What follows belongs to an exercise in optimizing a design on an open flow for small area, a short achievable clock period and few clock cycles per item; a production flow would make more cautious choices. Only simulation tests tie the RTL to the original design; equivalence was not proved. The series may have gaps, and a smaller design here may also do less where the tests do not look.

==> flow/design.v, too long to show whole: its modules and the start of the top module <==
// module Trans_filter_w: 14 lines
// module Trans_filter: 16 lines
// module Trans_tail_d: 14 lines
// module Trans_tail: 14 lines
// module booth_mul_cs: 558 lines
// module Trans_T: 2600 lines
// module Trans_Y: 1130 lines
// module winograd_tile: 80 lines
module winograd_tile (
    input  logic         clk,
    input  logic         rst_n,
    input  logic         in_valid,
    input  logic [255:0] tile,     
    input  logic [143:0] kernel,   
    output logic         in_ready,
    output logic         out_valid,
    output logic [63:0]  y         
);
  // ...
==> flow/flow/run.sh <==
#!/bin/bash
set -e
cd "$(dirname "$0")/.."
export SETUP_SLACK_MARGIN=6.2
bash standard.sh > standard.log 2>&1
==> flow/standard.sh <==
#!/bin/bash
# synth_recipe.tcl (not shown) runs the flow's synth.tcl, then flattens the netlist and writes it again
# the make line also repeats each setting of config.mk as NAME=value (left out here)
make -C /OpenROAD-flow-scripts/flow DESIGN_CONFIG=/design/flow/config.mk WORK_HOME=/design/flow/orfs CLKGATE_MAP_FILE= SYNTH_SCRIPT=/design/flow/synth_recipe.tcl "${@:-finish}"
==> flow/config.mk <==
export PLATFORM = sky130hd
export DESIGN_NAME = winograd_tile
export DESIGN_NICKNAME = winograd_tile
export VERILOG_FILES = /design/flow/design.v
export SDC_FILE = /design/flow/constraint.sdc
export NUM_CORES = 4
export LEC_CHECK = 0
export ABC_AREA = 1
export CAP_MARGIN = 20
export CORE_MARGIN = 2
export CORE_UTILIZATION = 50
export SLEW_MARGIN = 20
==> flow/constraint.sdc <==
create_clock -name core_clock -period 10.0 [get_ports {clk}]
set_input_delay 2.0000 -clock core_clock [delete_from_list [all_inputs] [get_ports {clk}]]
set_output_delay 2.0000 -clock core_clock [all_outputs]
set_load 0.01 [all_outputs]
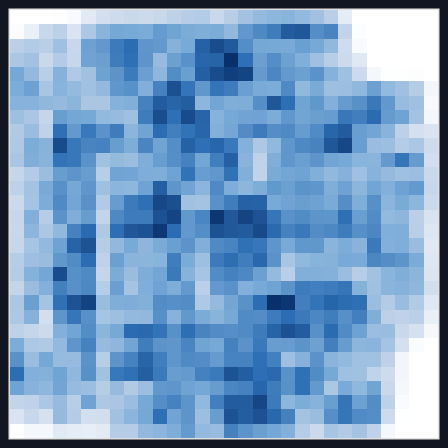
Figure 1: run 1, signal metal coverage by tile.
The die is cut into 30 by 30 equal tiles; white is low, dark blue is high, scaled to the fullest tile. Values are wire area over tile area, all layers added.
The mean over all tiles is 0.33. The emptiest ninth of the die: upper right. 50% of the tiles are over half the peak. 5.1% of the tiles are nearly empty. The fullest tile reaches 0.67.

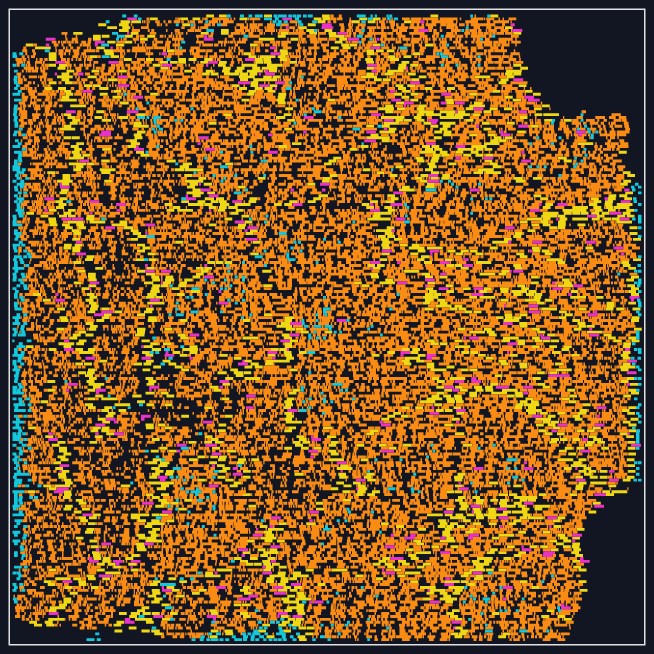
Figure 2: run 1, cell classes on the final placement.
Orange shows all other logic, cells 17350, share of their area 73%. Yellow shows flip-flops, cells 1802, share of their area 19%. Cyan shows other buffers and delay cells, cells 789, share of their area 4.0%. Magenta shows clock drivers and dummy loads, cells 402, share of their area 4.0%.
fin util: 0.560
fraction of area in registers: 0.188
core box area: 347000 um2
Site Rows: 216
Design Area, Final: 194000 um2

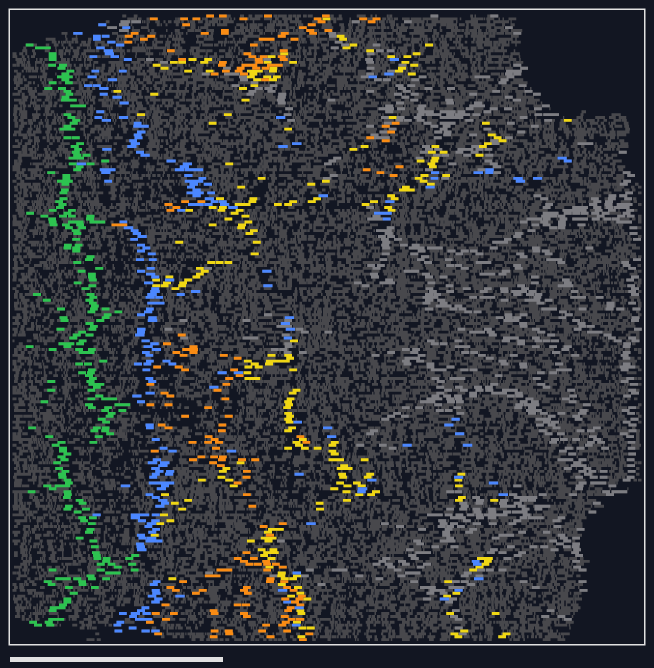
Figure 3: run 1, sequential cells coloured by netlist name.
The bar under the picture is 200 um long.
Orange shows W_r, sequential cells 192. Green shows D_r, sequential cells 252, where a vertical strip on the left. Yellow shows F_r, sequential cells 256. Blue shows I_r, sequential cells 249.

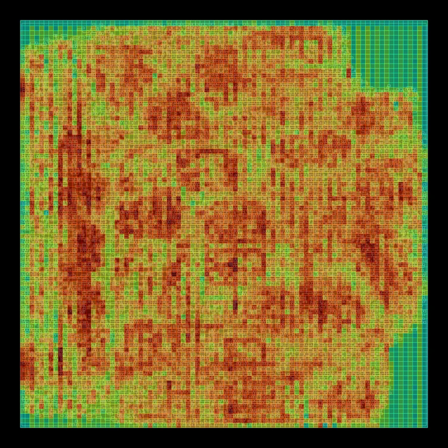
Figure 4: run 1, routing congestion.
met3 Use GR: 0.126
met2 usage: 0.492
M1 GR Usage: 0.489
Tot GR Track Use: 0.362
post-detailed-route wirelength per cell: 26.0 um

==> results.py, run 1 <==
metrics = {
    "yosys": {
        "avgSynthCellArea_um2": 8.78,
        "synth_top_area_share": 0.248,
        "synth.area.mux_share": 0,
        "async_flop_share": 0.00277,
        "synthCells": 19900,
        "synth_seq_cells": 1802,
        "ys_top_cells_by_count": "inv_1, xor2_1, fa_1, nand2_1, dfxtp_1",
        "syn-num-nets": 23800,
        "ys_seq_area_frac": 0.207,
        "synth_flop_cell": "dfxtp_1",
        "synthAdderAreaFrac": 0.344,
        "post-synth-top-count-cell": "inv_1",
        "yosysWarningCount": 1,
        "synth_top_area_cell": "fa_1",
        "synth_top_family_by_area": "adder cells",
        "synth_edf_count": 0,
        "synthDistinctLibCells": 63,
        "synth_xor_area_frac": 0.129,
        "synthTopCellsByArea": "fa_1, dfxtp_1, xor2_1",
        "netlist_area_um2": 174000,
        "synth-simple-area-share": 0.0795,
        "synth-compound-area-share": 0.118,
    },
    "sta": {
        "clock_skew_ns": 0.0669,
        "worst_pin_slew_ns": 1.38,
        "hold_viol_final": 0,
        "finalCriticalPeriod_ns": 3.84,
        "tns_ns": 0,
        "rsz0062_at_grt": "yes",
        "setup_viol": 0,
        "timing.hold.ws_ns": 0.350,
        "fin_crit_sh": 0.384,
        "fmax_ghz": 0.260,
        "slew_headroom": 0.0762,
        "slew_viol_final": 0,
        "setup_ws_ns": 6.16,
    },
    "cts": {
        "cts_buffers": 219,
        "cts_setup_buffers": 137,
        "clk_pin_slew_ns": 0.06,
        "htreeDepth": 4,
        "cts_root_buffer": "clkbuf_16",
        "cts_resized": 532,
        "cts_hold_buffers": 0,
        "clk_latency_ns": 0.99,
        "max-clock-path-buffers": 4,
        "cts_tree": "yes",
        "cts.sinks": 1802,
    },
    "critical_path": {
        "cp.required_ns": 10.76,
        "cp_slowest_cell": "dfxtp_1",
        "worst_path_most_repeated_cell": "nand3_1",
        "crit_chain": "inv_1 -> fa_1 -> inv_1 -> ha_1 -> nand3_1 -> nand2_1 -> nand3_1 -> nand3_1 -> a21oi_1 -> xor2_1",
        "critPathKind": "flop to flop",
        "arrival_ns": 4.60,
        "ff2ff_setup_slack_ns": 6.16,
        "slowest_delay_ns": 1.14,
        "end_kind": "flop",
        "worst-path-stages": 10,
        "startpoint_type": "flop",
        "crit_family": "flip-flops",
        "critical_path.max_fanout": 4,
        "rr_worst_depth": 10,
        "path_buf_inv": 2,
    },
    "place": {
        "gp_congestion": 1.04,
        "placed_cell_area_um2": 182000,
        "dpl.hpwl_mm": 550,
        "port-buffer-count": 467,
        "place_inst": 24200,
        "preCtsSetupSlack_ns": 4.66,
    },
    "worst_hold_path": {
        "worstHoldPathType": "flop to flop",
        "worstHoldPathCells": 0,
    },
    "final_layout": {
        "final_common_cell": "inv_1",
        "multi_input_cells": 12700,
        "register_area_um2": 36600,
        "nonClkBufAreaFrac": 0.0390,
        "multi_input_area_um2": 119000,
        "n_all_buffers": 789,
        "fill_cells": 31900,
        "drive_gt1_frac": 0.0789,
        "multi_input_area_share": 0.612,
        "area_delta_synth_final_pct": 11.4,
        "clock_buffers": 267,
        "n_sequential_cell": 1802,
        "clock_area_frac": 0.0385,
        "diodes": 95,
        "nets": 24100,
        "fin_cells": 25000,
        "nNonClkInverters": 4629,
        "layout_common_cells": "inv_1, xor2_1, fa_1, nand2_1, dfxtp_1",
        "dominant_cells": "multi-input combinational cells",
    },
    "routing": {
        "routed.top_layer": "met5",
        "dr_wl_met2_mm": 254,
        "drt_iter0_drc": 15100,
        "drt_wl_total_mm": 651,
        "drtPass1Iterations": 6,
        "drcViolationCount": 0,
        "wl_met1_mm": 267,
        "dr_wl_met3_mm": 81.0,
        "viasPerCell": 5.47,
        "drtAntennaViolNets": 0,
        "vias": 137000,
    },
    "grt": {
        "grt_antenna_before_repair": 145,
        "grt_pass1_vias": 133000,
        "top_usage_layer": "met2",
        "grt_overflow": 0,
        "grt_pass1_wl_mm": 925,
        "grt_max_degree": 30,
    },
    "flow_run": {
        "maxCapViolCount": 0,
    },
    "floorplan": {
        "die_h_um": 594,
        "dieArea_um2": 353000,
        "start_util": 0.503,
        "io_pins": 469,
        "die_w_um": 594,
        "tapCellCount": 4578,
    },
    "run_status": {
        "status": "finished clean",
    },
}
Testbench counts for the RTL of run 1, summed over its fixed seeds: cycles 8,040, items 8,000.
Figure 5. Zoomed window (run 1).
The bar under the picture is 20 um long. Window x 272 to 322, y 153 to 203 um. Cells in grey, sequential cells in the stronger grey; small squares are vias.
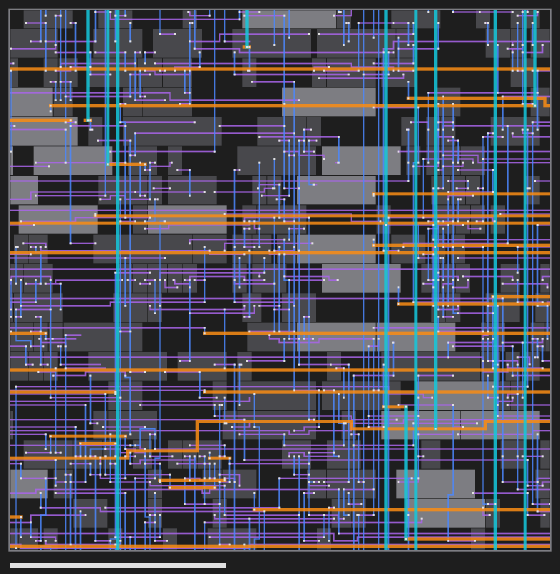

==> run 2: too many edits to list; what changed since run 1 <==
flow/design.v: 4426 -> 10181 lines; modules unchanged: 0
  fa: new, 4 lines
  ha: new, 4 lines
  winograd_tile: edited, 80 -> 10173 lines
  removed: Trans_filter_w, Trans_filter, Trans_tail_d, Trans_tail, booth_mul_cs, Trans_T, Trans_Y
==> module fa as of run 2 <==
module fa (input a, input b, input c, output s, output co);
    assign s  = a ^ b ^ c;
    assign co = (a & b) | (a & c) | (b & c);
endmodule
==> module ha as of run 2 <==
module ha (input a, input b, output s, output co);
    assign s  = a ^ b;
    assign co = a & b;
endmodule
==> flow/flow/run.sh (replaced) <==
#!/bin/bash
set -e
cd "$(dirname "$0")/.."
export SETUP_SLACK_MARGIN=6.25
export BUFFER_PORTS_ARGS="-buffer_cell sky130_fd_sc_hd__buf_2"
bash standard.sh > standard.log 2>&1
--- a/flow/config.mk
+++ b/flow/config.mk
@@ -7,6 +7,6 @@
 export LEC_CHECK = 0
 export ABC_AREA = 1
-export CAP_MARGIN = 20
+export CAP_MARGIN = 25
 export CORE_MARGIN = 2
-export CORE_UTILIZATION = 50
+export CORE_UTILIZATION = 65
 export SLEW_MARGIN = 20
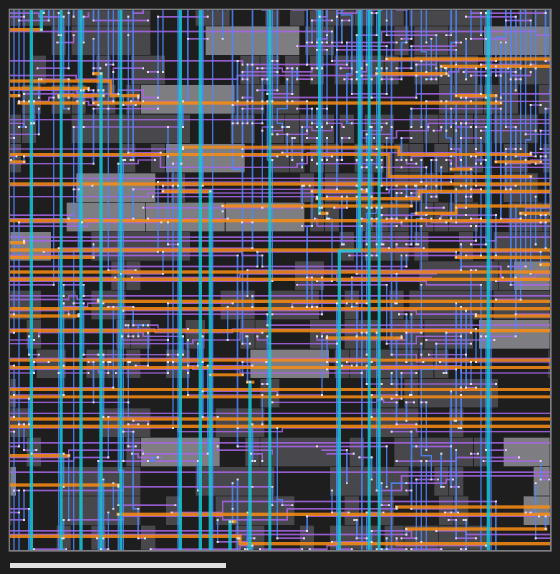
Figure 6: run 2, zoomed window.
The bar under the picture is 20 um long. Window x 234 to 284, y 131 to 181 um. Cells in grey, sequential cells in the stronger grey; small squares are vias.
Purple shows met1. Cyan shows met4. Orange shows met3. Blue shows met2.
184 logic cells have their middle in the window. Sequential cells in the window: 12. Most frequent: inv_1 (57), nand2_1 (30), fa_1 (14).

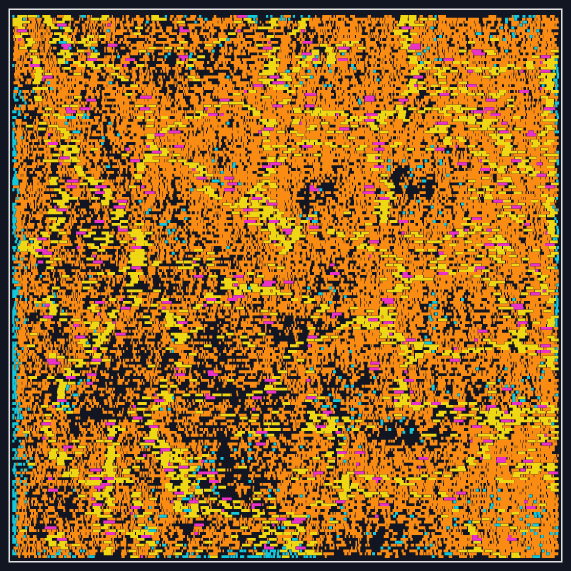
Figure 7: run 2, cell classes on the final placement.
Orange shows all other logic, cells 17239, share of their area 73%. Cyan shows other buffers and delay cells, cells 820, share of their area 2.9%. Magenta shows clock drivers and dummy loads, cells 375, share of their area 3.9%. Yellow shows flip-flops, cells 1802, share of their area 20%.

==> run 2 against run 1 <==
Compared with the run above:
- synthesized cell count fell by 0.56%
- non-clock buffer count rose by 31
- routed wire length is essentially flat
- clock skew shrank 0.0093 ns
- critical path type unchanged
- critical endpoint is now mc_r[68]$_DFF_P_
- largest cell class unchanged
==> results.py, run 2 <==
metrics = {
    "flow_run": {
        "maxCapViolCount": 0,
    },
    "place": {
        "port-buffer-count": 467,
        "place_inst": 23100,
        "preCtsSetupSlack_ns": 5.19,
        "gp_congestion": 1.08,
        "dpl.hpwl_mm": 530,
        "placed_cell_area_um2": 176000,
    },
    "sta": {
        "timing.hold.ws_ns": 0.343,
        "tns_ns": 0,
        "worst_pin_slew_ns": 1.31,
        "setup_ws_ns": 6.00,
        "clock_skew_ns": 0.0576,
        "slew_headroom": 0.122,
        "hold_viol_final": 0,
        "rsz0062_at_grt": "yes",
        "fmax_ghz": 0.250,
        "finalCriticalPeriod_ns": 4.00,
        "fin_crit_sh": 0.400,
        "slew_viol_final": 0,
    },
    "routing": {
        "viasPerCell": 6.00,
        "drcViolationCount": 0,
        "routed.top_layer": "met5",
        "dr_wl_met2_mm": 250,
        "drtAntennaViolNets": 0,
        "drtPass1Iterations": 9,
        "drt_iter0_drc": 19500,
        "drt_wl_total_mm": 651,
        "vias": 143000,
        "wl_met1_mm": 239,
    },
    "cts": {
        "cts_hold_buffers": 0,
        "cts.sinks": 1802,
        "cts_tree": "yes",
        "cts_setup_buffers": 79,
        "cts_buffers": 203,
        "htreeDepth": 4,
        "cts_root_buffer": "clkbuf_16",
        "max-clock-path-buffers": 4,
        "clk_latency_ns": 0.96,
        "cts_resized": 448,
        "clk_pin_slew_ns": 0.07,
    },
    "yosys": {
        "async_flop_share": 0.00277,
        "synth.area.mux_share": 0,
        "synth_xor_area_frac": 0.130,
        "netlist_area_um2": 172000,
        "yosysWarningCount": 1,
        "synth_flop_cell": "dfxtp_1",
        "synth-simple-area-share": 0.0782,
        "synthDistinctLibCells": 53,
        "synth_top_area_cell": "fa_1",
        "synth_seq_cells": 1802,
        "avgSynthCellArea_um2": 8.72,
        "synthCells": 19700,
        "synth_top_family_by_area": "adder cells",
        "synth-compound-area-share": 0.114,
        "synthAdderAreaFrac": 0.349,
        "syn-num-nets": 23600,
        "synthTopCellsByArea": "fa_1, dfxtp_1, xor2_1",
        "synth_top_area_share": 0.252,
        "ys_seq_area_frac": 0.210,
        "ys_top_cells_by_count": "inv_1, xor2_1, fa_1, nand2_1, dfxtp_1",
        "post-synth-top-count-cell": "inv_1",
    },
    "grt": {
        "top_usage_layer": "met2",
        "grtUsageMet3": 0.189,
        "grt_pass1_wl_mm": 924,
        "grt_overflow": 0,
        "grt_use_total": 0.473,
        "use_met2": 0.635,
        "grt_pass1_vias": 139000,
        "use_met1": 0.599,
        "grt_max_degree": 46,
        "grt_antenna_before_repair": 114,
    },
    "floorplan": {
        "die_w_um": 519,
        "io_pins": 469,
        "die_h_um": 519,
        "core-area_um2": 263000,
        "fp-row-count": 188,
        "tapCellCount": 3515,
        "start_util": 0.655,
        "dieArea_um2": 269000,
    },
    "final_layout": {
        "layout_common_cells": "inv_1, xor2_1, fa_1, nand2_1, dfxtp_1",
        "fill_cells": 20100,
        "multi_input_area_share": 0.622,
        "nets": 24000,
        "dominant_cells": "multi-input combinational cells",
        "final_cell_area_um2": 189000,
        "nonClkBufAreaFrac": 0.0279,
        "nNonClkInverters": 4561,
        "clock_area_frac": 0.0382,
        "n_all_buffers": 820,
        "multi_input_area_um2": 117000,
        "drive_gt1_frac": 0.0944,
        "diodes": 91,
        "n_sequential_cell": 1802,
        "multi_input_cells": 12700,
        "area_delta_synth_final_pct": 9.62,
        "clock_buffers": 250,
        "final_common_cell": "inv_1",
        "fin_cells": 23800,
    },
    "worst_hold_path": {
        "worstHoldPathCells": 0,
    },
    "critical_path": {
        "path_buf_inv": 3,
        "arrival_ns": 4.78,
        "worst_path_most_repeated_cell": "fa_1",
        "crit_family": "adder cells",
        "end_kind": "flop",
        "cp.required_ns": 10.77,
        "crit_chain": "inv_1 -> o22ai_1 -> xor2_1 -> fa_1 -> inv_1 -> fa_1 -> fa_1 -> inv_1 -> fa_1",
        "startpoint_type": "flop",
        "ff2ff_setup_slack_ns": 6.00,
        "cp_slowest_cell": "dfxtp_1",
        "critPathKind": "flop to flop",
        "rr_worst_depth": 9,
        "critical_path.max_fanout": 14,
        "worst-path-stages": 9,
    },
    "run_status": {
        "status": "finished clean",
    },
}
Testbench counts for the RTL of run 2, summed over its fixed seeds: cycles 8,040, items 8,000.
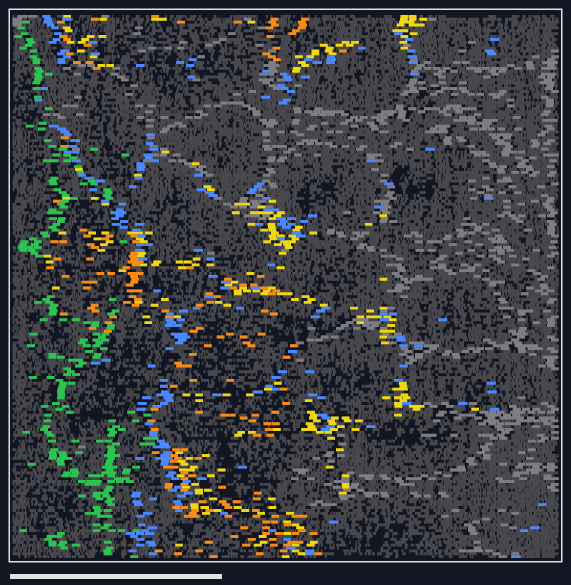
Figure 8: run 2, sequential cells coloured by netlist name.
The bar under the picture is 200 um long.
Yellow shows F_r, sequential cells 256. Orange shows W_r, sequential cells 192. Blue shows I_r, sequential cells 249. Green shows D_r, sequential cells 252, where a vertical strip on the left.
register area: 36600 um2
fraction of area in registers: 0.194
fin util: 0.718

Figure 9. Routing congestion (run 2).
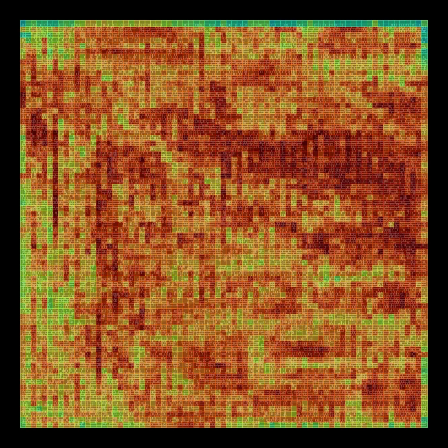

## Run 3: what changed since run 2
==> flow/flow/run.sh (replaced) <==
#!/bin/bash
set -e
cd "$(dirname "$0")/.."
export SETUP_SLACK_MARGIN=6.3
export BUFFER_PORTS_ARGS="-buffer_cell sky130_fd_sc_hd__buf_2"
bash standard.sh > standard.log 2>&1
--- a/flow/config.mk
+++ b/flow/config.mk
@@ -10,3 +10,3 @@
 export CORE_MARGIN = 2
-export CORE_UTILIZATION = 65
+export CORE_UTILIZATION = 50
 export SLEW_MARGIN = 20
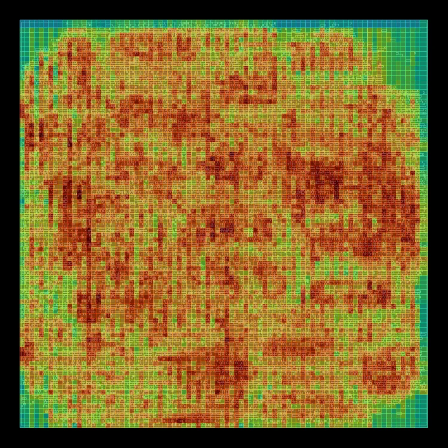
Figure 10: run 3, routing congestion.
met2 usage: 0.525
fin util: 0.558
met3 Use GR: 0.103
post-detailed-route wirelength per cell: 26.4 um

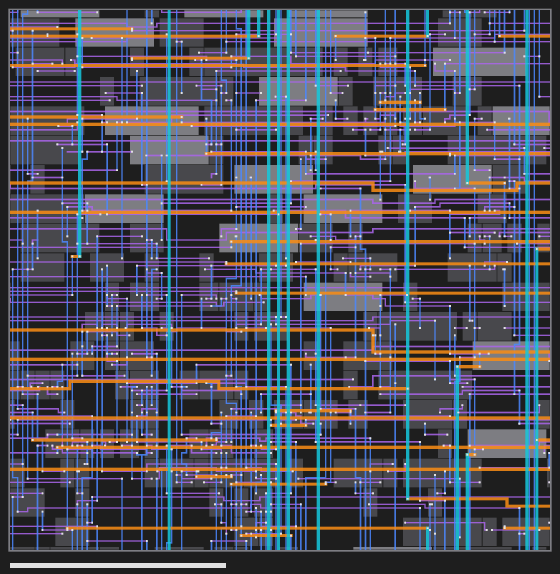
Figure 11: run 3, zoomed window.
The bar under the picture is 20 um long. Window x 270 to 320, y 152 to 202 um. Cells in grey, sequential cells in the stronger grey; small squares are vias.
Cyan shows met4. Purple shows met1. Blue shows met2. Orange shows met3.
151 logic cells have their middle in the window. Sequential cells in the window: 15. Most frequent: inv_1 (37), nand2_1 (22), dfxtp_1 (12).

==> run 3 against run 2 <==
Compared with the run above:
- non-clock buffer count is 48 higher
- synthesized area unchanged
- register-to-register slack better by 0.28 ns
- flip-flop and latch count unchanged
- critical endpoint is now F_r[89]$_DFF_P_
- clock skew increased by 0.0039 ns
- via count is 4.3% lower
- hold slack barely moved
- synthesized cell count unchanged
==> results.py, run 3 <==
metrics = {
    "run_status": {
        "status": "finished clean",
    },
    "yosys": {
        "synth_top_family_by_area": "adder cells",
        "synthTopCellsByArea": "fa_1, dfxtp_1, xor2_1",
        "ys_top_cells_by_count": "inv_1, xor2_1, fa_1, nand2_1, dfxtp_1",
        "synthCells": 19700,
        "ys_seq_area_frac": 0.210,
        "synth_edf_count": 0,
        "netlist_area_um2": 172000,
        "syn-num-nets": 23600,
        "synth_xor_area_frac": 0.130,
        "synth_flop_cell": "dfxtp_1",
        "synthAdderAreaFrac": 0.349,
        "synth.area.mux_share": 0,
        "synth-simple-area-share": 0.0782,
        "post-synth-top-count-cell": "inv_1",
        "avgSynthCellArea_um2": 8.72,
        "synth_top_area_cell": "fa_1",
        "async_flop_share": 0.00277,
        "synthDistinctLibCells": 53,
        "synth_top_area_share": 0.252,
        "synth-compound-area-share": 0.114,
        "synth_seq_cells": 1802,
        "yosysWarningCount": 1,
    },
    "routing": {
        "drt_iter0_drc": 15300,
        "dr_wl_met2_mm": 264,
        "wl_met1_mm": 268,
        "routed.top_layer": "met5",
        "dr_wl_met3_mm": 71.3,
        "drtPass1Iterations": 9,
        "drcViolationCount": 0,
        "viasPerCell": 5.48,
        "drtAntennaViolNets": 0,
    },
    "critical_path": {
        "cp_slowest_cell": "xor2_1",
        "end_kind": "flop",
        "worst-path-stages": 10,
        "path_buf_inv": 2,
        "arrival_ns": 4.48,
        "crit_chain": "inv_1 -> fa_1 -> inv_1 -> fa_1 -> o21ai_1 -> a21oi_1 -> o21ai_2 -> nand2_1 -> nand2_1 -> xor2_1",
        "crit_family": "adder cells",
        "cp.required_ns": 10.76,
        "startpoint_type": "flop",
        "ff2ff_setup_slack_ns": 6.28,
        "rr_worst_depth": 10,
        "slowest_delay_ns": 0.80,
        "critPathKind": "flop to flop",
        "critical_path.max_fanout": 4,
    },
    "final_layout": {
        "n_sequential_cell": 1802,
        "fin_cells": 25000,
        "multi_input_area_share": 0.616,
        "diodes": 135,
        "fill_cells": 32000,
        "n_all_buffers": 868,
        "layout_common_cells": "inv_1, xor2_1, fa_1, nand2_1, dfxtp_1",
        "nets": 24000,
        "final_cell_area_um2": 192000,
        "drive_gt1_frac": 0.103,
        "dominant_cells": "multi-input combinational cells",
        "nNonClkInverters": 4558,
        "clock_buffers": 269,
        "final_common_cell": "inv_1",
        "seq_share": 0.192,
        "clock_area_frac": 0.0390,
        "nonClkBufAreaFrac": 0.0298,
        "multi_input_area_um2": 118000,
        "area_delta_synth_final_pct": 11.2,
        "register_area_um2": 36700,
        "multi_input_cells": 12700,
    },
    "worst_hold_path": {
        "worstHoldPathCells": 0,
        "worstHoldPathType": "flop to flop",
    },
    "grt": {
        "grt_antenna_before_repair": 125,
        "use_met1": 0.494,
        "grt_overflow": 0,
        "grt_pass1_wl_mm": 932,
        "top_usage_layer": "met2",
        "grt_pass1_vias": 133000,
        "grt_max_degree": 31,
    },
    "sta": {
        "fin_crit_sh": 0.372,
        "hold_viol_final": 0,
        "tns_ns": 0,
        "clock_skew_ns": 0.0615,
        "fmax_ghz": 0.269,
        "setup_ws_ns": 6.28,
        "slew_viol_final": 0,
        "setup_viol": 0,
        "finalCriticalPeriod_ns": 3.72,
        "slew_headroom": 0.236,
        "timing.hold.ws_ns": 0.343,
        "worst_pin_slew_ns": 1.14,
        "rsz0062_at_grt": "yes",
    },
    "cts": {
        "clk_pin_slew_ns": 0.06,
        "htreeDepth": 4,
        "cts.sinks": 1802,
        "cts_root_buffer": "clkbuf_16",
        "clk_latency_ns": 0.97,
        "max-clock-path-buffers": 4,
        "cts_buffers": 214,
        "cts_hold_buffers": 0,
        "cts_setup_buffers": 147,
        "cts_tree": "yes",
        "cts_resized": 551,
    },
    "place": {
        "gp_congestion": 1.04,
        "placed_cell_area_um2": 178000,
        "dpl.hpwl_mm": 557,
        "place_inst": 24100,
        "port-buffer-count": 467,
        "preCtsSetupSlack_ns": 5.23,
    },
    "flow_run": {
        "maxCapViolCount": 0,
    },
    "floorplan": {
        "tapCellCount": 4557,
        "core-area_um2": 343000,
        "io_pins": 469,
        "fp-row-count": 215,
        "die_h_um": 591,
        "start_util": 0.502,
        "die_w_um": 591,
        "dieArea_um2": 349000,
    },
}
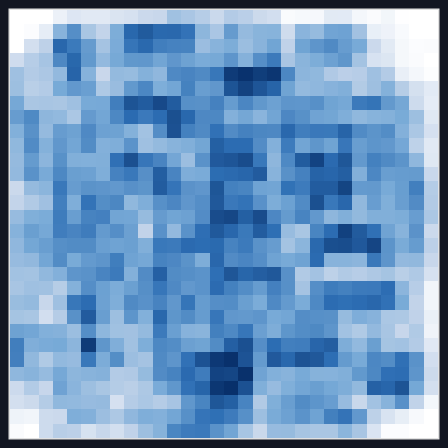
Figure 12: run 3, signal metal coverage by tile.
The die is cut into 30 by 30 equal tiles; white is low, dark blue is high, scaled to the fullest tile. Values are wire area over tile area, all layers added.
The fullest tile reaches 0.65. The emptiest ninth of the die: upper right. 2.2% of the tiles are nearly empty. The mean over all tiles is 0.34.
Tot GR Track Use: 0.373
vias: 137000
final WL: 661 mm

Figure 13. The whole layout, all layers (run 3).
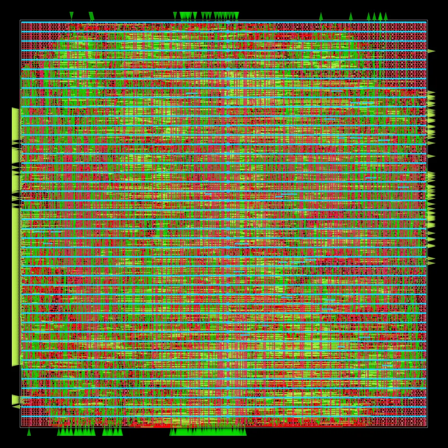

## Run 4: what changed since run 3
--- a/flow/config.mk
+++ b/flow/config.mk
@@ -10,3 +10,3 @@
 export CORE_MARGIN = 2
-export CORE_UTILIZATION = 50
+export CORE_UTILIZATION = 58
 export SLEW_MARGIN = 20
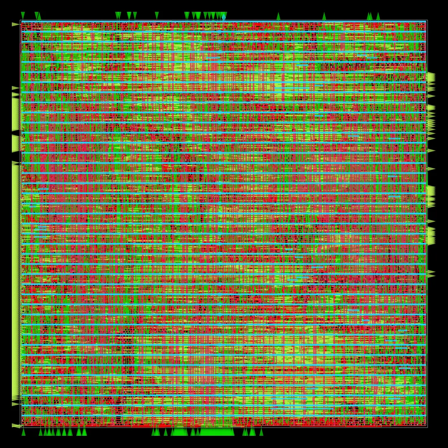
Figure 14: run 4, the whole layout, all layers.
Design Area, Final: 190000 um2
die width: 549 um

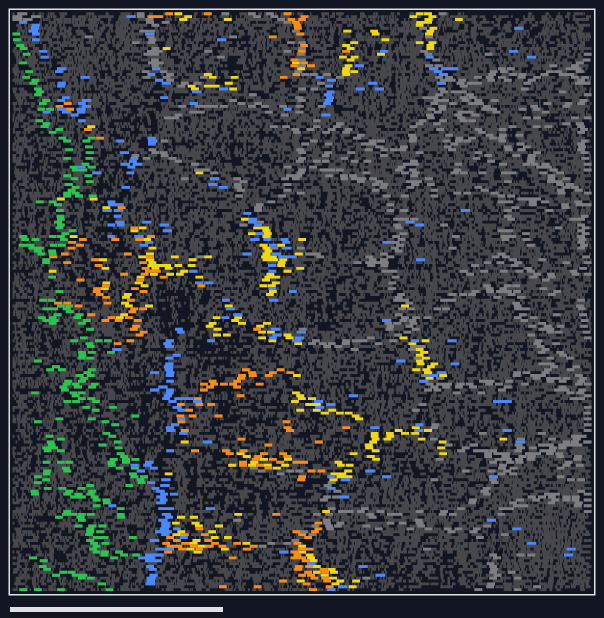
Figure 15: run 4, sequential cells coloured by netlist name.
The bar under the picture is 200 um long.
Blue shows I_r, sequential cells 249. Green shows D_r, sequential cells 252, where a vertical strip on the left. Orange shows W_r, sequential cells 192. Yellow shows F_r, sequential cells 256.

==> run 4 against run 3 <==
Compared with the run above:
- maximum frequency is 1.2% lower
- synthesized area did not move
- final area fell by 0.71%
- synthesized cell count stayed put
- still clean
- cell count down 2.7%
==> results.py, run 4 <==
metrics = {
    "run_status": {
        "status": "finished clean",
    },
    "place": {
        "placed_cell_area_um2": 177000,
        "port-buffer-count": 467,
        "preCtsSetupSlack_ns": 5.25,
        "place_inst": 23500,
        "dpl.hpwl_mm": 537,
        "gp_congestion": 1.06,
    },
    "grt": {
        "top_usage_layer": "met2",
        "grt_pass1_vias": 133000,
        "grtUsageMet3": 0.149,
        "grt_max_degree": 35,
        "grt_use_total": 0.422,
        "use_met1": 0.550,
        "grt_overflow": 0,
        "grt_pass1_wl_mm": 913,
        "use_met2": 0.575,
        "grt_antenna_before_repair": 95,
    },
    "floorplan": {
        "tapCellCount": 3939,
        "dieArea_um2": 301000,
        "start_util": 0.582,
        "io_pins": 469,
        "core-area_um2": 296000,
        "fp-row-count": 200,
    },
    "critical_path": {
        "crit_chain": "inv_1 -> ha_1 -> nand2_1 -> o21ai_1 -> a21oi_1 -> o21ai_0 -> xor2_4",
        "ff2ff_setup_slack_ns": 6.23,
        "worst-path-stages": 7,
        "arrival_ns": 4.49,
        "end_kind": "flop",
        "critPathKind": "flop to flop",
        "cp.required_ns": 10.72,
        "slowest_delay_ns": 0.78,
        "cp_slowest_cell": "dfxtp_1",
        "startpoint_type": "flop",
        "crit_family": "compound AO/OA/AOI/OAI gates",
        "critical_path.max_fanout": 10,
        "rr_worst_depth": 7,
        "path_buf_inv": 1,
    },
    "routing": {
        "dr_wl_met2_mm": 252,
        "wl_met1_mm": 252,
        "routedWlPerCell_um": 26.5,
        "vias": 138000,
        "routed.top_layer": "met5",
        "dr_wl_met3_mm": 81.1,
        "drtAntennaViolNets": 0,
        "drcViolationCount": 0,
        "viasPerCell": 5.69,
        "drtPass1Iterations": 8,
        "drt_wl_total_mm": 644,
        "drt_iter0_drc": 15900,
    },
    "yosys": {
        "synth_seq_cells": 1802,
        "ys_top_cells_by_count": "inv_1, xor2_1, fa_1, nand2_1, dfxtp_1",
        "synth_edf_count": 0,
        "netlist_area_um2": 172000,
        "synth.area.mux_share": 0,
        "synthTopCellsByArea": "fa_1, dfxtp_1, xor2_1",
        "synth-simple-area-share": 0.0782,
        "ys_seq_area_frac": 0.210,
        "synth_xor_area_frac": 0.130,
        "synth_top_area_cell": "fa_1",
        "synthCells": 19700,
        "synth_flop_cell": "dfxtp_1",
        "syn-num-nets": 23600,
        "async_flop_share": 0.00277,
        "synth-compound-area-share": 0.114,
        "avgSynthCellArea_um2": 8.72,
        "synthAdderAreaFrac": 0.349,
        "synth_top_family_by_area": "adder cells",
        "post-synth-top-count-cell": "inv_1",
        "yosysWarningCount": 1,
        "synthDistinctLibCells": 53,
        "synth_top_area_share": 0.252,
    },
    "final_layout": {
        "final_common_cell": "inv_1",
        "clock_buffers": 265,
        "dominant_cells": "multi-input combinational cells",
        "drive_gt1_frac": 0.102,
        "fin_cells": 24300,
        "post-route-util": 0.642,
        "nets": 24000,
        "diodes": 96,
        "area_delta_synth_final_pct": 10.4,
        "multi_input_area_share": 0.620,
        "n_sequential_cell": 1802,
        "multi_input_cells": 12700,
        "clock_area_frac": 0.0378,
        "nNonClkInverters": 4561,
        "register_area_um2": 36700,
        "multi_input_area_um2": 118000,
        "fill_cells": 25800,
        "nonClkBufAreaFrac": 0.0295,
        "n_all_buffers": 868,
        "seq_share": 0.193,
        "layout_common_cells": "inv_1, xor2_1, fa_1, nand2_1, dfxtp_1",
    },
    "sta": {
        "fmax_ghz": 0.265,
        "clock_skew_ns": 0.0410,
        "slew_viol_final": 0,
        "setup_viol": 0,
        "timing.hold.ws_ns": 0.345,
        "tns_ns": 0,
        "fin_crit_sh": 0.377,
        "hold_viol_final": 0,
        "rsz0062_at_grt": "yes",
        "setup_ws_ns": 6.23,
        "finalCriticalPeriod_ns": 3.77,
        "slew_headroom": 0.201,
        "worst_pin_slew_ns": 1.19,
    },
    "cts": {
        "cts_setup_buffers": 93,
        "cts.sinks": 1802,
        "htreeDepth": 4,
        "cts_root_buffer": "clkbuf_16",
        "clk_pin_slew_ns": 0.07,
        "cts_tree": "yes",
        "cts_resized": 530,
        "cts_buffers": 206,
        "max-clock-path-buffers": 4,
        "cts_hold_buffers": 0,
        "clk_latency_ns": 0.93,
    },
    "worst_hold_path": {
        "worstHoldPathType": "flop to flop",
        "worstHoldPathCells": 0,
    },
    "flow_run": {
        "maxCapViolCount": 0,
    },
}
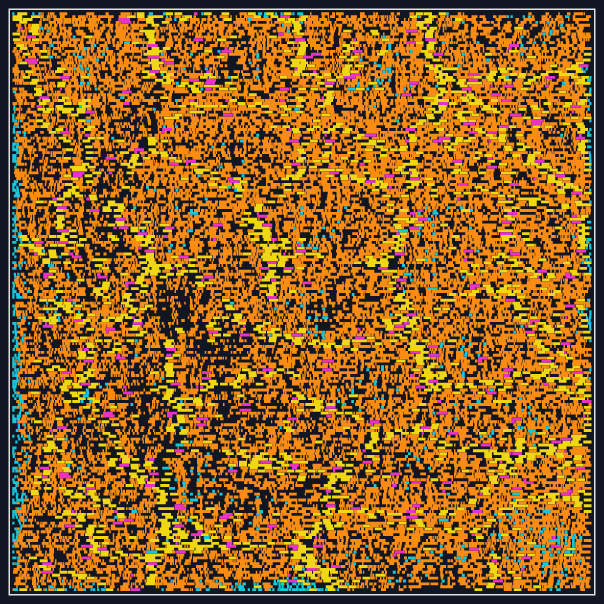
Figure 16: run 4, cell classes on the final placement.
Magenta shows clock drivers and dummy loads, cells 380, share of their area 3.9%. Yellow shows flip-flops, cells 1802, share of their area 20%. Orange shows all other logic, cells 17238, share of their area 73%. Cyan shows other buffers and delay cells, cells 868, share of their area 3.0%.

Figure 17. Signal metal coverage by tile (run 4).
The die is cut into 27 by 27 equal tiles; white is low, dark blue is high, scaled to the fullest tile. Values are wire area over tile area, all layers added.
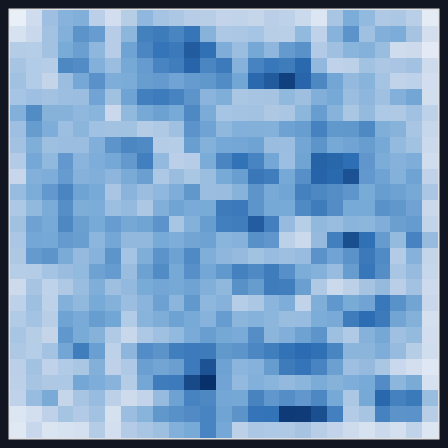

## Run 5: what changed since run 4
==> flow/flow/run.sh (replaced) <==
#!/bin/bash
# The standard layout (standard.sh), with three changes to how it is made
# (constraints and synthesis are unchanged):
#  1. After the standard synthesis, flow/invpush.py removes inverters around
#     the full-adder cells (FA(~a,~b,~c) = ~FA(a,b,c)); registers and ports
#     are untouched, only inverters are added or removed.
#  2. Timing repair is asked to leave more setup slack than the 10 ns clock
#     needs, so that it speeds up the critical paths.
#  3. Every port is still buffered, with a plain buf_2 instead of the delay
#     cell that buffer_ports picks by default.
set -euo pipefail
cd "$(dirname "$0")/.."
export SETUP_SLACK_MARGIN=6.3
export BUFFER_PORTS_ARGS="-buffer_cell sky130_fd_sc_hd__buf_2"
R="$(pwd)/orfs/results/sky130hd/winograd_tile/base"
bash standard.sh synth > synth.log 2>&1
cp "$R/1_2_yosys.v" ./1_2_yosys_standard.v
python3 flow/invpush.py ./1_2_yosys_standard.v "$R/1_2_yosys.v" > invpush.log 2>&1
rm -f "$R/1_synth.odb" "$R/1_synth.sdc"
bash standard.sh > standard.log 2>&1
==> flow/flow/invpush.py (new file) <==
#!/usr/bin/env python3
"""Removes inverters around full-adder cells of a flat netlist.

A full adder with all three inputs inverted gives both outputs inverted:
FA(~a,~b,~c) = (~s, ~co).  Where most of an fa cell's inputs come through
inverters, the cell is flipped: it takes the inverters' inputs instead, and
inverters that only served to undo its outputs are dropped; any pin that still
needs the other polarity gets an inverter.  Registers and ports are untouched.
Usage: invpush.py IN.v OUT.v"""
import re, sys

src = open(sys.argv[1]).read()
cell_re = re.compile(r'^  (sky130_fd_sc_hd__\w+) (\S+ ?) \(\n(.*?)\n  \);\n', re.S | re.M)
pin_re = re.compile(r'\.(\w+)\((.*?)\)(?:,|$)', re.M)
first = cell_re.search(src)
header = src[:first.start()]
tail_start = None
cells = {}
order = []
pos = first.start()
for m in cell_re.finditer(src):
    assert m.start() == pos, "unexpected netlist text at %d" % pos
    pos = m.end()
    typ, name, body = m.group(1), m.group(2).strip(), m.group(3)
    pins = {}
    for line in body.split('\n'):
        pm = re.match(r'\s*\.(\w+)\((.*)\),?\s*$', line)
        assert pm, line
        pins[pm.group(1)] = pm.group(2).strip()
    cells[name] = [typ, pins]
    order.append(name)
footer = src[pos:]
assert footer.strip() == 'endmodule', footer[:200]

ports = set()
for m in re.finditer(r'^\s*(input|output)\s+(?:\[(\d+):(\d+)\]\s+)?(\S+);', header, re.M):
    if m.group(2):
        for i in range(int(m.group(3)), int(m.group(2)) + 1):
            ports.add(f"{m.group(4)}[{i}]")
    else:
        ports.add(m.group(4))

OUTPINS = {'X', 'Y', 'Q', 'Q_N', 'SUM', 'COUT', 'HI', 'LO'}
def is_inv(t): return re.match(r'sky130_fd_sc_hd__(clk)?inv_\d+$', t) is not None
def is_fa(t): return re.match(r'sky130_fd_sc_hd__fa_\d+$', t) is not None
def is_const(n): return "'" in n

driver, sinks = {}, {}
def add_sink(n, c, p): sinks.setdefault(n, []).append((c, p))
def del_sink(n, c, p): sinks[n].remove((c, p))
for name in order:
    typ, pins = cells[name]
    for p, n in pins.items():
        if p in OUTPINS: driver[n] = (name, p)
        else: add_sink(n, name, p)

counter = [0]
new_wires = []
def fresh_net():
    counter[0] += 1
    n = f"_ipn{counter[0]}_"
    new_wires.append(n)
    return n
def fresh_cell():
    counter[0] += 1
    return f"_ipc{counter[0]}_"

def inv_driver(n):
    d = driver.get(n)
    if d and is_inv(cells[d[0]][0]): return d[0]
    return None
def inv_sink(n):
    for (c, p) in sinks.get(n, []):
        if c in cells and is_inv(cells[c][0]) and cells[c][1]['Y'] not in ports:
            return c
    return None

def gain(f):
    typ, pins = cells[f]
    g = 0
    ins = [pins['A'], pins['B'], pins['CIN']]
    if any(is_const(n) for n in ins): return -99
    for n in ins:
        i = inv_driver(n)
        if i is not None:
            if len(sinks[n]) == 1 and n not in ports: g += 1
        elif inv_sink(n) is None:
            g -= 1
    for p in ('SUM', 'COUT'):
        n = pins[p]
        other = 0
        for (c, q) in sinks.get(n, []):
            if is_inv(cells[c][0]) and cells[c][1]['Y'] not in ports: g += 1
            else: other += 1
        if other or n in ports: g -= 1
    return g

def new_inv(a, y):
    c = fresh_cell()
    cells[c] = ['sky130_fd_sc_hd__inv_1', {'A': a, 'Y': y}]
    order.append(c)
    add_sink(a, c, 'A')
    driver[y] = (c, 'Y')
    return c

def remove_cell(c):
    typ, pins = cells[c]
    for p, n in pins.items():
        if p in OUTPINS: driver.pop(n, None)
        else: del_sink(n, c, p)
    del cells[c]

def reconnect(c, p, n_new):
    n_old = cells[c][1][p]
    del_sink(n_old, c, p)
    cells[c][1][p] = n_new
    add_sink(n_new, c, p)

def flip(f):
    typ, pins = cells[f]
    for p in ('A', 'B', 'CIN'):
        n = pins[p]
        i = inv_driver(n)
        if i is not None:
            x = cells[i][1]['A']
            reconnect(f, p, x)
            if not sinks[n] and n not in ports:
                remove_cell(i)
        else:
            j = inv_sink(n)
            if j is not None:
                reconnect(f, p, cells[j][1]['Y'])
            else:
                y = fresh_net()
                new_inv(n, y)
                reconnect(f, p, y)
    for p in ('SUM', 'COUT'):
        n = pins[p]
        m = fresh_net()
        driver.pop(n, None)
        pins[p] = m
        driver[m] = (f, p)
        for (c, q) in list(sinks.get(n, [])):
            if c in cells and is_inv(cells[c][0]) and cells[c][1]['Y'] not in ports:
                o = cells[c][1]['Y']
                remove_cell(c)
                for (c2, q2) in list(sinks.get(o, [])):
                    reconnect(c2, q2, m)
        if sinks.get(n) or n in ports:
            new_inv(m, n)

before = sum(1 for c in cells.values() if is_inv(c[0]))
for it in range(20):
    changed = 0
    for f in list(order):
        if f in cells and is_fa(cells[f][0]) and gain(f) > 0:
            flip(f)
            changed += 1
    if not changed: break
after = sum(1 for c in cells.values() if is_inv(c[0]))
print(f"invpush: inverters {before} -> {after}", file=sys.stderr)

def fmt(n): return n + ' ' if n.startswith('\\') else n
out = [header]
for w in new_wires:
    if w in driver or w in sinks:
        out.append(f"  wire {w};\n")
for name in order:
    if name not in cells: continue
    typ, pins = cells[name]
    body = ",\n".join(f"    .{p}({fmt(n)})" for p, n in pins.items())
    out.append(f"  {typ} {fmt(name)} (\n{body}\n  );\n")
out.append(footer)
open(sys.argv[2], 'w').write("".join(out))
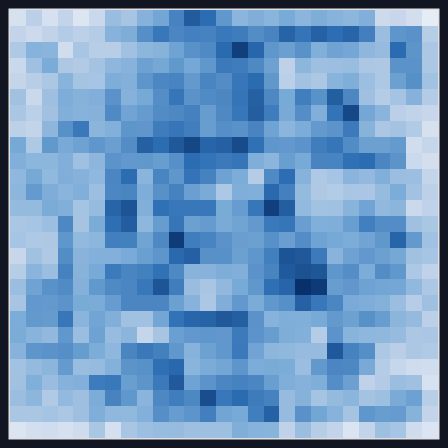
Figure 18: run 5, signal metal coverage by tile.
The die is cut into 27 by 27 equal tiles; white is low, dark blue is high, scaled to the fullest tile. Values are wire area over tile area, all layers added.
49% of the tiles are over half the peak. The fullest tile reaches 0.77. The mean over all tiles is 0.40.

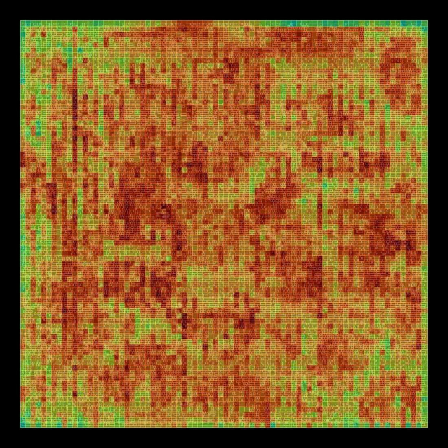
Figure 19: run 5, routing congestion.
Tot GR Track Use: 0.431
gr busiest metal: met2
fin util: 0.646
M1 GR Usage: 0.552

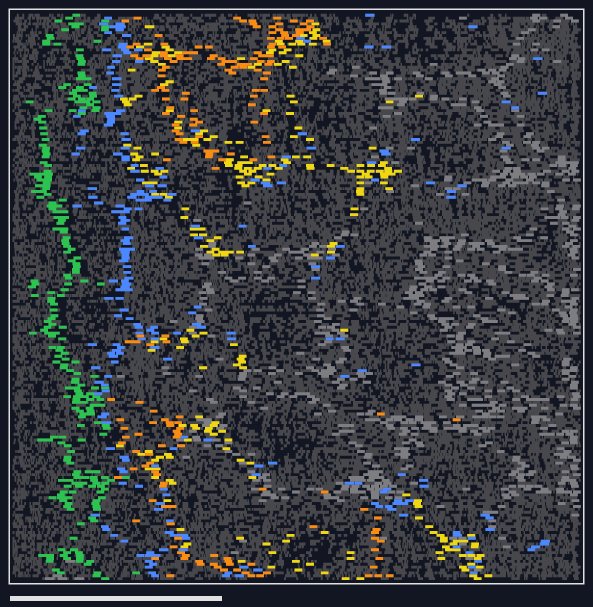
Figure 20: run 5, sequential cells coloured by netlist name.
The bar under the picture is 200 um long.
Yellow shows F_r, sequential cells 256. Blue shows I_r, sequential cells 249. Green shows D_r, sequential cells 252, where a vertical strip on the left. Orange shows W_r, sequential cells 192.
Another 853 sequential cells are not coloured.

==> run 5 against run 4 <==
Compared with the run above:
- die area fell by 3.4%
- first-iteration DRC count increased by 0.95%
- setup slack improved by 0.066 ns
- via count decreased by 4.0%
- critical path type unchanged
==> results.py, run 5 <==
metrics = {
    "run_status": {
        "status": "finished clean",
    },
    "grt": {
        "grt_max_degree": 60,
        "grt_pass1_vias": 128000,
        "grtUsageMet3": 0.174,
        "grt_overflow": 0,
        "grt_pass1_wl_mm": 898,
        "use_met2": 0.586,
    },
    "critical_path": {
        "slowest_delay_ns": 0.46,
        "worst-path-stages": 13,
        "critPathKind": "flop to flop",
        "crit_family": "adder cells",
        "startpoint_type": "flop",
        "path_buf_inv": 3,
        "crit_chain": "buf_12 -> nor2_4 -> inv_1 -> o21ai_4 -> clkinvlp_2 -> o22ai_1 -> xor2_1 -> fa_1 -> fa_1 -> xor2_1 -> xnor2_1 -> nand3b_1 -> nand2_1",
        "cp_slowest_cell": "fa_1",
        "cp.required_ns": 10.74,
        "arrival_ns": 4.44,
        "ff2ff_setup_slack_ns": 6.30,
    },
    "sta": {
        "rsz0062_at_grt": "yes",
        "finalCriticalPeriod_ns": 3.70,
        "clock_skew_ns": 0.0898,
        "timing.hold.ws_ns": 0.351,
        "hold_viol_final": 0,
        "slew_viol_final": 0,
        "slew_headroom": 0.160,
        "fin_crit_sh": 0.370,
        "worst_pin_slew_ns": 1.26,
        "setup_viol": 0,
    },
    "final_layout": {
        "register_area_um2": 36600,
        "multi_input_cells": 12700,
        "dominant_cells": "multi-input combinational cells",
        "layout_common_cells": "inv_1, xor2_1, fa_1, nand2_1, dfxtp_1",
        "final_cell_area_um2": 184000,
        "area_delta_synth_final_pct": 10.7,
        "n_sequential_cell": 1802,
        "final_common_cell": "inv_1",
        "multi_input_area_um2": 118000,
        "nonClkBufAreaFrac": 0.0318,
        "clock_area_frac": 0.0395,
        "n_all_buffers": 884,
        "nNonClkInverters": 2986,
        "drive_gt1_frac": 0.108,
        "multi_input_area_share": 0.639,
        "seq_share": 0.199,
        "diodes": 130,
    },
    "yosys": {
        "avgSynthCellArea_um2": 9.15,
        "synthCells": 18200,
        "syn-num-nets": 22100,
    },
    "floorplan": {
        "dieArea_um2": 291000,
        "io_pins": 469,
    },
    "place": {
        "dpl.hpwl_mm": 537,
        "placed_cell_area_um2": 171000,
        "gp_congestion": 1.07,
        "preCtsSetupSlack_ns": 5.27,
    },
    "cts": {
        "clk_pin_slew_ns": 0.06,
        "cts.sinks": 1802,
        "clk_latency_ns": 0.98,
        "cts_root_buffer": "clkbuf_16",
    },
    "worst_hold_path": {
        "worstHoldPathCells": 0,
        "worstHoldPathType": "flop to flop",
    },
    "routing": {
        "routed.top_layer": "met5",
        "vias": 133000,
        "dr_wl_met2_mm": 251,
        "drtAntennaViolNets": 0,
        "drtPass1Iterations": 7,
        "routedWlPerCell_um": 28.2,
        "drt_wl_total_mm": 638,
    },
    "flow_run": {
        "maxCapViolCount": 0,
    },
}
Figure 21. The whole layout, all layers (run 5).
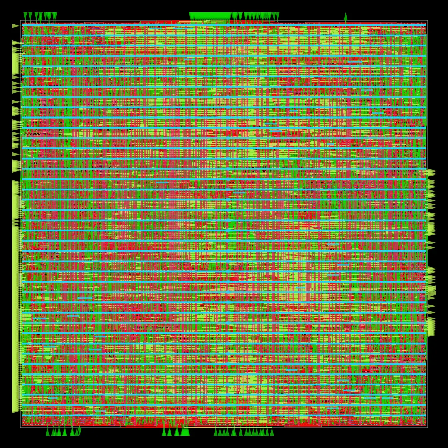

## Run 6: what changed since run 5
--- a/flow/flow/run.sh
+++ b/flow/flow/run.sh
@@ -5,3 +5,5 @@
 #     the full-adder cells (FA(~a,~b,~c) = ~FA(a,b,c)); registers and ports
-#     are untouched, only inverters are added or removed.
+#     are untouched, only inverters are added or removed; a gate followed
+#     by an inverter becomes the complementary gate (xor2 <-> xnor2,
+#     nand2 -> and2, nor2 -> or2).
 #  2. Timing repair is asked to leave more setup slack than the 10 ns clock
--- a/flow/flow/invpush.py
+++ b/flow/flow/invpush.py
@@ -7,3 +7,5 @@
 inverters that only served to undo its outputs are dropped; any pin that still
-needs the other polarity gets an inverter.  Registers and ports are untouched.
+needs the other polarity gets an inverter.  Registers and ports are untouched.  Then a gate driving only an inverter
+becomes the complementary gate (xor2/xnor2, nand2 -> and2, nor2 -> or2),
+and inverter pairs are removed.
 Usage: invpush.py IN.v OUT.v"""
@@ -159,2 +161,35 @@
     if not changed: break
+# Peepholes: gate + inverter -> complementary gate; inverter pairs.
+SWAP = {
+    'sky130_fd_sc_hd__xor2_1': ('sky130_fd_sc_hd__xnor2_1', 'X', 'Y'),
+    'sky130_fd_sc_hd__xnor2_1': ('sky130_fd_sc_hd__xor2_1', 'Y', 'X'),
+    'sky130_fd_sc_hd__nand2_1': ('sky130_fd_sc_hd__and2_1', 'Y', 'X'),
+    'sky130_fd_sc_hd__nor2_1': ('sky130_fd_sc_hd__or2_1', 'Y', 'X'),
+}
+peep = 0
+for i in list(order):
+    if i not in cells or not is_inv(cells[i][0]): continue
+    n, o = cells[i][1]['A'], cells[i][1]['Y']
+    if n in ports or o in ports: continue
+    d = driver.get(n)
+    if d is None or len(sinks.get(n, [])) != 1: continue
+    dc = d[0]
+    if cells[dc][0] in SWAP:
+        nt, op, np_ = SWAP[cells[dc][0]]
+        remove_cell(i)
+        pins = cells[dc][1]
+        driver.pop(n, None)
+        del pins[op]
+        pins[np_] = o
+        cells[dc][0] = nt
+        driver[o] = (dc, np_)
+        peep += 1
+    elif is_inv(cells[dc][0]) and cells[dc][1]['A'] not in ports:
+        x = cells[dc][1]['A']
+        remove_cell(i)
+        for (c2, q2) in list(sinks.get(o, [])):
+            reconnect(c2, q2, x)
+        if not sinks.get(n): remove_cell(dc)
+        peep += 1
+print(f"invpush: peepholes {peep}", file=sys.stderr)
 after = sum(1 for c in cells.values() if is_inv(c[0]))
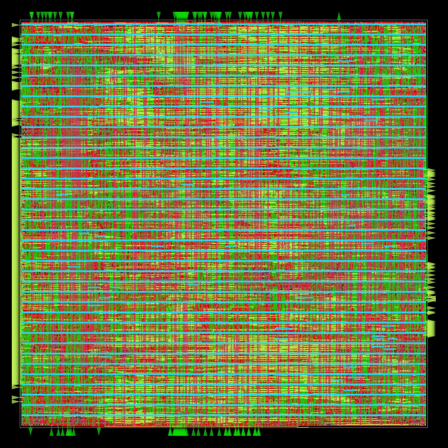
Figure 22: run 6, the whole layout, all layers.
Design Area, Final: 184000 um2
final WL: 647 mm

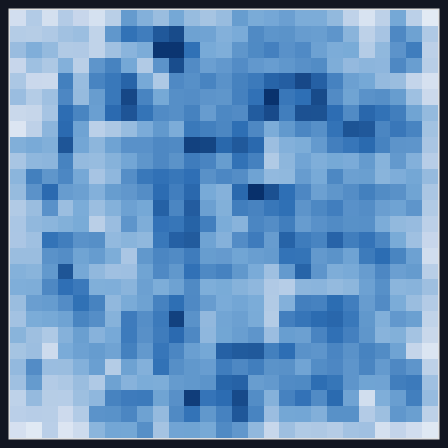
Figure 23: run 6, signal metal coverage by tile.
The die is cut into 27 by 27 equal tiles; white is low, dark blue is high, scaled to the fullest tile. Values are wire area over tile area, all layers added.
The fullest tile reaches 0.75. 62% of the tiles are over half the peak. The mean over all tiles is 0.41.

==> run 6 against run 5 <==
Compared with the run above:
- setup slack got worse by 0.025 ns
- via count fell by 0.11%
- register-to-register slack got worse by 0.03 ns
- hold slack got worse by 0.012 ns
- maximum frequency fell by 0.68%
- synthesized cell count fell by 0.99%
- cell count fell by 0.85%
- clock skew fell by 0.041 ns
- first-iteration DRC count fell by 0.41%
- largest cell class unchanged
- highest routed layer unchanged
==> results.py, run 6 <==
metrics = {
    "floorplan": {
        "die_h_um": 539,
        "tapCellCount": 3762,
        "start_util": 0.582,
        "io_pins": 469,
        "die_w_um": 539,
        "dieArea_um2": 290000,
        "fp-row-count": 196,
        "core-area_um2": 285000,
    },
    "worst_hold_path": {
        "worstHoldPathType": "flop to flop",
        "worstHoldPathCells": 0,
    },
    "run_status": {
        "status": "finished clean",
    },
    "final_layout": {
        "area_delta_synth_final_pct": 11.0,
        "layout_common_cells": "inv_1, xor2_1, fa_1, nand2_1, dfxtp_1",
        "multi_input_area_share": 0.642,
        "clock_area_frac": 0.0411,
        "drive_gt1_frac": 0.109,
        "dominant_cells": "multi-input combinational cells",
        "n_all_buffers": 856,
        "diodes": 129,
        "fill_cells": 23900,
        "multi_input_area_um2": 118000,
        "nets": 22300,
        "final_common_cell": "inv_1",
        "nonClkBufAreaFrac": 0.0309,
        "fin_cells": 22400,
        "nNonClkInverters": 2807,
        "clock_buffers": 250,
        "multi_input_cells": 12700,
        "n_sequential_cell": 1802,
        "register_area_um2": 36600,
    },
    "grt": {
        "use_met2": 0.601,
        "grt_pass1_wl_mm": 909,
        "grt_antenna_before_repair": 127,
        "grt_use_total": 0.438,
        "grt_max_degree": 60,
        "grt_pass1_vias": 128000,
        "use_met1": 0.560,
        "top_usage_layer": "met2",
        "grt_overflow": 0,
        "grtUsageMet3": 0.187,
    },
    "sta": {
        "slew_viol_final": 0,
        "hold_viol_final": 0,
        "setup_viol": 0,
        "finalCriticalPeriod_ns": 3.73,
        "fmax_ghz": 0.268,
        "clock_skew_ns": 0.0485,
        "rsz0062_at_grt": "yes",
        "slew_headroom": 0.145,
        "fin_crit_sh": 0.373,
        "worst_pin_slew_ns": 1.28,
        "tns_ns": 0,
        "setup_ws_ns": 6.27,
        "timing.hold.ws_ns": 0.339,
    },
    "cts": {
        "cts_root_buffer": "clkbuf_16",
        "htreeDepth": 4,
        "max-clock-path-buffers": 4,
        "cts_hold_buffers": 0,
        "clk_pin_slew_ns": 0.07,
        "clk_latency_ns": 0.94,
        "cts_setup_buffers": 96,
        "cts.sinks": 1802,
        "cts_tree": "yes",
        "cts_resized": 537,
        "cts_buffers": 210,
    },
    "critical_path": {
        "rr_worst_depth": 11,
        "critPathKind": "flop to flop",
        "path_buf_inv": 3,
        "crit_chain": "buf_12 -> nor2_2 -> nor2_4 -> clkinvlp_4 -> o22ai_2 -> xor2_1 -> fa_2 -> fa_2 -> fa_1 -> fa_1 -> inv_1",
        "arrival_ns": 4.53,
        "cp_slowest_cell": "fa_1",
        "end_kind": "flop",
        "startpoint_type": "flop",
        "critical_path.max_fanout": 7,
        "worst-path-stages": 11,
        "cp.required_ns": 10.80,
        "slowest_delay_ns": 0.56,
        "crit_family": "adder cells",
        "ff2ff_setup_slack_ns": 6.27,
    },
    "routing": {
        "drtPass1Iterations": 7,
        "viasPerCell": 5.92,
        "routed.top_layer": "met5",
        "drtAntennaViolNets": 0,
        "drt_iter0_drc": 15900,
        "dr_wl_met3_mm": 92.0,
        "drcViolationCount": 0,
        "wl_met1_mm": 247,
        "routedWlPerCell_um": 28.9,
        "dr_wl_met2_mm": 255,
        "vias": 133000,
    },
    "place": {
        "placed_cell_area_um2": 171000,
        "gp_congestion": 1.10,
        "dpl.hpwl_mm": 545,
        "place_inst": 21600,
        "preCtsSetupSlack_ns": 5.33,
        "port-buffer-count": 467,
    },
    "flow_run": {
        "maxCapViolCount": 0,
    },
    "yosys": {
        "netlist_area_um2": 166000,
        "synthCells": 18000,
        "syn-num-nets": 21900,
        "avgSynthCellArea_um2": 9.22,
        "yosysWarningCount": 1,
    },
}
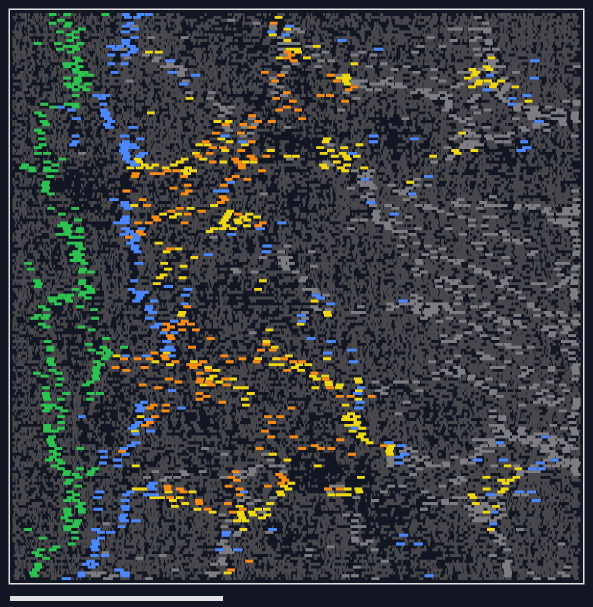
Figure 24: run 6, sequential cells coloured by netlist name.
The bar under the picture is 200 um long.
Blue shows I_r, sequential cells 249. Orange shows W_r, sequential cells 192. Green shows D_r, sequential cells 252, where a vertical strip on the left. Yellow shows F_r, sequential cells 256.
Another 853 sequential cells are not coloured.
fin util: 0.647
fraction of area in registers: 0.199

Figure 25. Routing congestion (run 6).
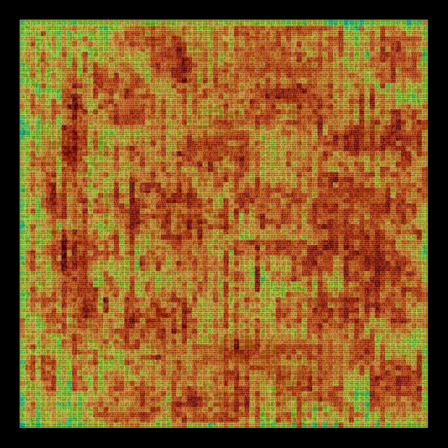

## Run 7: what changed since run 6
--- a/flow/flow/run.sh
+++ b/flow/flow/run.sh
@@ -5,5 +5,6 @@
 #     the full-adder cells (FA(~a,~b,~c) = ~FA(a,b,c)); registers and ports
-#     are untouched, only inverters are added or removed; a gate followed
+#     are untouched; then a gate followed
 #     by an inverter becomes the complementary gate (xor2 <-> xnor2,
-#     nand2 -> and2, nor2 -> or2).
+#     nand2 -> and2, nor2 -> or2), and half adders fed through
+#     inverters become xor2/nor2 or xnor2/nor2b pairs.
 #  2. Timing repair is asked to leave more setup slack than the 10 ns clock
--- a/flow/flow/invpush.py
+++ b/flow/flow/invpush.py
@@ -9,3 +9,4 @@
 becomes the complementary gate (xor2/xnor2, nand2 -> and2, nor2 -> or2),
-and inverter pairs are removed.
+and inverter pairs are removed.  Half adders fed through inverters become
+xor2/nor2 or xnor2/nor2b pairs.
 Usage: invpush.py IN.v OUT.v"""
@@ -193,3 +194,40 @@
         peep += 1
-print(f"invpush: peepholes {peep}", file=sys.stderr)
+# Half adders fed through inverters: HA(~a,~b) = (xor2(a,b), nor2(a,b));
+# HA(a,~b) = (xnor2(a,b), nor2b(A=b, B_N=a)).
+def single_inv(n):
+    i = inv_driver(n)
+    if i is None or n in ports or len(sinks.get(n, [])) != 1: return None
+    if cells[i][1]['A'] in ports: return None
+    return i
+def is_ha(t): return t == 'sky130_fd_sc_hd__ha_1'
+def add_cell(typ, pins):
+    c = fresh_cell()
+    cells[c] = [typ, pins]
+    order.append(c)
+    for p, n in pins.items():
+        if p in OUTPINS: driver[n] = (c, p)
+        else: add_sink(n, c, p)
+hap = 0
+for h in list(order):
+    if h not in cells or not is_ha(cells[h][0]): continue
+    pins = cells[h][1]
+    a, b, so, co = pins['A'], pins['B'], pins['SUM'], pins['COUT']
+    if is_const(a) or is_const(b) or a == b: continue
+    ia, ib = single_inv(a), single_inv(b)
+    if ia is None and ib is None: continue
+    remove_cell(h)
+    if ia is not None and ib is not None:
+        xa, xb = cells[ia][1]['A'], cells[ib][1]['A']
+        remove_cell(ia); remove_cell(ib)
+        add_cell('sky130_fd_sc_hd__xor2_1', {'A': xa, 'B': xb, 'X': so})
+        add_cell('sky130_fd_sc_hd__nor2_1', {'A': xa, 'B': xb, 'Y': co})
+    else:
+        if ia is not None:   # make b the inverted one
+            a, b, ia, ib = b, a, None, ia
+        xb = cells[ib][1]['A']
+        remove_cell(ib)
+        add_cell('sky130_fd_sc_hd__xnor2_1', {'A': a, 'B': xb, 'Y': so})
+        add_cell('sky130_fd_sc_hd__nor2b_1', {'A': xb, 'B_N': a, 'Y': co})
+    hap += 1
+print(f"invpush: peepholes {peep}, half adders {hap}", file=sys.stderr)
 after = sum(1 for c in cells.values() if is_inv(c[0]))
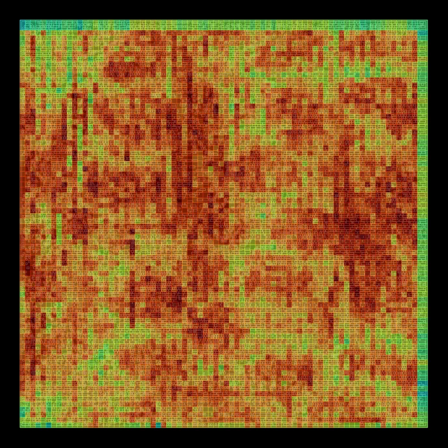
Figure 26: run 7, routing congestion.
post-detailed-route wirelength per cell: 28.4 um
Tot GR Track Use: 0.434
M1 GR Usage: 0.539
fin util: 0.640

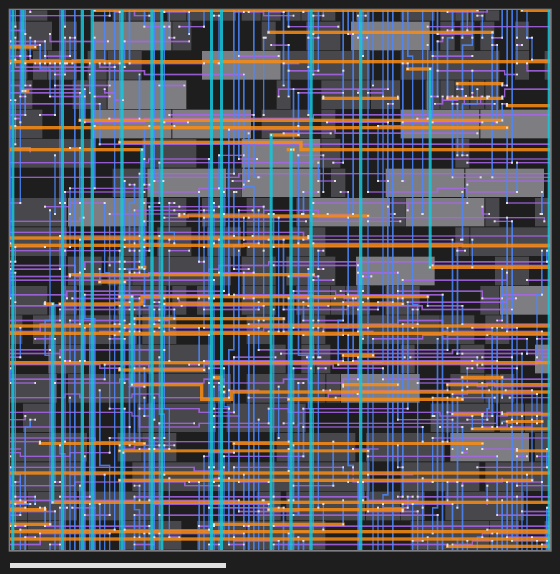
Figure 27: run 7, zoomed window.
The bar under the picture is 20 um long. Window x 244 to 294, y 136 to 186 um. Cells in grey, sequential cells in the stronger grey; small squares are vias.
Cyan shows met4. Purple shows met1. Orange shows met3. Blue shows met2.
Most frequent: fa_1 (26), inv_1 (24), xor2_1 (22). Sequential cells in the window: 20. 149 logic cells have their middle in the window.

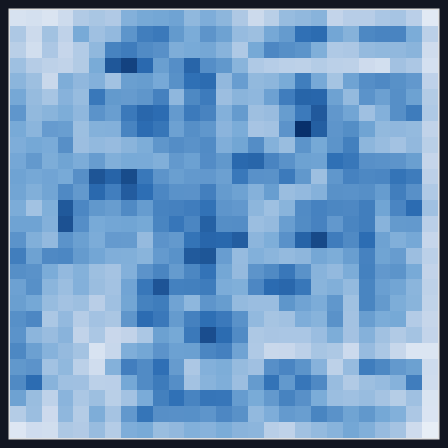
Figure 28: run 7, signal metal coverage by tile.
The die is cut into 27 by 27 equal tiles; white is low, dark blue is high, scaled to the fullest tile. Values are wire area over tile area, all layers added.
The mean over all tiles is 0.40. The densest ninth of the die: centre. The fullest tile reaches 0.80. 51% of the tiles are over half the peak.

==> run 7 against run 6 <==
Compared with the run above:
- still clean
- critical path depth unchanged
- non-clock buffer count shrank 34
- synthesized cell count decreased by 0.13%
- hold slack better by 0.0034 ns
- flip-flop and latch count unchanged
- maximum frequency rose by 1.6%
- setup slack gained 0.060 ns
- register-to-register slack better by 0.06 ns
- clock skew rose by 0.021 ns
- sequential share of layout area is 0.19 points higher
- largest cell class unchanged
==> results.py, run 7 <==
metrics = {
    "cts": {
        "cts_hold_buffers": 0,
        "cts_root_buffer": "clkbuf_16",
        "htreeDepth": 4,
        "cts_buffers": 205,
        "cts_tree": "yes",
        "cts_resized": 468,
        "cts.sinks": 1802,
        "max-clock-path-buffers": 4,
        "clk_pin_slew_ns": 0.07,
        "cts_setup_buffers": 79,
        "clk_latency_ns": 0.95,
    },
    "sta": {
        "fin_crit_sh": 0.367,
        "timing.hold.ws_ns": 0.343,
        "rsz0062_at_grt": "yes",
        "worst_pin_slew_ns": 1.27,
        "tns_ns": 0,
        "fmax_ghz": 0.273,
        "setup_viol": 0,
        "hold_viol_final": 0,
        "clock_skew_ns": 0.0690,
        "slew_headroom": 0.149,
        "slew_viol_final": 0,
        "finalCriticalPeriod_ns": 3.67,
        "setup_ws_ns": 6.33,
    },
    "routing": {
        "drtPass1Iterations": 8,
        "drt_iter0_drc": 15900,
        "wl_met1_mm": 239,
        "viasPerCell": 5.92,
        "dr_wl_met2_mm": 250,
        "drt_wl_total_mm": 637,
        "vias": 133000,
        "routed.top_layer": "met5",
        "drtAntennaViolNets": 0,
        "drcViolationCount": 0,
        "dr_wl_met3_mm": 78.0,
    },
    "final_layout": {
        "dominant_cells": "multi-input combinational cells",
        "area_delta_synth_final_pct": 10.1,
        "nonClkBufAreaFrac": 0.0285,
        "clock_area_frac": 0.0390,
        "n_sequential_cell": 1802,
        "drive_gt1_frac": 0.100,
        "final_cell_area_um2": 182000,
        "diodes": 166,
        "n_all_buffers": 822,
        "seq_share": 0.201,
        "multi_input_cells": 13000,
        "fin_cells": 22400,
        "nNonClkInverters": 2457,
        "multi_input_area_um2": 118000,
        "multi_input_area_share": 0.651,
        "final_common_cell": "inv_1",
        "clock_buffers": 266,
        "fill_cells": 24400,
        "layout_common_cells": "inv_1, xor2_1, fa_1, nand2_1, dfxtp_1",
        "nets": 21900,
        "register_area_um2": 36600,
    },
    "place": {
        "preCtsSetupSlack_ns": 5.24,
        "place_inst": 21600,
        "port-buffer-count": 467,
        "placed_cell_area_um2": 170000,
        "dpl.hpwl_mm": 532,
        "gp_congestion": 1.11,
    },
    "yosys": {
        "syn-num-nets": 21500,
        "yosysWarningCount": 1,
        "synthCells": 18000,
        "avgSynthCellArea_um2": 9.20,
        "netlist_area_um2": 165000,
    },
    "grt": {
        "grt_overflow": 0,
        "grt_antenna_before_repair": 143,
        "grt_max_degree": 45,
        "grt_pass1_wl_mm": 892,
        "use_met2": 0.591,
        "top_usage_layer": "met2",
        "grt_pass1_vias": 127000,
        "grtUsageMet3": 0.158,
    },
    "critical_path": {
        "rr_worst_depth": 11,
        "startpoint_type": "flop",
        "slowest_delay_ns": 0.54,
        "crit_chain": "buf_6 -> or2_4 -> o21ai_4 -> clkinvlp_4 -> o22ai_2 -> xor2_1 -> fa_1 -> fa_1 -> fa_1 -> fa_1 -> inv_1",
        "ff2ff_setup_slack_ns": 6.33,
        "worst-path-stages": 11,
        "arrival_ns": 4.46,
        "end_kind": "flop",
        "cp_slowest_cell": "fa_1",
        "path_buf_inv": 3,
        "cp.required_ns": 10.79,
        "critical_path.max_fanout": 10,
        "worst_path_most_repeated_cell": "fa_1",
        "crit_family": "adder cells",
        "critPathKind": "flop to flop",
    },
    "floorplan": {
        "core-area_um2": 284000,
        "die_w_um": 538,
        "fp-row-count": 196,
        "io_pins": 469,
        "die_h_um": 538,
        "start_util": 0.582,
        "tapCellCount": 3762,
        "dieArea_um2": 289000,
    },
    "worst_hold_path": {
        "worstHoldPathType": "flop to flop",
        "worstHoldPathCells": 0,
    },
    "flow_run": {
        "maxCapViolCount": 0,
    },
    "run_status": {
        "status": "finished clean",
    },
}
Figure 29. Cell classes on the final placement (run 7).
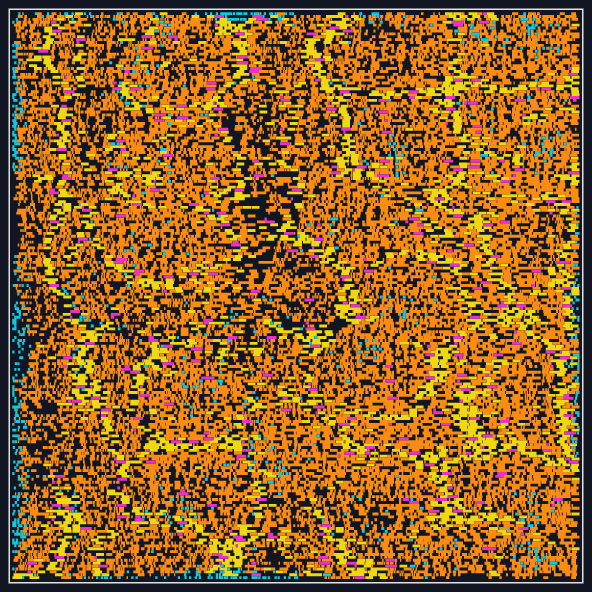

## Run 8: what changed since run 7
--- a/flow/flow/run.sh
+++ b/flow/flow/run.sh
@@ -15,3 +15,3 @@
 cd "$(dirname "$0")/.."
-export SETUP_SLACK_MARGIN=6.3
+export SETUP_SLACK_MARGIN=6.35
 export BUFFER_PORTS_ARGS="-buffer_cell sky130_fd_sc_hd__buf_2"
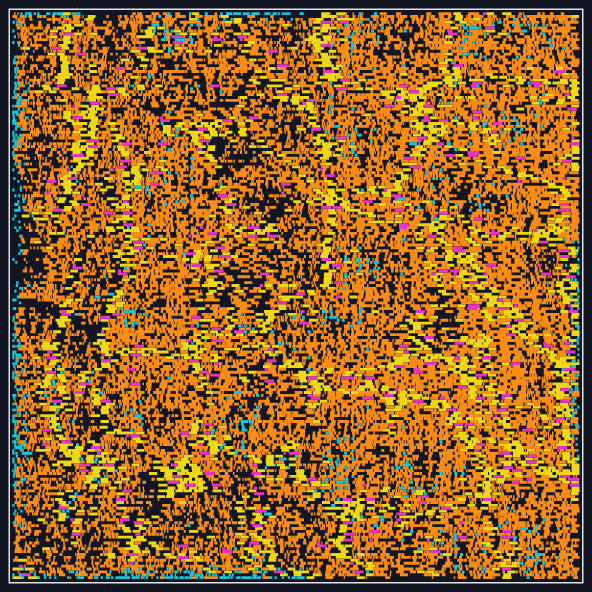
Figure 30: run 8, cell classes on the final placement.
Magenta shows clock drivers and dummy loads, cells 386, share of their area 4.2%. Orange shows all other logic, cells 15460, share of their area 72%. Yellow shows flip-flops, cells 1802, share of their area 21%. Cyan shows other buffers and delay cells, cells 905, share of their area 3.3%.

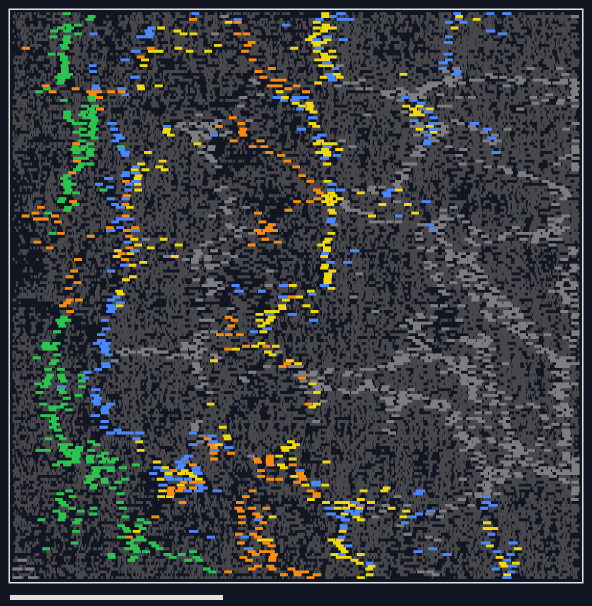
Figure 31: run 8, sequential cells coloured by netlist name.
The bar under the picture is 200 um long.
Orange shows W_r, sequential cells 192. Blue shows I_r, sequential cells 249, where widely spread. Yellow shows F_r, sequential cells 256. Green shows D_r, sequential cells 252, where a vertical strip on the left.
Another 853 sequential cells are not coloured.

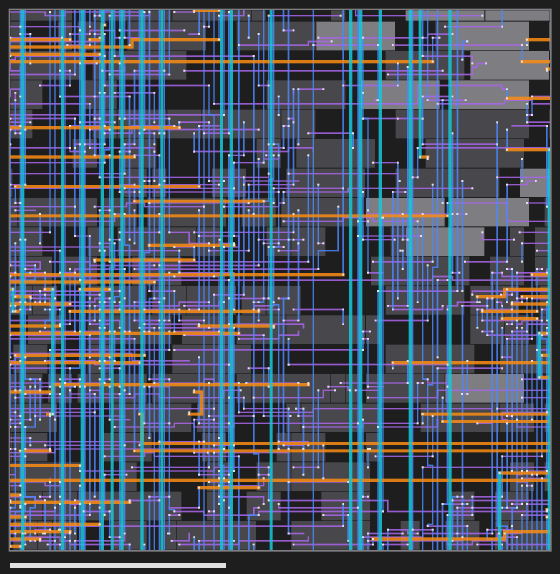
Figure 32: run 8, zoomed window.
The bar under the picture is 20 um long. Window x 244 to 294, y 136 to 186 um. Cells in grey, sequential cells in the stronger grey; small squares are vias.
Blue shows met2. Cyan shows met4. Purple shows met1. Orange shows met3.
135 logic cells have their middle in the window. Sequential cells in the window: 9. Most frequent: xor2_1 (31), fa_1 (31), o22ai_1 (30).

==> run 8 against run 7 <==
Compared with the run above:
- first-iteration DRC count decreased by 4.0%
- non-clock buffer count increased by 83
- count of clock-buffer cells in the layout decreased by 9
- sequential share of layout area is 0.14 points lower
- critical path depth down 1
- clock skew decreased by 0.0079 ns
- via count grew 0.46%
- utilization up 0.59 points
- register-to-register slack better by 0.05 ns
- critical endpoint is now mc_r[235]$_DFF_P_
==> results.py, run 8 <==
metrics = {
    "floorplan": {
        "dieArea_um2": 289000,
        "die_h_um": 538,
        "die_w_um": 538,
        "start_util": 0.582,
        "core-area_um2": 284000,
        "tapCellCount": 3762,
        "fp-row-count": 196,
        "io_pins": 469,
    },
    "sta": {
        "fmax_ghz": 0.276,
        "setup_ws_ns": 6.38,
        "rsz0062_at_grt": "yes",
        "slew_viol_final": 0,
        "clock_skew_ns": 0.0611,
        "hold_viol_final": 0,
        "fin_crit_sh": 0.362,
        "setup_viol": 0,
        "timing.hold.ws_ns": 0.358,
        "tns_ns": 0,
        "worst_pin_slew_ns": 1.25,
        "slew_headroom": 0.161,
        "finalCriticalPeriod_ns": 3.62,
    },
    "cts": {
        "htreeDepth": 4,
        "cts_setup_buffers": 94,
        "cts_resized": 543,
        "max-clock-path-buffers": 4,
        "cts_buffers": 208,
        "cts_hold_buffers": 0,
        "cts.sinks": 1802,
        "cts_tree": "yes",
        "cts_root_buffer": "clkbuf_16",
        "clk_latency_ns": 0.95,
        "clk_pin_slew_ns": 0.07,
    },
    "place": {
        "dpl.hpwl_mm": 531,
        "place_inst": 21600,
        "port-buffer-count": 467,
        "gp_congestion": 1.04,
        "placed_cell_area_um2": 170000,
        "preCtsSetupSlack_ns": 5.20,
    },
    "grt": {
        "use_met2": 0.610,
        "use_met1": 0.542,
        "grt_use_total": 0.433,
        "grt_max_degree": 45,
        "grt_overflow": 0,
        "top_usage_layer": "met2",
        "grt_pass1_vias": 128000,
        "grt_antenna_before_repair": 131,
        "grtUsageMet3": 0.144,
        "grt_pass1_wl_mm": 895,
    },
    "routing": {
        "drcViolationCount": 0,
        "viasPerCell": 5.93,
        "dr_wl_met2_mm": 259,
        "drtPass1Iterations": 8,
        "routedWlPerCell_um": 28.4,
        "drt_iter0_drc": 15300,
        "dr_wl_met3_mm": 76.5,
        "drt_wl_total_mm": 638,
        "vias": 133000,
        "routed.top_layer": "met5",
        "wl_met1_mm": 239,
        "drtAntennaViolNets": 0,
    },
    "final_layout": {
        "fin_cells": 22500,
        "multi_input_cells": 13000,
        "layout_common_cells": "inv_1, xor2_1, fa_1, nand2_1, dfxtp_1",
        "diodes": 140,
        "multi_input_area_share": 0.648,
        "fill_cells": 24100,
        "register_area_um2": 36600,
        "dominant_cells": "multi-input combinational cells",
        "drive_gt1_frac": 0.111,
        "multi_input_area_um2": 119000,
        "n_sequential_cell": 1802,
        "seq_share": 0.199,
        "n_all_buffers": 905,
        "clock_buffers": 257,
        "nonClkBufAreaFrac": 0.0320,
        "clock_area_frac": 0.0406,
        "nets": 22000,
        "post-route-util": 0.646,
        "area_delta_synth_final_pct": 11.1,
        "final_common_cell": "inv_1",
        "final_cell_area_um2": 184000,
        "nNonClkInverters": 2456,
    },
    "critical_path": {
        "slowest_delay_ns": 0.54,
        "crit_chain": "or2_4 -> o21ai_4 -> clkinvlp_4 -> o22ai_2 -> xor2_1 -> fa_1 -> fa_1 -> fa_1 -> fa_1 -> inv_1",
        "arrival_ns": 4.45,
        "worst_path_most_repeated_cell": "fa_1",
        "critical_path.max_fanout": 7,
        "ff2ff_setup_slack_ns": 6.38,
        "cp_slowest_cell": "fa_1",
        "startpoint_type": "flop",
        "rr_worst_depth": 10,
        "critPathKind": "flop to flop",
        "path_buf_inv": 2,
        "end_kind": "flop",
        "cp.required_ns": 10.83,
        "worst-path-stages": 10,
        "crit_family": "adder cells",
    },
    "yosys": {
        "synthCells": 18000,
        "syn-num-nets": 21500,
        "avgSynthCellArea_um2": 9.20,
        "yosysWarningCount": 1,
        "netlist_area_um2": 165000,
    },
    "run_status": {
        "status": "finished clean",
    },
    "flow_run": {
        "maxCapViolCount": 0,
    },
    "worst_hold_path": {
        "worstHoldPathType": "flop to flop",
        "worstHoldPathCells": 0,
    },
}
Figure 33. The whole layout, all layers (run 8).
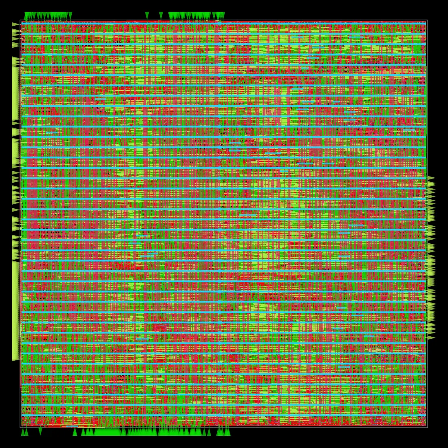

## Run 9: what changed since run 8
--- a/flow/flow/run.sh
+++ b/flow/flow/run.sh
@@ -15,3 +15,3 @@
 cd "$(dirname "$0")/.."
-export SETUP_SLACK_MARGIN=6.35
+export SETUP_SLACK_MARGIN=6.4
 export BUFFER_PORTS_ARGS="-buffer_cell sky130_fd_sc_hd__buf_2"
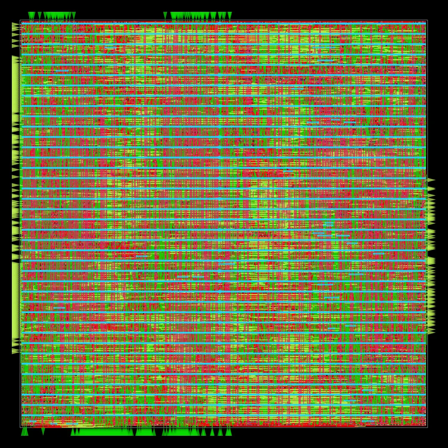
Figure 34: run 9, the whole layout, all layers.
Site Rows: 196
final cell count without fillers: 22500

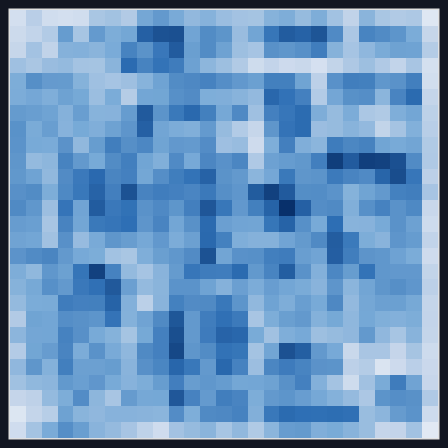
Figure 35: run 9, signal metal coverage by tile.
The die is cut into 27 by 27 equal tiles; white is low, dark blue is high, scaled to the fullest tile. Values are wire area over tile area, all layers added.
The fullest tile reaches 0.75. 60% of the tiles are over half the peak. The mean over all tiles is 0.40.
Tot GR Track Use: 0.431
final WL: 636 mm
vias: 132000

==> run 9 against run 8 <==
Compared with the run above:
- highest routed layer unchanged
- cell count rose by 0.20%
- die area did not move
- global-route usage fell by 0.18 points
- count of clock-buffer cells in the layout fell by 6
- utilization rose by 0.29 points
- maximum frequency fell by 0.73%
- first-iteration DRC count rose by 0.58%
- setup slack got worse by 0.026 ns
- critical endpoint is now I_r[169]$_DFF_P_
- sequential share of layout area fell by 0.091 points
==> results.py, run 9 <==
metrics = {
    "routing": {
        "drtPass1Iterations": 8,
        "dr_wl_met3_mm": 76.5,
        "routedWlPerCell_um": 28.2,
        "drt_iter0_drc": 15400,
        "drcViolationCount": 0,
        "dr_wl_met2_mm": 255,
        "wl_met1_mm": 239,
        "viasPerCell": 5.89,
        "routed.top_layer": "met5",
        "drtAntennaViolNets": 0,
    },
    "critical_path": {
        "critPathKind": "flop to flop",
        "critical_path.max_fanout": 4,
        "startpoint_type": "flop",
        "ff2ff_setup_slack_ns": 6.36,
        "crit_family": "flip-flops",
        "end_kind": "flop",
        "rr_worst_depth": 8,
        "cp_slowest_cell": "dfxtp_1",
        "path_buf_inv": 1,
        "worst-path-stages": 8,
        "crit_chain": "inv_1 -> ha_1 -> nor2_1 -> nand2_1 -> nand2_1 -> a31o_2 -> a21oi_1 -> xor2_1",
        "arrival_ns": 4.34,
        "cp.required_ns": 10.70,
        "slowest_delay_ns": 0.82,
        "worst_path_most_repeated_cell": "nand2_1",
    },
    "sta": {
        "tns_ns": 0,
        "timing.hold.ws_ns": 0.352,
        "slew_headroom": 0.173,
        "slew_viol_final": 0,
        "finalCriticalPeriod_ns": 3.64,
        "fin_crit_sh": 0.364,
        "worst_pin_slew_ns": 1.24,
        "setup_ws_ns": 6.36,
        "hold_viol_final": 0,
        "rsz0062_at_grt": "yes",
        "setup_viol": 0,
        "clock_skew_ns": 0.0868,
        "fmax_ghz": 0.274,
    },
    "grt": {
        "grt_pass1_vias": 126000,
        "grt_overflow": 0,
        "use_met2": 0.599,
        "top_usage_layer": "met2",
        "use_met1": 0.538,
        "grtUsageMet3": 0.153,
        "grt_pass1_wl_mm": 889,
        "grt_max_degree": 31,
        "grt_antenna_before_repair": 128,
    },
    "place": {
        "gp_congestion": 1.06,
        "place_inst": 21600,
        "dpl.hpwl_mm": 529,
        "preCtsSetupSlack_ns": 5.30,
        "placed_cell_area_um2": 170000,
        "port-buffer-count": 467,
    },
    "cts": {
        "max-clock-path-buffers": 4,
        "clk_pin_slew_ns": 0.06,
        "cts.sinks": 1802,
        "cts_buffers": 207,
        "cts_tree": "yes",
        "cts_resized": 572,
        "cts_root_buffer": "clkbuf_16",
        "clk_latency_ns": 0.96,
        "cts_setup_buffers": 114,
        "cts_hold_buffers": 0,
        "htreeDepth": 4,
    },
    "final_layout": {
        "area_delta_synth_final_pct": 11.6,
        "multi_input_area_share": 0.647,
        "final_common_cell": "inv_1",
        "diodes": 145,
        "nNonClkInverters": 2458,
        "final_cell_area_um2": 185000,
        "n_all_buffers": 949,
        "drive_gt1_frac": 0.118,
        "fill_cells": 23900,
        "n_sequential_cell": 1802,
        "dominant_cells": "multi-input combinational cells",
        "post-route-util": 0.649,
        "layout_common_cells": "inv_1, xor2_1, fa_1, nand2_1, dfxtp_1",
        "nets": 22000,
        "multi_input_area_um2": 119000,
        "nonClkBufAreaFrac": 0.0343,
        "clock_area_frac": 0.0392,
        "clock_buffers": 251,
        "multi_input_cells": 13000,
    },
    "floorplan": {
        "core-area_um2": 284000,
        "start_util": 0.582,
        "dieArea_um2": 289000,
        "tapCellCount": 3762,
        "die_h_um": 538,
        "die_w_um": 538,
        "io_pins": 469,
    },
    "flow_run": {
        "maxCapViolCount": 0,
    },
    "yosys": {
        "yosysWarningCount": 1,
        "netlist_area_um2": 165000,
        "avgSynthCellArea_um2": 9.20,
        "synthCells": 18000,
        "syn-num-nets": 21500,
    },
    "worst_hold_path": {
        "worstHoldPathType": "flop to flop",
        "worstHoldPathCells": 0,
    },
    "run_status": {
        "status": "finished clean",
    },
}
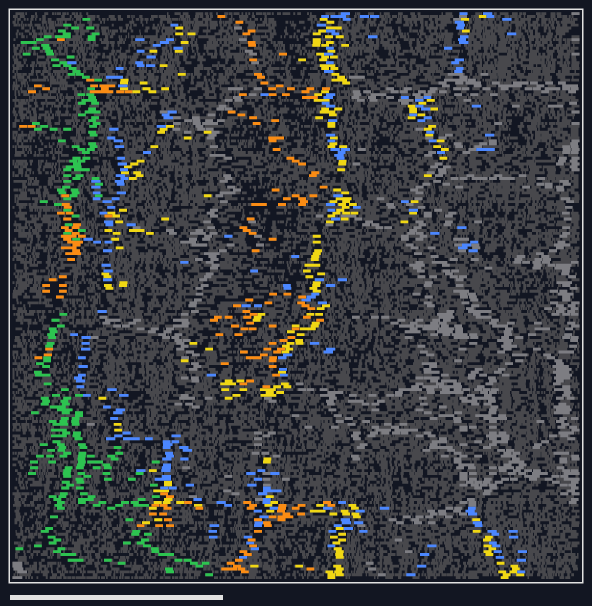
Figure 36: run 9, sequential cells coloured by netlist name.
The bar under the picture is 200 um long.
Green shows D_r, sequential cells 252, where a vertical strip on the left. Yellow shows F_r, sequential cells 256. Blue shows I_r, sequential cells 249, where widely spread. Orange shows W_r, sequential cells 192.
register area: 36600 um2
fraction of area in registers: 0.199

Figure 37. Zoomed window (run 9).
The bar under the picture is 20 um long. Window x 244 to 294, y 136 to 186 um. Cells in grey, sequential cells in the stronger grey; small squares are vias.
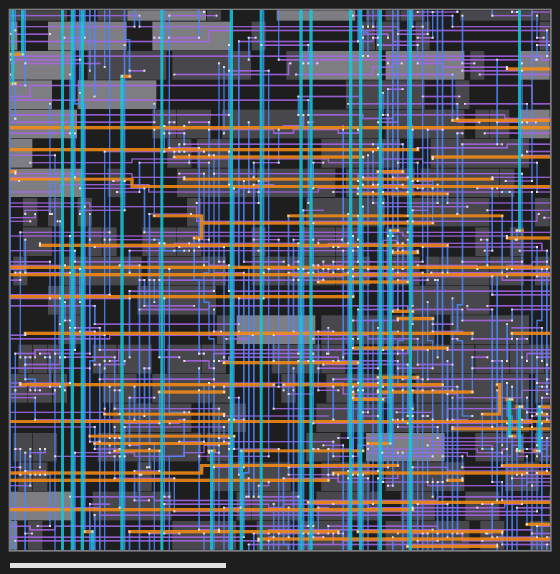

## Run 10: what changed since run 9
--- a/flow/flow/run.sh
+++ b/flow/flow/run.sh
@@ -15,3 +15,3 @@
 cd "$(dirname "$0")/.."
-export SETUP_SLACK_MARGIN=6.4
+export SETUP_SLACK_MARGIN=6.3
 export BUFFER_PORTS_ARGS="-buffer_cell sky130_fd_sc_hd__buf_2"
--- a/flow/config.mk
+++ b/flow/config.mk
@@ -10,3 +10,3 @@
 export CORE_MARGIN = 2
-export CORE_UTILIZATION = 58
+export CORE_UTILIZATION = 54
 export SLEW_MARGIN = 20
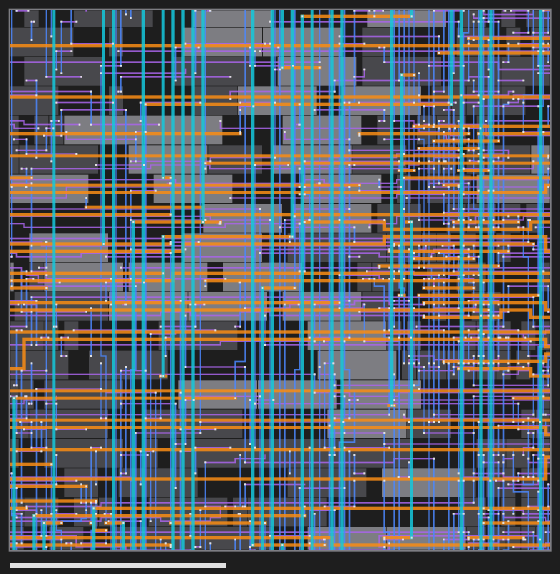
Figure 38: run 10, zoomed window.
The bar under the picture is 20 um long. Window x 254 to 304, y 142 to 192 um. Cells in grey, sequential cells in the stronger grey; small squares are vias.
Orange shows met3. Cyan shows met4. Blue shows met2. Purple shows met1.
159 logic cells have their middle in the window. Most frequent: inv_1 (35), dfxtp_1 (34), fa_1 (22). Sequential cells in the window: 35.

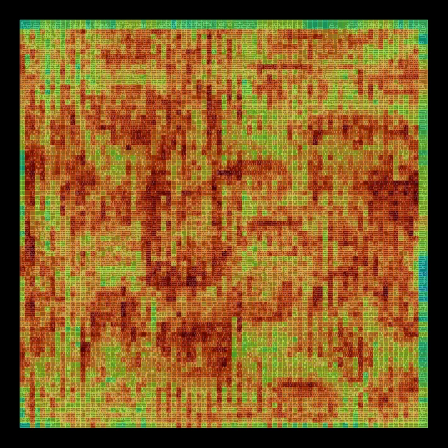
Figure 39: run 10, routing congestion.
met2 usage: 0.582
M1 GR Usage: 0.514
fin util: 0.600
Tot GR Track Use: 0.413

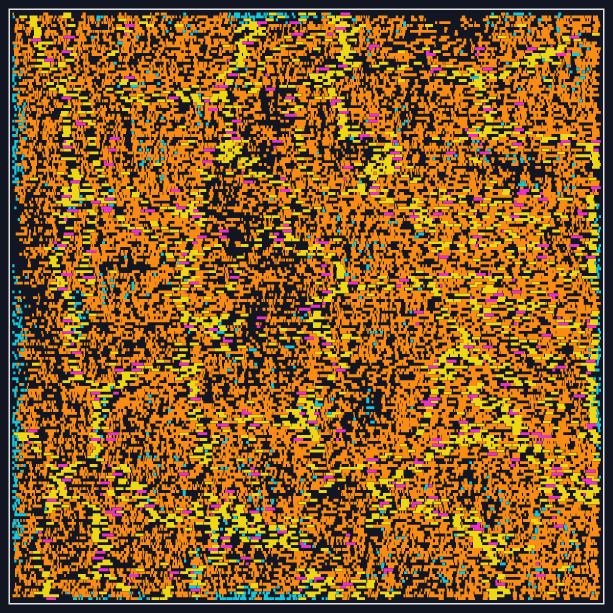
Figure 40: run 10, cell classes on the final placement.
Orange shows all other logic, cells 15463, share of their area 72%. Yellow shows flip-flops, cells 1802, share of their area 21%. Magenta shows clock drivers and dummy loads, cells 373, share of their area 4.0%. Cyan shows other buffers and delay cells, cells 843, share of their area 3.1%.
core box area: 305000 um2
fraction of area in registers: 0.200
Site Rows: 203

==> run 10 against run 9 <==
Compared with the run above:
- still clean
- synthesized cell count unchanged
- maximum frequency fell by 1.0%
- register-to-register slack got worse by 0.02 ns
- cell count rose by 1.4%
- routed wire length rose by 2.0%
- critical path depth is 1 higher
- non-clock buffer count shrank 106
==> results.py, run 10 <==
metrics = {
    "cts": {
        "cts.sinks": 1802,
        "max-clock-path-buffers": 4,
        "clk_pin_slew_ns": 0.06,
        "cts_tree": "yes",
        "cts_setup_buffers": 84,
        "clk_latency_ns": 0.95,
        "cts_hold_buffers": 0,
    },
    "grt": {
        "grt_pass1_vias": 127000,
        "top_usage_layer": "met2",
        "grtUsageMet3": 0.135,
        "grt_max_degree": 31,
        "grt_pass1_wl_mm": 909,
    },
    "worst_hold_path": {
        "worstHoldPathType": "flop to flop",
        "worstHoldPathCells": 0,
    },
    "critical_path": {
        "arrival_ns": 4.49,
        "ff2ff_setup_slack_ns": 6.34,
        "end_kind": "flop",
        "critical_path.max_fanout": 4,
        "slowest_delay_ns": 0.60,
        "crit_chain": "buf_2 -> fa_2 -> xnor2_2 -> nand2_1 -> o21ai_0 -> nand3_1 -> nand4_1 -> a21oi_1 -> xor2_1",
        "critPathKind": "primary input to flop",
        "cp_slowest_cell": "fa_2",
        "cp.required_ns": 10.81,
        "startpoint_type": "primary input",
    },
    "sta": {
        "rsz0062_at_grt": "yes",
        "slew_viol_final": 0,
        "hold_viol_final": 0,
        "clock_skew_ns": 0.0520,
        "slew_headroom": 0.159,
        "setup_viol": 0,
        "fmax_ghz": 0.272,
    },
    "final_layout": {
        "multi_input_cells": 13000,
        "fin_cells": 22800,
        "fill_cells": 27200,
        "nets": 21900,
        "multi_input_area_um2": 119000,
        "drive_gt1_frac": 0.104,
        "nNonClkInverters": 2459,
        "multi_input_area_share": 0.648,
        "final_common_cell": "inv_1",
        "clock_buffers": 251,
        "area_delta_synth_final_pct": 10.8,
        "clock_area_frac": 0.0390,
        "layout_common_cells": "inv_1, xor2_1, fa_1, nand2_1, dfxtp_1",
    },
    "routing": {
        "wl_met1_mm": 247,
        "drt_iter0_drc": 14000,
        "drtPass1Iterations": 7,
        "drtAntennaViolNets": 0,
        "dr_wl_met2_mm": 263,
        "drcViolationCount": 0,
        "dr_wl_met3_mm": 72.0,
        "drt_wl_total_mm": 648,
        "routed.top_layer": "met5",
    },
    "place": {
        "placed_cell_area_um2": 171000,
        "preCtsSetupSlack_ns": 5.25,
        "dpl.hpwl_mm": 545,
    },
    "floorplan": {
        "io_pins": 469,
        "start_util": 0.541,
        "tapCellCount": 4100,
    },
    "run_status": {
        "status": "finished clean",
    },
    "yosys": {
        "synthCells": 18000,
        "avgSynthCellArea_um2": 9.20,
        "netlist_area_um2": 165000,
        "syn-num-nets": 21500,
    },
}
Figure 41. Sequential cells coloured by netlist name (run 10).
The bar under the picture is 200 um long.
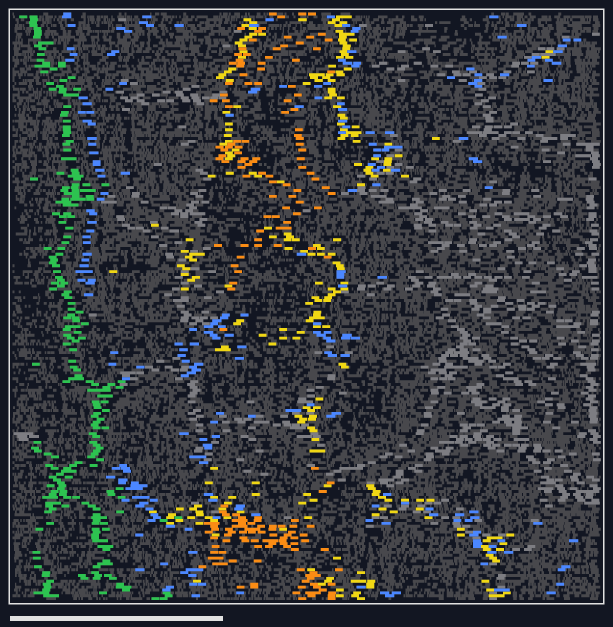

--- run 11: outline of the changes from run 10 ---
flow/design.v: 10181 -> 9994 lines; modules unchanged: 2
  winograd_tile: edited, 10173 -> 9986 lines
==> flow/flow/run.sh (replaced) <==
#!/bin/bash
set -e
cd "$(dirname "$0")/.."
export SETUP_SLACK_MARGIN=6.3
export BUFFER_PORTS_ARGS="-buffer_cell sky130_fd_sc_hd__buf_2"
bash standard.sh > standard.log 2>&1
--- a/flow/config.mk
+++ b/flow/config.mk
@@ -9,4 +9,4 @@
 export CAP_MARGIN = 25
 export CORE_MARGIN = 2
-export CORE_UTILIZATION = 54
+export CORE_UTILIZATION = 50
 export SLEW_MARGIN = 20
removed: flow/flow/invpush.py
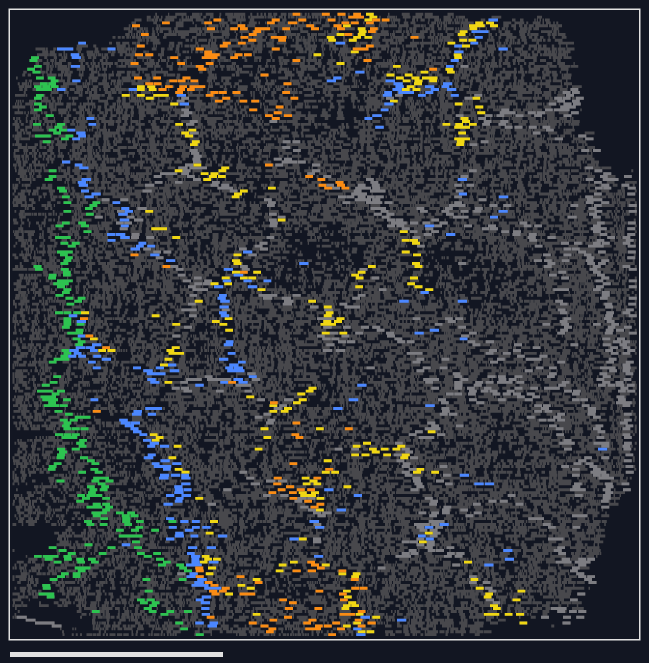
Figure 42: run 11, sequential cells coloured by netlist name.
The bar under the picture is 200 um long.
Blue shows I_r, sequential cells 249. Yellow shows F_r, sequential cells 256. Orange shows W_r, sequential cells 192. Green shows D_r, sequential cells 252, where a vertical strip on the left.
fin util: 0.559
fraction of area in registers: 0.185

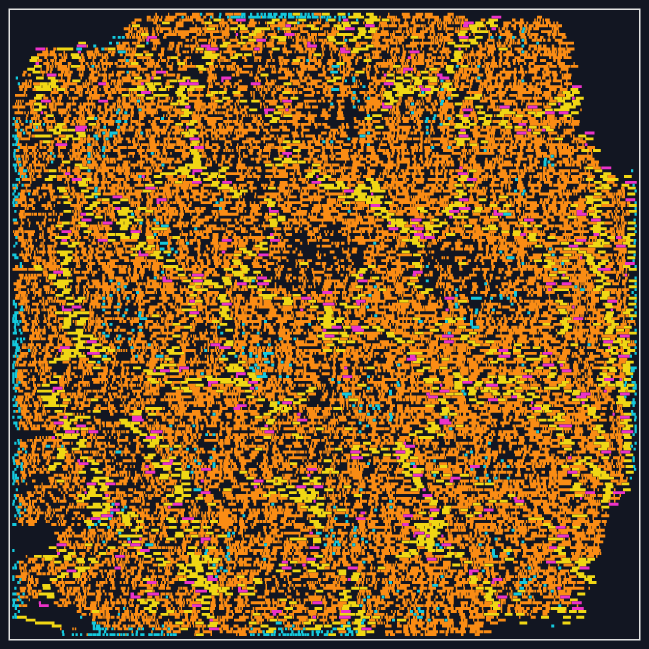
Figure 43: run 11, cell classes on the final placement.
Orange shows all other logic, cells 17466, share of their area 74%. Yellow shows flip-flops, cells 1738, share of their area 19%. Magenta shows clock drivers and dummy loads, cells 391, share of their area 4.0%. Cyan shows other buffers and delay cells, cells 882, share of their area 3.1%.
Design Area, Final: 192000 um2
core box area: 342000 um2

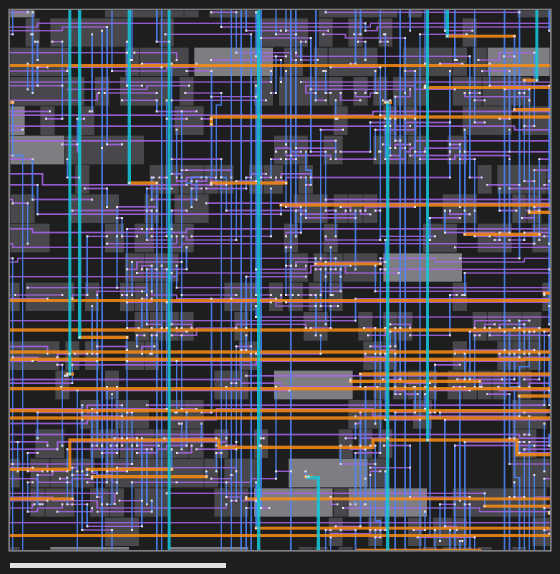
Figure 44: run 11, zoomed window.
The bar under the picture is 20 um long. Window x 270 to 320, y 152 to 202 um. Cells in grey, sequential cells in the stronger grey; small squares are vias.
Orange shows met3. Blue shows met2. Cyan shows met4. Purple shows met1.
Most frequent: nand2_1 (50), inv_1 (45), xor2_1 (14). 182 logic cells have their middle in the window. Sequential cells in the window: 8.

==> run 11 against run 10 <==
Compared with the run above:
- still clean on timing, DRC and antenna
- cell count grew 10%
- non-clock buffer count grew 39
- clock skew grew 0.022 ns
- hold slack lost 0.0081 ns
- via count grew 4.7%
- sequential share of layout area shrank 1.4 points
- count of clock-buffer cells in the layout is the same
- routed wire length grew 1.1%
- die area grew 12%
- final area grew 4.6%
- highest routed layer unchanged
==> results.py, run 11 <==
metrics = {
    "sta": {
        "clock_skew_ns": 0.0745,
        "slew_viol_final": 0,
        "rsz0062_at_grt": "yes",
        "setup_viol": 0,
        "slew_headroom": 0.0878,
        "fmax_ghz": 0.263,
        "hold_viol_final": 0,
    },
    "floorplan": {
        "tapCellCount": 4557,
        "start_util": 0.502,
        "io_pins": 469,
        "fp-row-count": 215,
    },
    "yosys": {
        "synthCells": 19900,
        "synthAdderAreaFrac": 0.349,
        "synthTopCellsByArea": "fa_1, dfxtp_1, xor2_1",
        "synth.area.mux_share": 0,
        "netlist_area_um2": 172000,
        "avgSynthCellArea_um2": 8.62,
    },
    "routing": {
        "drcViolationCount": 0,
        "routed.top_layer": "met5",
        "drtAntennaViolNets": 0,
        "wl_met1_mm": 262,
        "dr_wl_met3_mm": 70.0,
        "drtPass1Iterations": 6,
        "drt_wl_total_mm": 655,
        "drt_iter0_drc": 14500,
        "dr_wl_met2_mm": 266,
    },
    "critical_path": {
        "cp.required_ns": 10.91,
        "end_kind": "flop",
        "slowest_delay_ns": 0.57,
        "startpoint_type": "flop",
        "cp_slowest_cell": "fa_1",
        "worst_path_most_repeated_cell": "inv_2",
        "crit_chain": "ha_4 -> inv_2 -> fa_2 -> fa_1 -> fa_1 -> inv_2 -> ha_4 -> inv_2 -> fa_2 -> xnor2_4 -> xnor2_2 -> xor2_1 -> nand2_2 -> nand2_1 -> nand3_1 -> nand2_1",
        "critical_path.max_fanout": 2,
        "critPathKind": "flop to flop",
        "arrival_ns": 4.70,
    },
    "cts": {
        "cts_tree": "yes",
        "cts_resized": 643,
        "max-clock-path-buffers": 4,
        "clk_pin_slew_ns": 0.07,
        "cts.sinks": 1738,
        "cts_setup_buffers": 108,
        "clk_latency_ns": 0.96,
        "cts_hold_buffers": 0,
    },
    "final_layout": {
        "clock_area_frac": 0.0387,
        "multi_input_cells": 12800,
        "final_common_cell": "inv_1",
        "area_delta_synth_final_pct": 11.5,
        "layout_common_cells": "inv_1, xor2_1, nand2_1, fa_1, o22ai_1",
        "fill_cells": 31700,
        "nNonClkInverters": 4663,
        "fin_cells": 25100,
        "clock_buffers": 251,
        "multi_input_area_share": 0.621,
        "multi_input_area_um2": 119000,
        "drive_gt1_frac": 0.113,
    },
    "worst_hold_path": {
        "worstHoldPathType": "flop to flop",
        "worstHoldPathCells": 0,
    },
    "grt": {
        "use_met2": 0.524,
        "grt_pass1_wl_mm": 923,
        "top_usage_layer": "met2",
        "use_met1": 0.483,
        "grt_use_total": 0.370,
        "grt_max_degree": 32,
        "grt_pass1_vias": 133000,
        "grtUsageMet3": 0.100,
    },
    "place": {
        "preCtsSetupSlack_ns": 5.18,
        "dpl.hpwl_mm": 555,
        "placed_cell_area_um2": 178000,
    },
    "run_status": {
        "status": "finished clean",
    },
}
Testbench counts for the RTL of run 11, summed over its fixed seeds: cycles 8,040, items 8,000.
Figure 45. Signal metal coverage by tile (run 11).
The die is cut into 30 by 30 equal tiles; white is low, dark blue is high, scaled to the fullest tile. Values are wire area over tile area, all layers added.
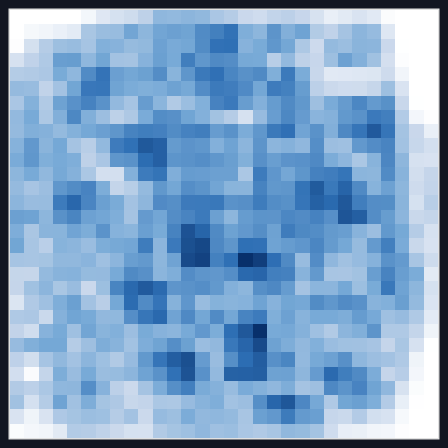

==> run 12: too many edits to list; what changed since run 11 <==
flow/design.v: 9994 -> 12005 lines; modules unchanged: 2
  winograd_tile: edited, 9986 -> 11997 lines
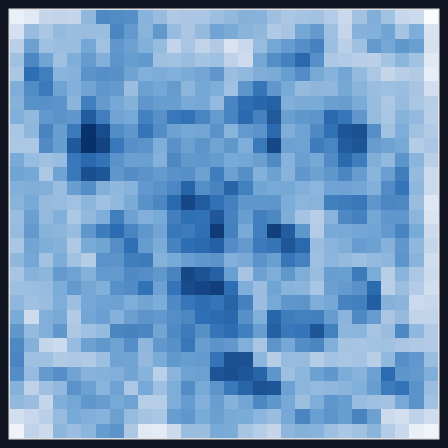
Figure 46: run 12, signal metal coverage by tile.
The die is cut into 30 by 30 equal tiles; white is low, dark blue is high, scaled to the fullest tile. Values are wire area over tile area, all layers added.
The densest ninth of the die: centre. The mean over all tiles is 0.34. The fullest tile reaches 0.66. 52% of the tiles are over half the peak.

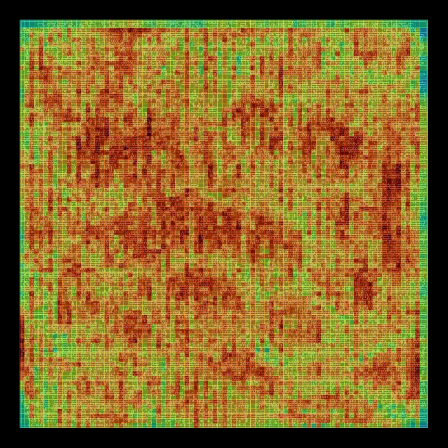
Figure 47: run 12, routing congestion.
fin util: 0.548
M1 GR Usage: 0.505
met2 usage: 0.554
post-detailed-route wirelength per cell: 25.8 um

==> run 12 against run 11 <==
Compared with the run above:
- sequential share of layout area rose by 0.29 points
- hold slack improved by 0.0067 ns
- highest routed layer unchanged
- cell count increased by 7.7%
- die area increased by 2.7%
- flip-flop and latch count up 64
- routed wire length increased by 6.5%
- critical path depth down 7
- register-to-register slack about the same
- critical endpoint is now F_r[31]$_DFF_P_
- first-iteration DRC count grew 4.0%
==> results.py, run 12 <==
metrics = {
    "critical_path": {
        "slowest_delay_ns": 0.77,
        "end_kind": "flop",
        "cp_slowest_cell": "dfxtp_1",
        "crit_chain": "inv_1 -> fa_1 -> ha_1 -> a21o_1 -> a31oi_1 -> o21ai_0 -> nand3_1 -> nand4_1 -> xor2_2",
        "crit_family": "adder cells",
        "critical_path.max_fanout": 4,
        "cp.required_ns": 10.82,
        "startpoint_type": "flop",
        "arrival_ns": 4.63,
        "critPathKind": "flop to flop",
    },
    "place": {
        "dpl.hpwl_mm": 593,
        "placed_cell_area_um2": 183000,
        "preCtsSetupSlack_ns": 5.30,
        "port-buffer-count": 467,
    },
    "routing": {
        "drt_wl_total_mm": 698,
        "drt_iter0_drc": 15100,
        "drtPass1Iterations": 7,
        "wl_met1_mm": 291,
        "routed.top_layer": "met5",
        "drtAntennaViolNets": 0,
        "drcViolationCount": 0,
        "dr_wl_met3_mm": 63.2,
        "vias": 149000,
        "dr_wl_met2_mm": 285,
    },
    "yosys": {
        "synthCells": 22000,
        "synthTopCellsByArea": "dfxtp_1, fa_1, xor2_1",
        "synth_top_family_by_area": "adder cells",
        "netlist_area_um2": 176000,
        "synth_top_area_share": 0.204,
        "synthAdderAreaFrac": 0.277,
        "synth.area.mux_share": 0,
        "avgSynthCellArea_um2": 8.02,
    },
    "final_layout": {
        "multi_input_area_share": 0.639,
        "fin_cells": 27100,
        "n_sequential_cell": 1802,
        "final_cell_area_um2": 193000,
        "multi_input_cells": 15300,
        "clock_area_frac": 0.0393,
        "layout_common_cells": "inv_1, nand2_1, xor2_1, dfxtp_1, fa_1",
        "seq_share": 0.188,
        "nNonClkInverters": 4166,
        "drive_gt1_frac": 0.0857,
        "clock_buffers": 268,
        "fill_cells": 33600,
        "area_delta_synth_final_pct": 9.43,
        "final_common_cell": "inv_1",
        "multi_input_area_um2": 123000,
    },
    "sta": {
        "slew_headroom": 0.155,
        "rsz0062_at_grt": "yes",
        "clock_skew_ns": 0.0772,
        "setup_viol": 0,
        "slew_viol_final": 0,
        "hold_viol_final": 0,
        "fmax_ghz": 0.263,
        "timing.hold.ws_ns": 0.348,
    },
    "cts": {
        "max-clock-path-buffers": 4,
        "cts_tree": "yes",
        "clk_latency_ns": 1.00,
        "clk_pin_slew_ns": 0.07,
        "cts_setup_buffers": 23,
        "cts_resized": 198,
        "cts.sinks": 1802,
        "cts_root_buffer": "clkbuf_16",
        "cts_hold_buffers": 0,
    },
    "worst_hold_path": {
        "worstHoldPathCells": 0,
        "worstHoldPathType": "flop to flop",
    },
    "grt": {
        "top_usage_layer": "met2",
        "grtUsageMet3": 0.0868,
        "grt_use_total": 0.383,
        "grt_max_degree": 45,
        "grt_pass1_wl_mm": 986,
        "grt_pass1_vias": 142000,
    },
    "floorplan": {
        "fp-row-count": 218,
        "io_pins": 469,
        "tapCellCount": 4620,
        "start_util": 0.501,
        "core-area_um2": 352000,
    },
    "run_status": {
        "status": "finished clean",
    },
}
Testbench counts for the RTL of run 12, summed over its fixed seeds: cycles 8,040, items 8,000.
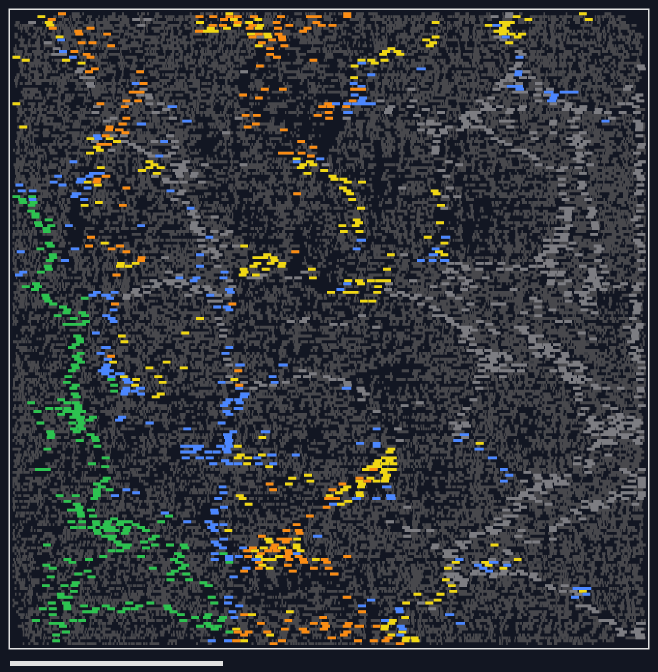
Figure 48: run 12, sequential cells coloured by netlist name.
The bar under the picture is 200 um long.
Blue shows I_r, sequential cells 249, where widely spread. Yellow shows F_r, sequential cells 256. Green shows D_r, sequential cells 252. Orange shows W_r, sequential cells 192.
Another 853 sequential cells are not coloured.

==> separate check: timing with driven ports <==
No port has a modelled driver above. Below, the same layouts with a new extraction and two added sets of constraints.
Step 1 sets driving cells, clkbuf_16 on the clock port and buf_2 on the other inputs (assumed; they add their load-dependent delay and slew).
Step 2, shift: input delay + t, output delay - t, t = (earliest + latest rising clock arrival at the registers) / 2. This alone moves slack from input paths to output paths.
Three values: no drivers, after step 1, after step 2; two values: the first two.
run | shift t [ns] | slack for setup (ns) | pins driven straight from the clock port
run 1 | 1.062 | 6.157 / 6.157 / 5.104 | 1
run 2 | 1.051 | 5.997 / 5.997 / 5.410 | 1
run 3 | 1.067 | 6.280 / 6.280 / 5.394 | 1
run 4 | 1.028 | 6.233 / 6.233 / 5.367 | 1
run 5 | 1.051 | 6.300 / 6.300 / 5.308 | 1
run 6 | 1.034 | 6.274 / 6.274 / 5.461 | 1
run 7 | 1.038 | 6.334 / 6.334 / 5.441 | 1
run 8 | 1.032 | 6.383 / 6.383 / 5.433 | 1
run 9 | 1.036 | 6.356 / 6.356 / 5.553 | 1
run 10 | 1.042 | 6.318 / 6.342 / 5.319 | 1
run 11 | 1.038 | 6.204 / 6.204 / 5.386 | 1
run 12 | 1.079 | 6.198 / 6.198 / 5.419 | 1
After both steps setup and hold are still met in every run listed. The setup slack of run 1, which loses most, moves by 0.000 ns with the drivers and by -1.053 ns with both steps.
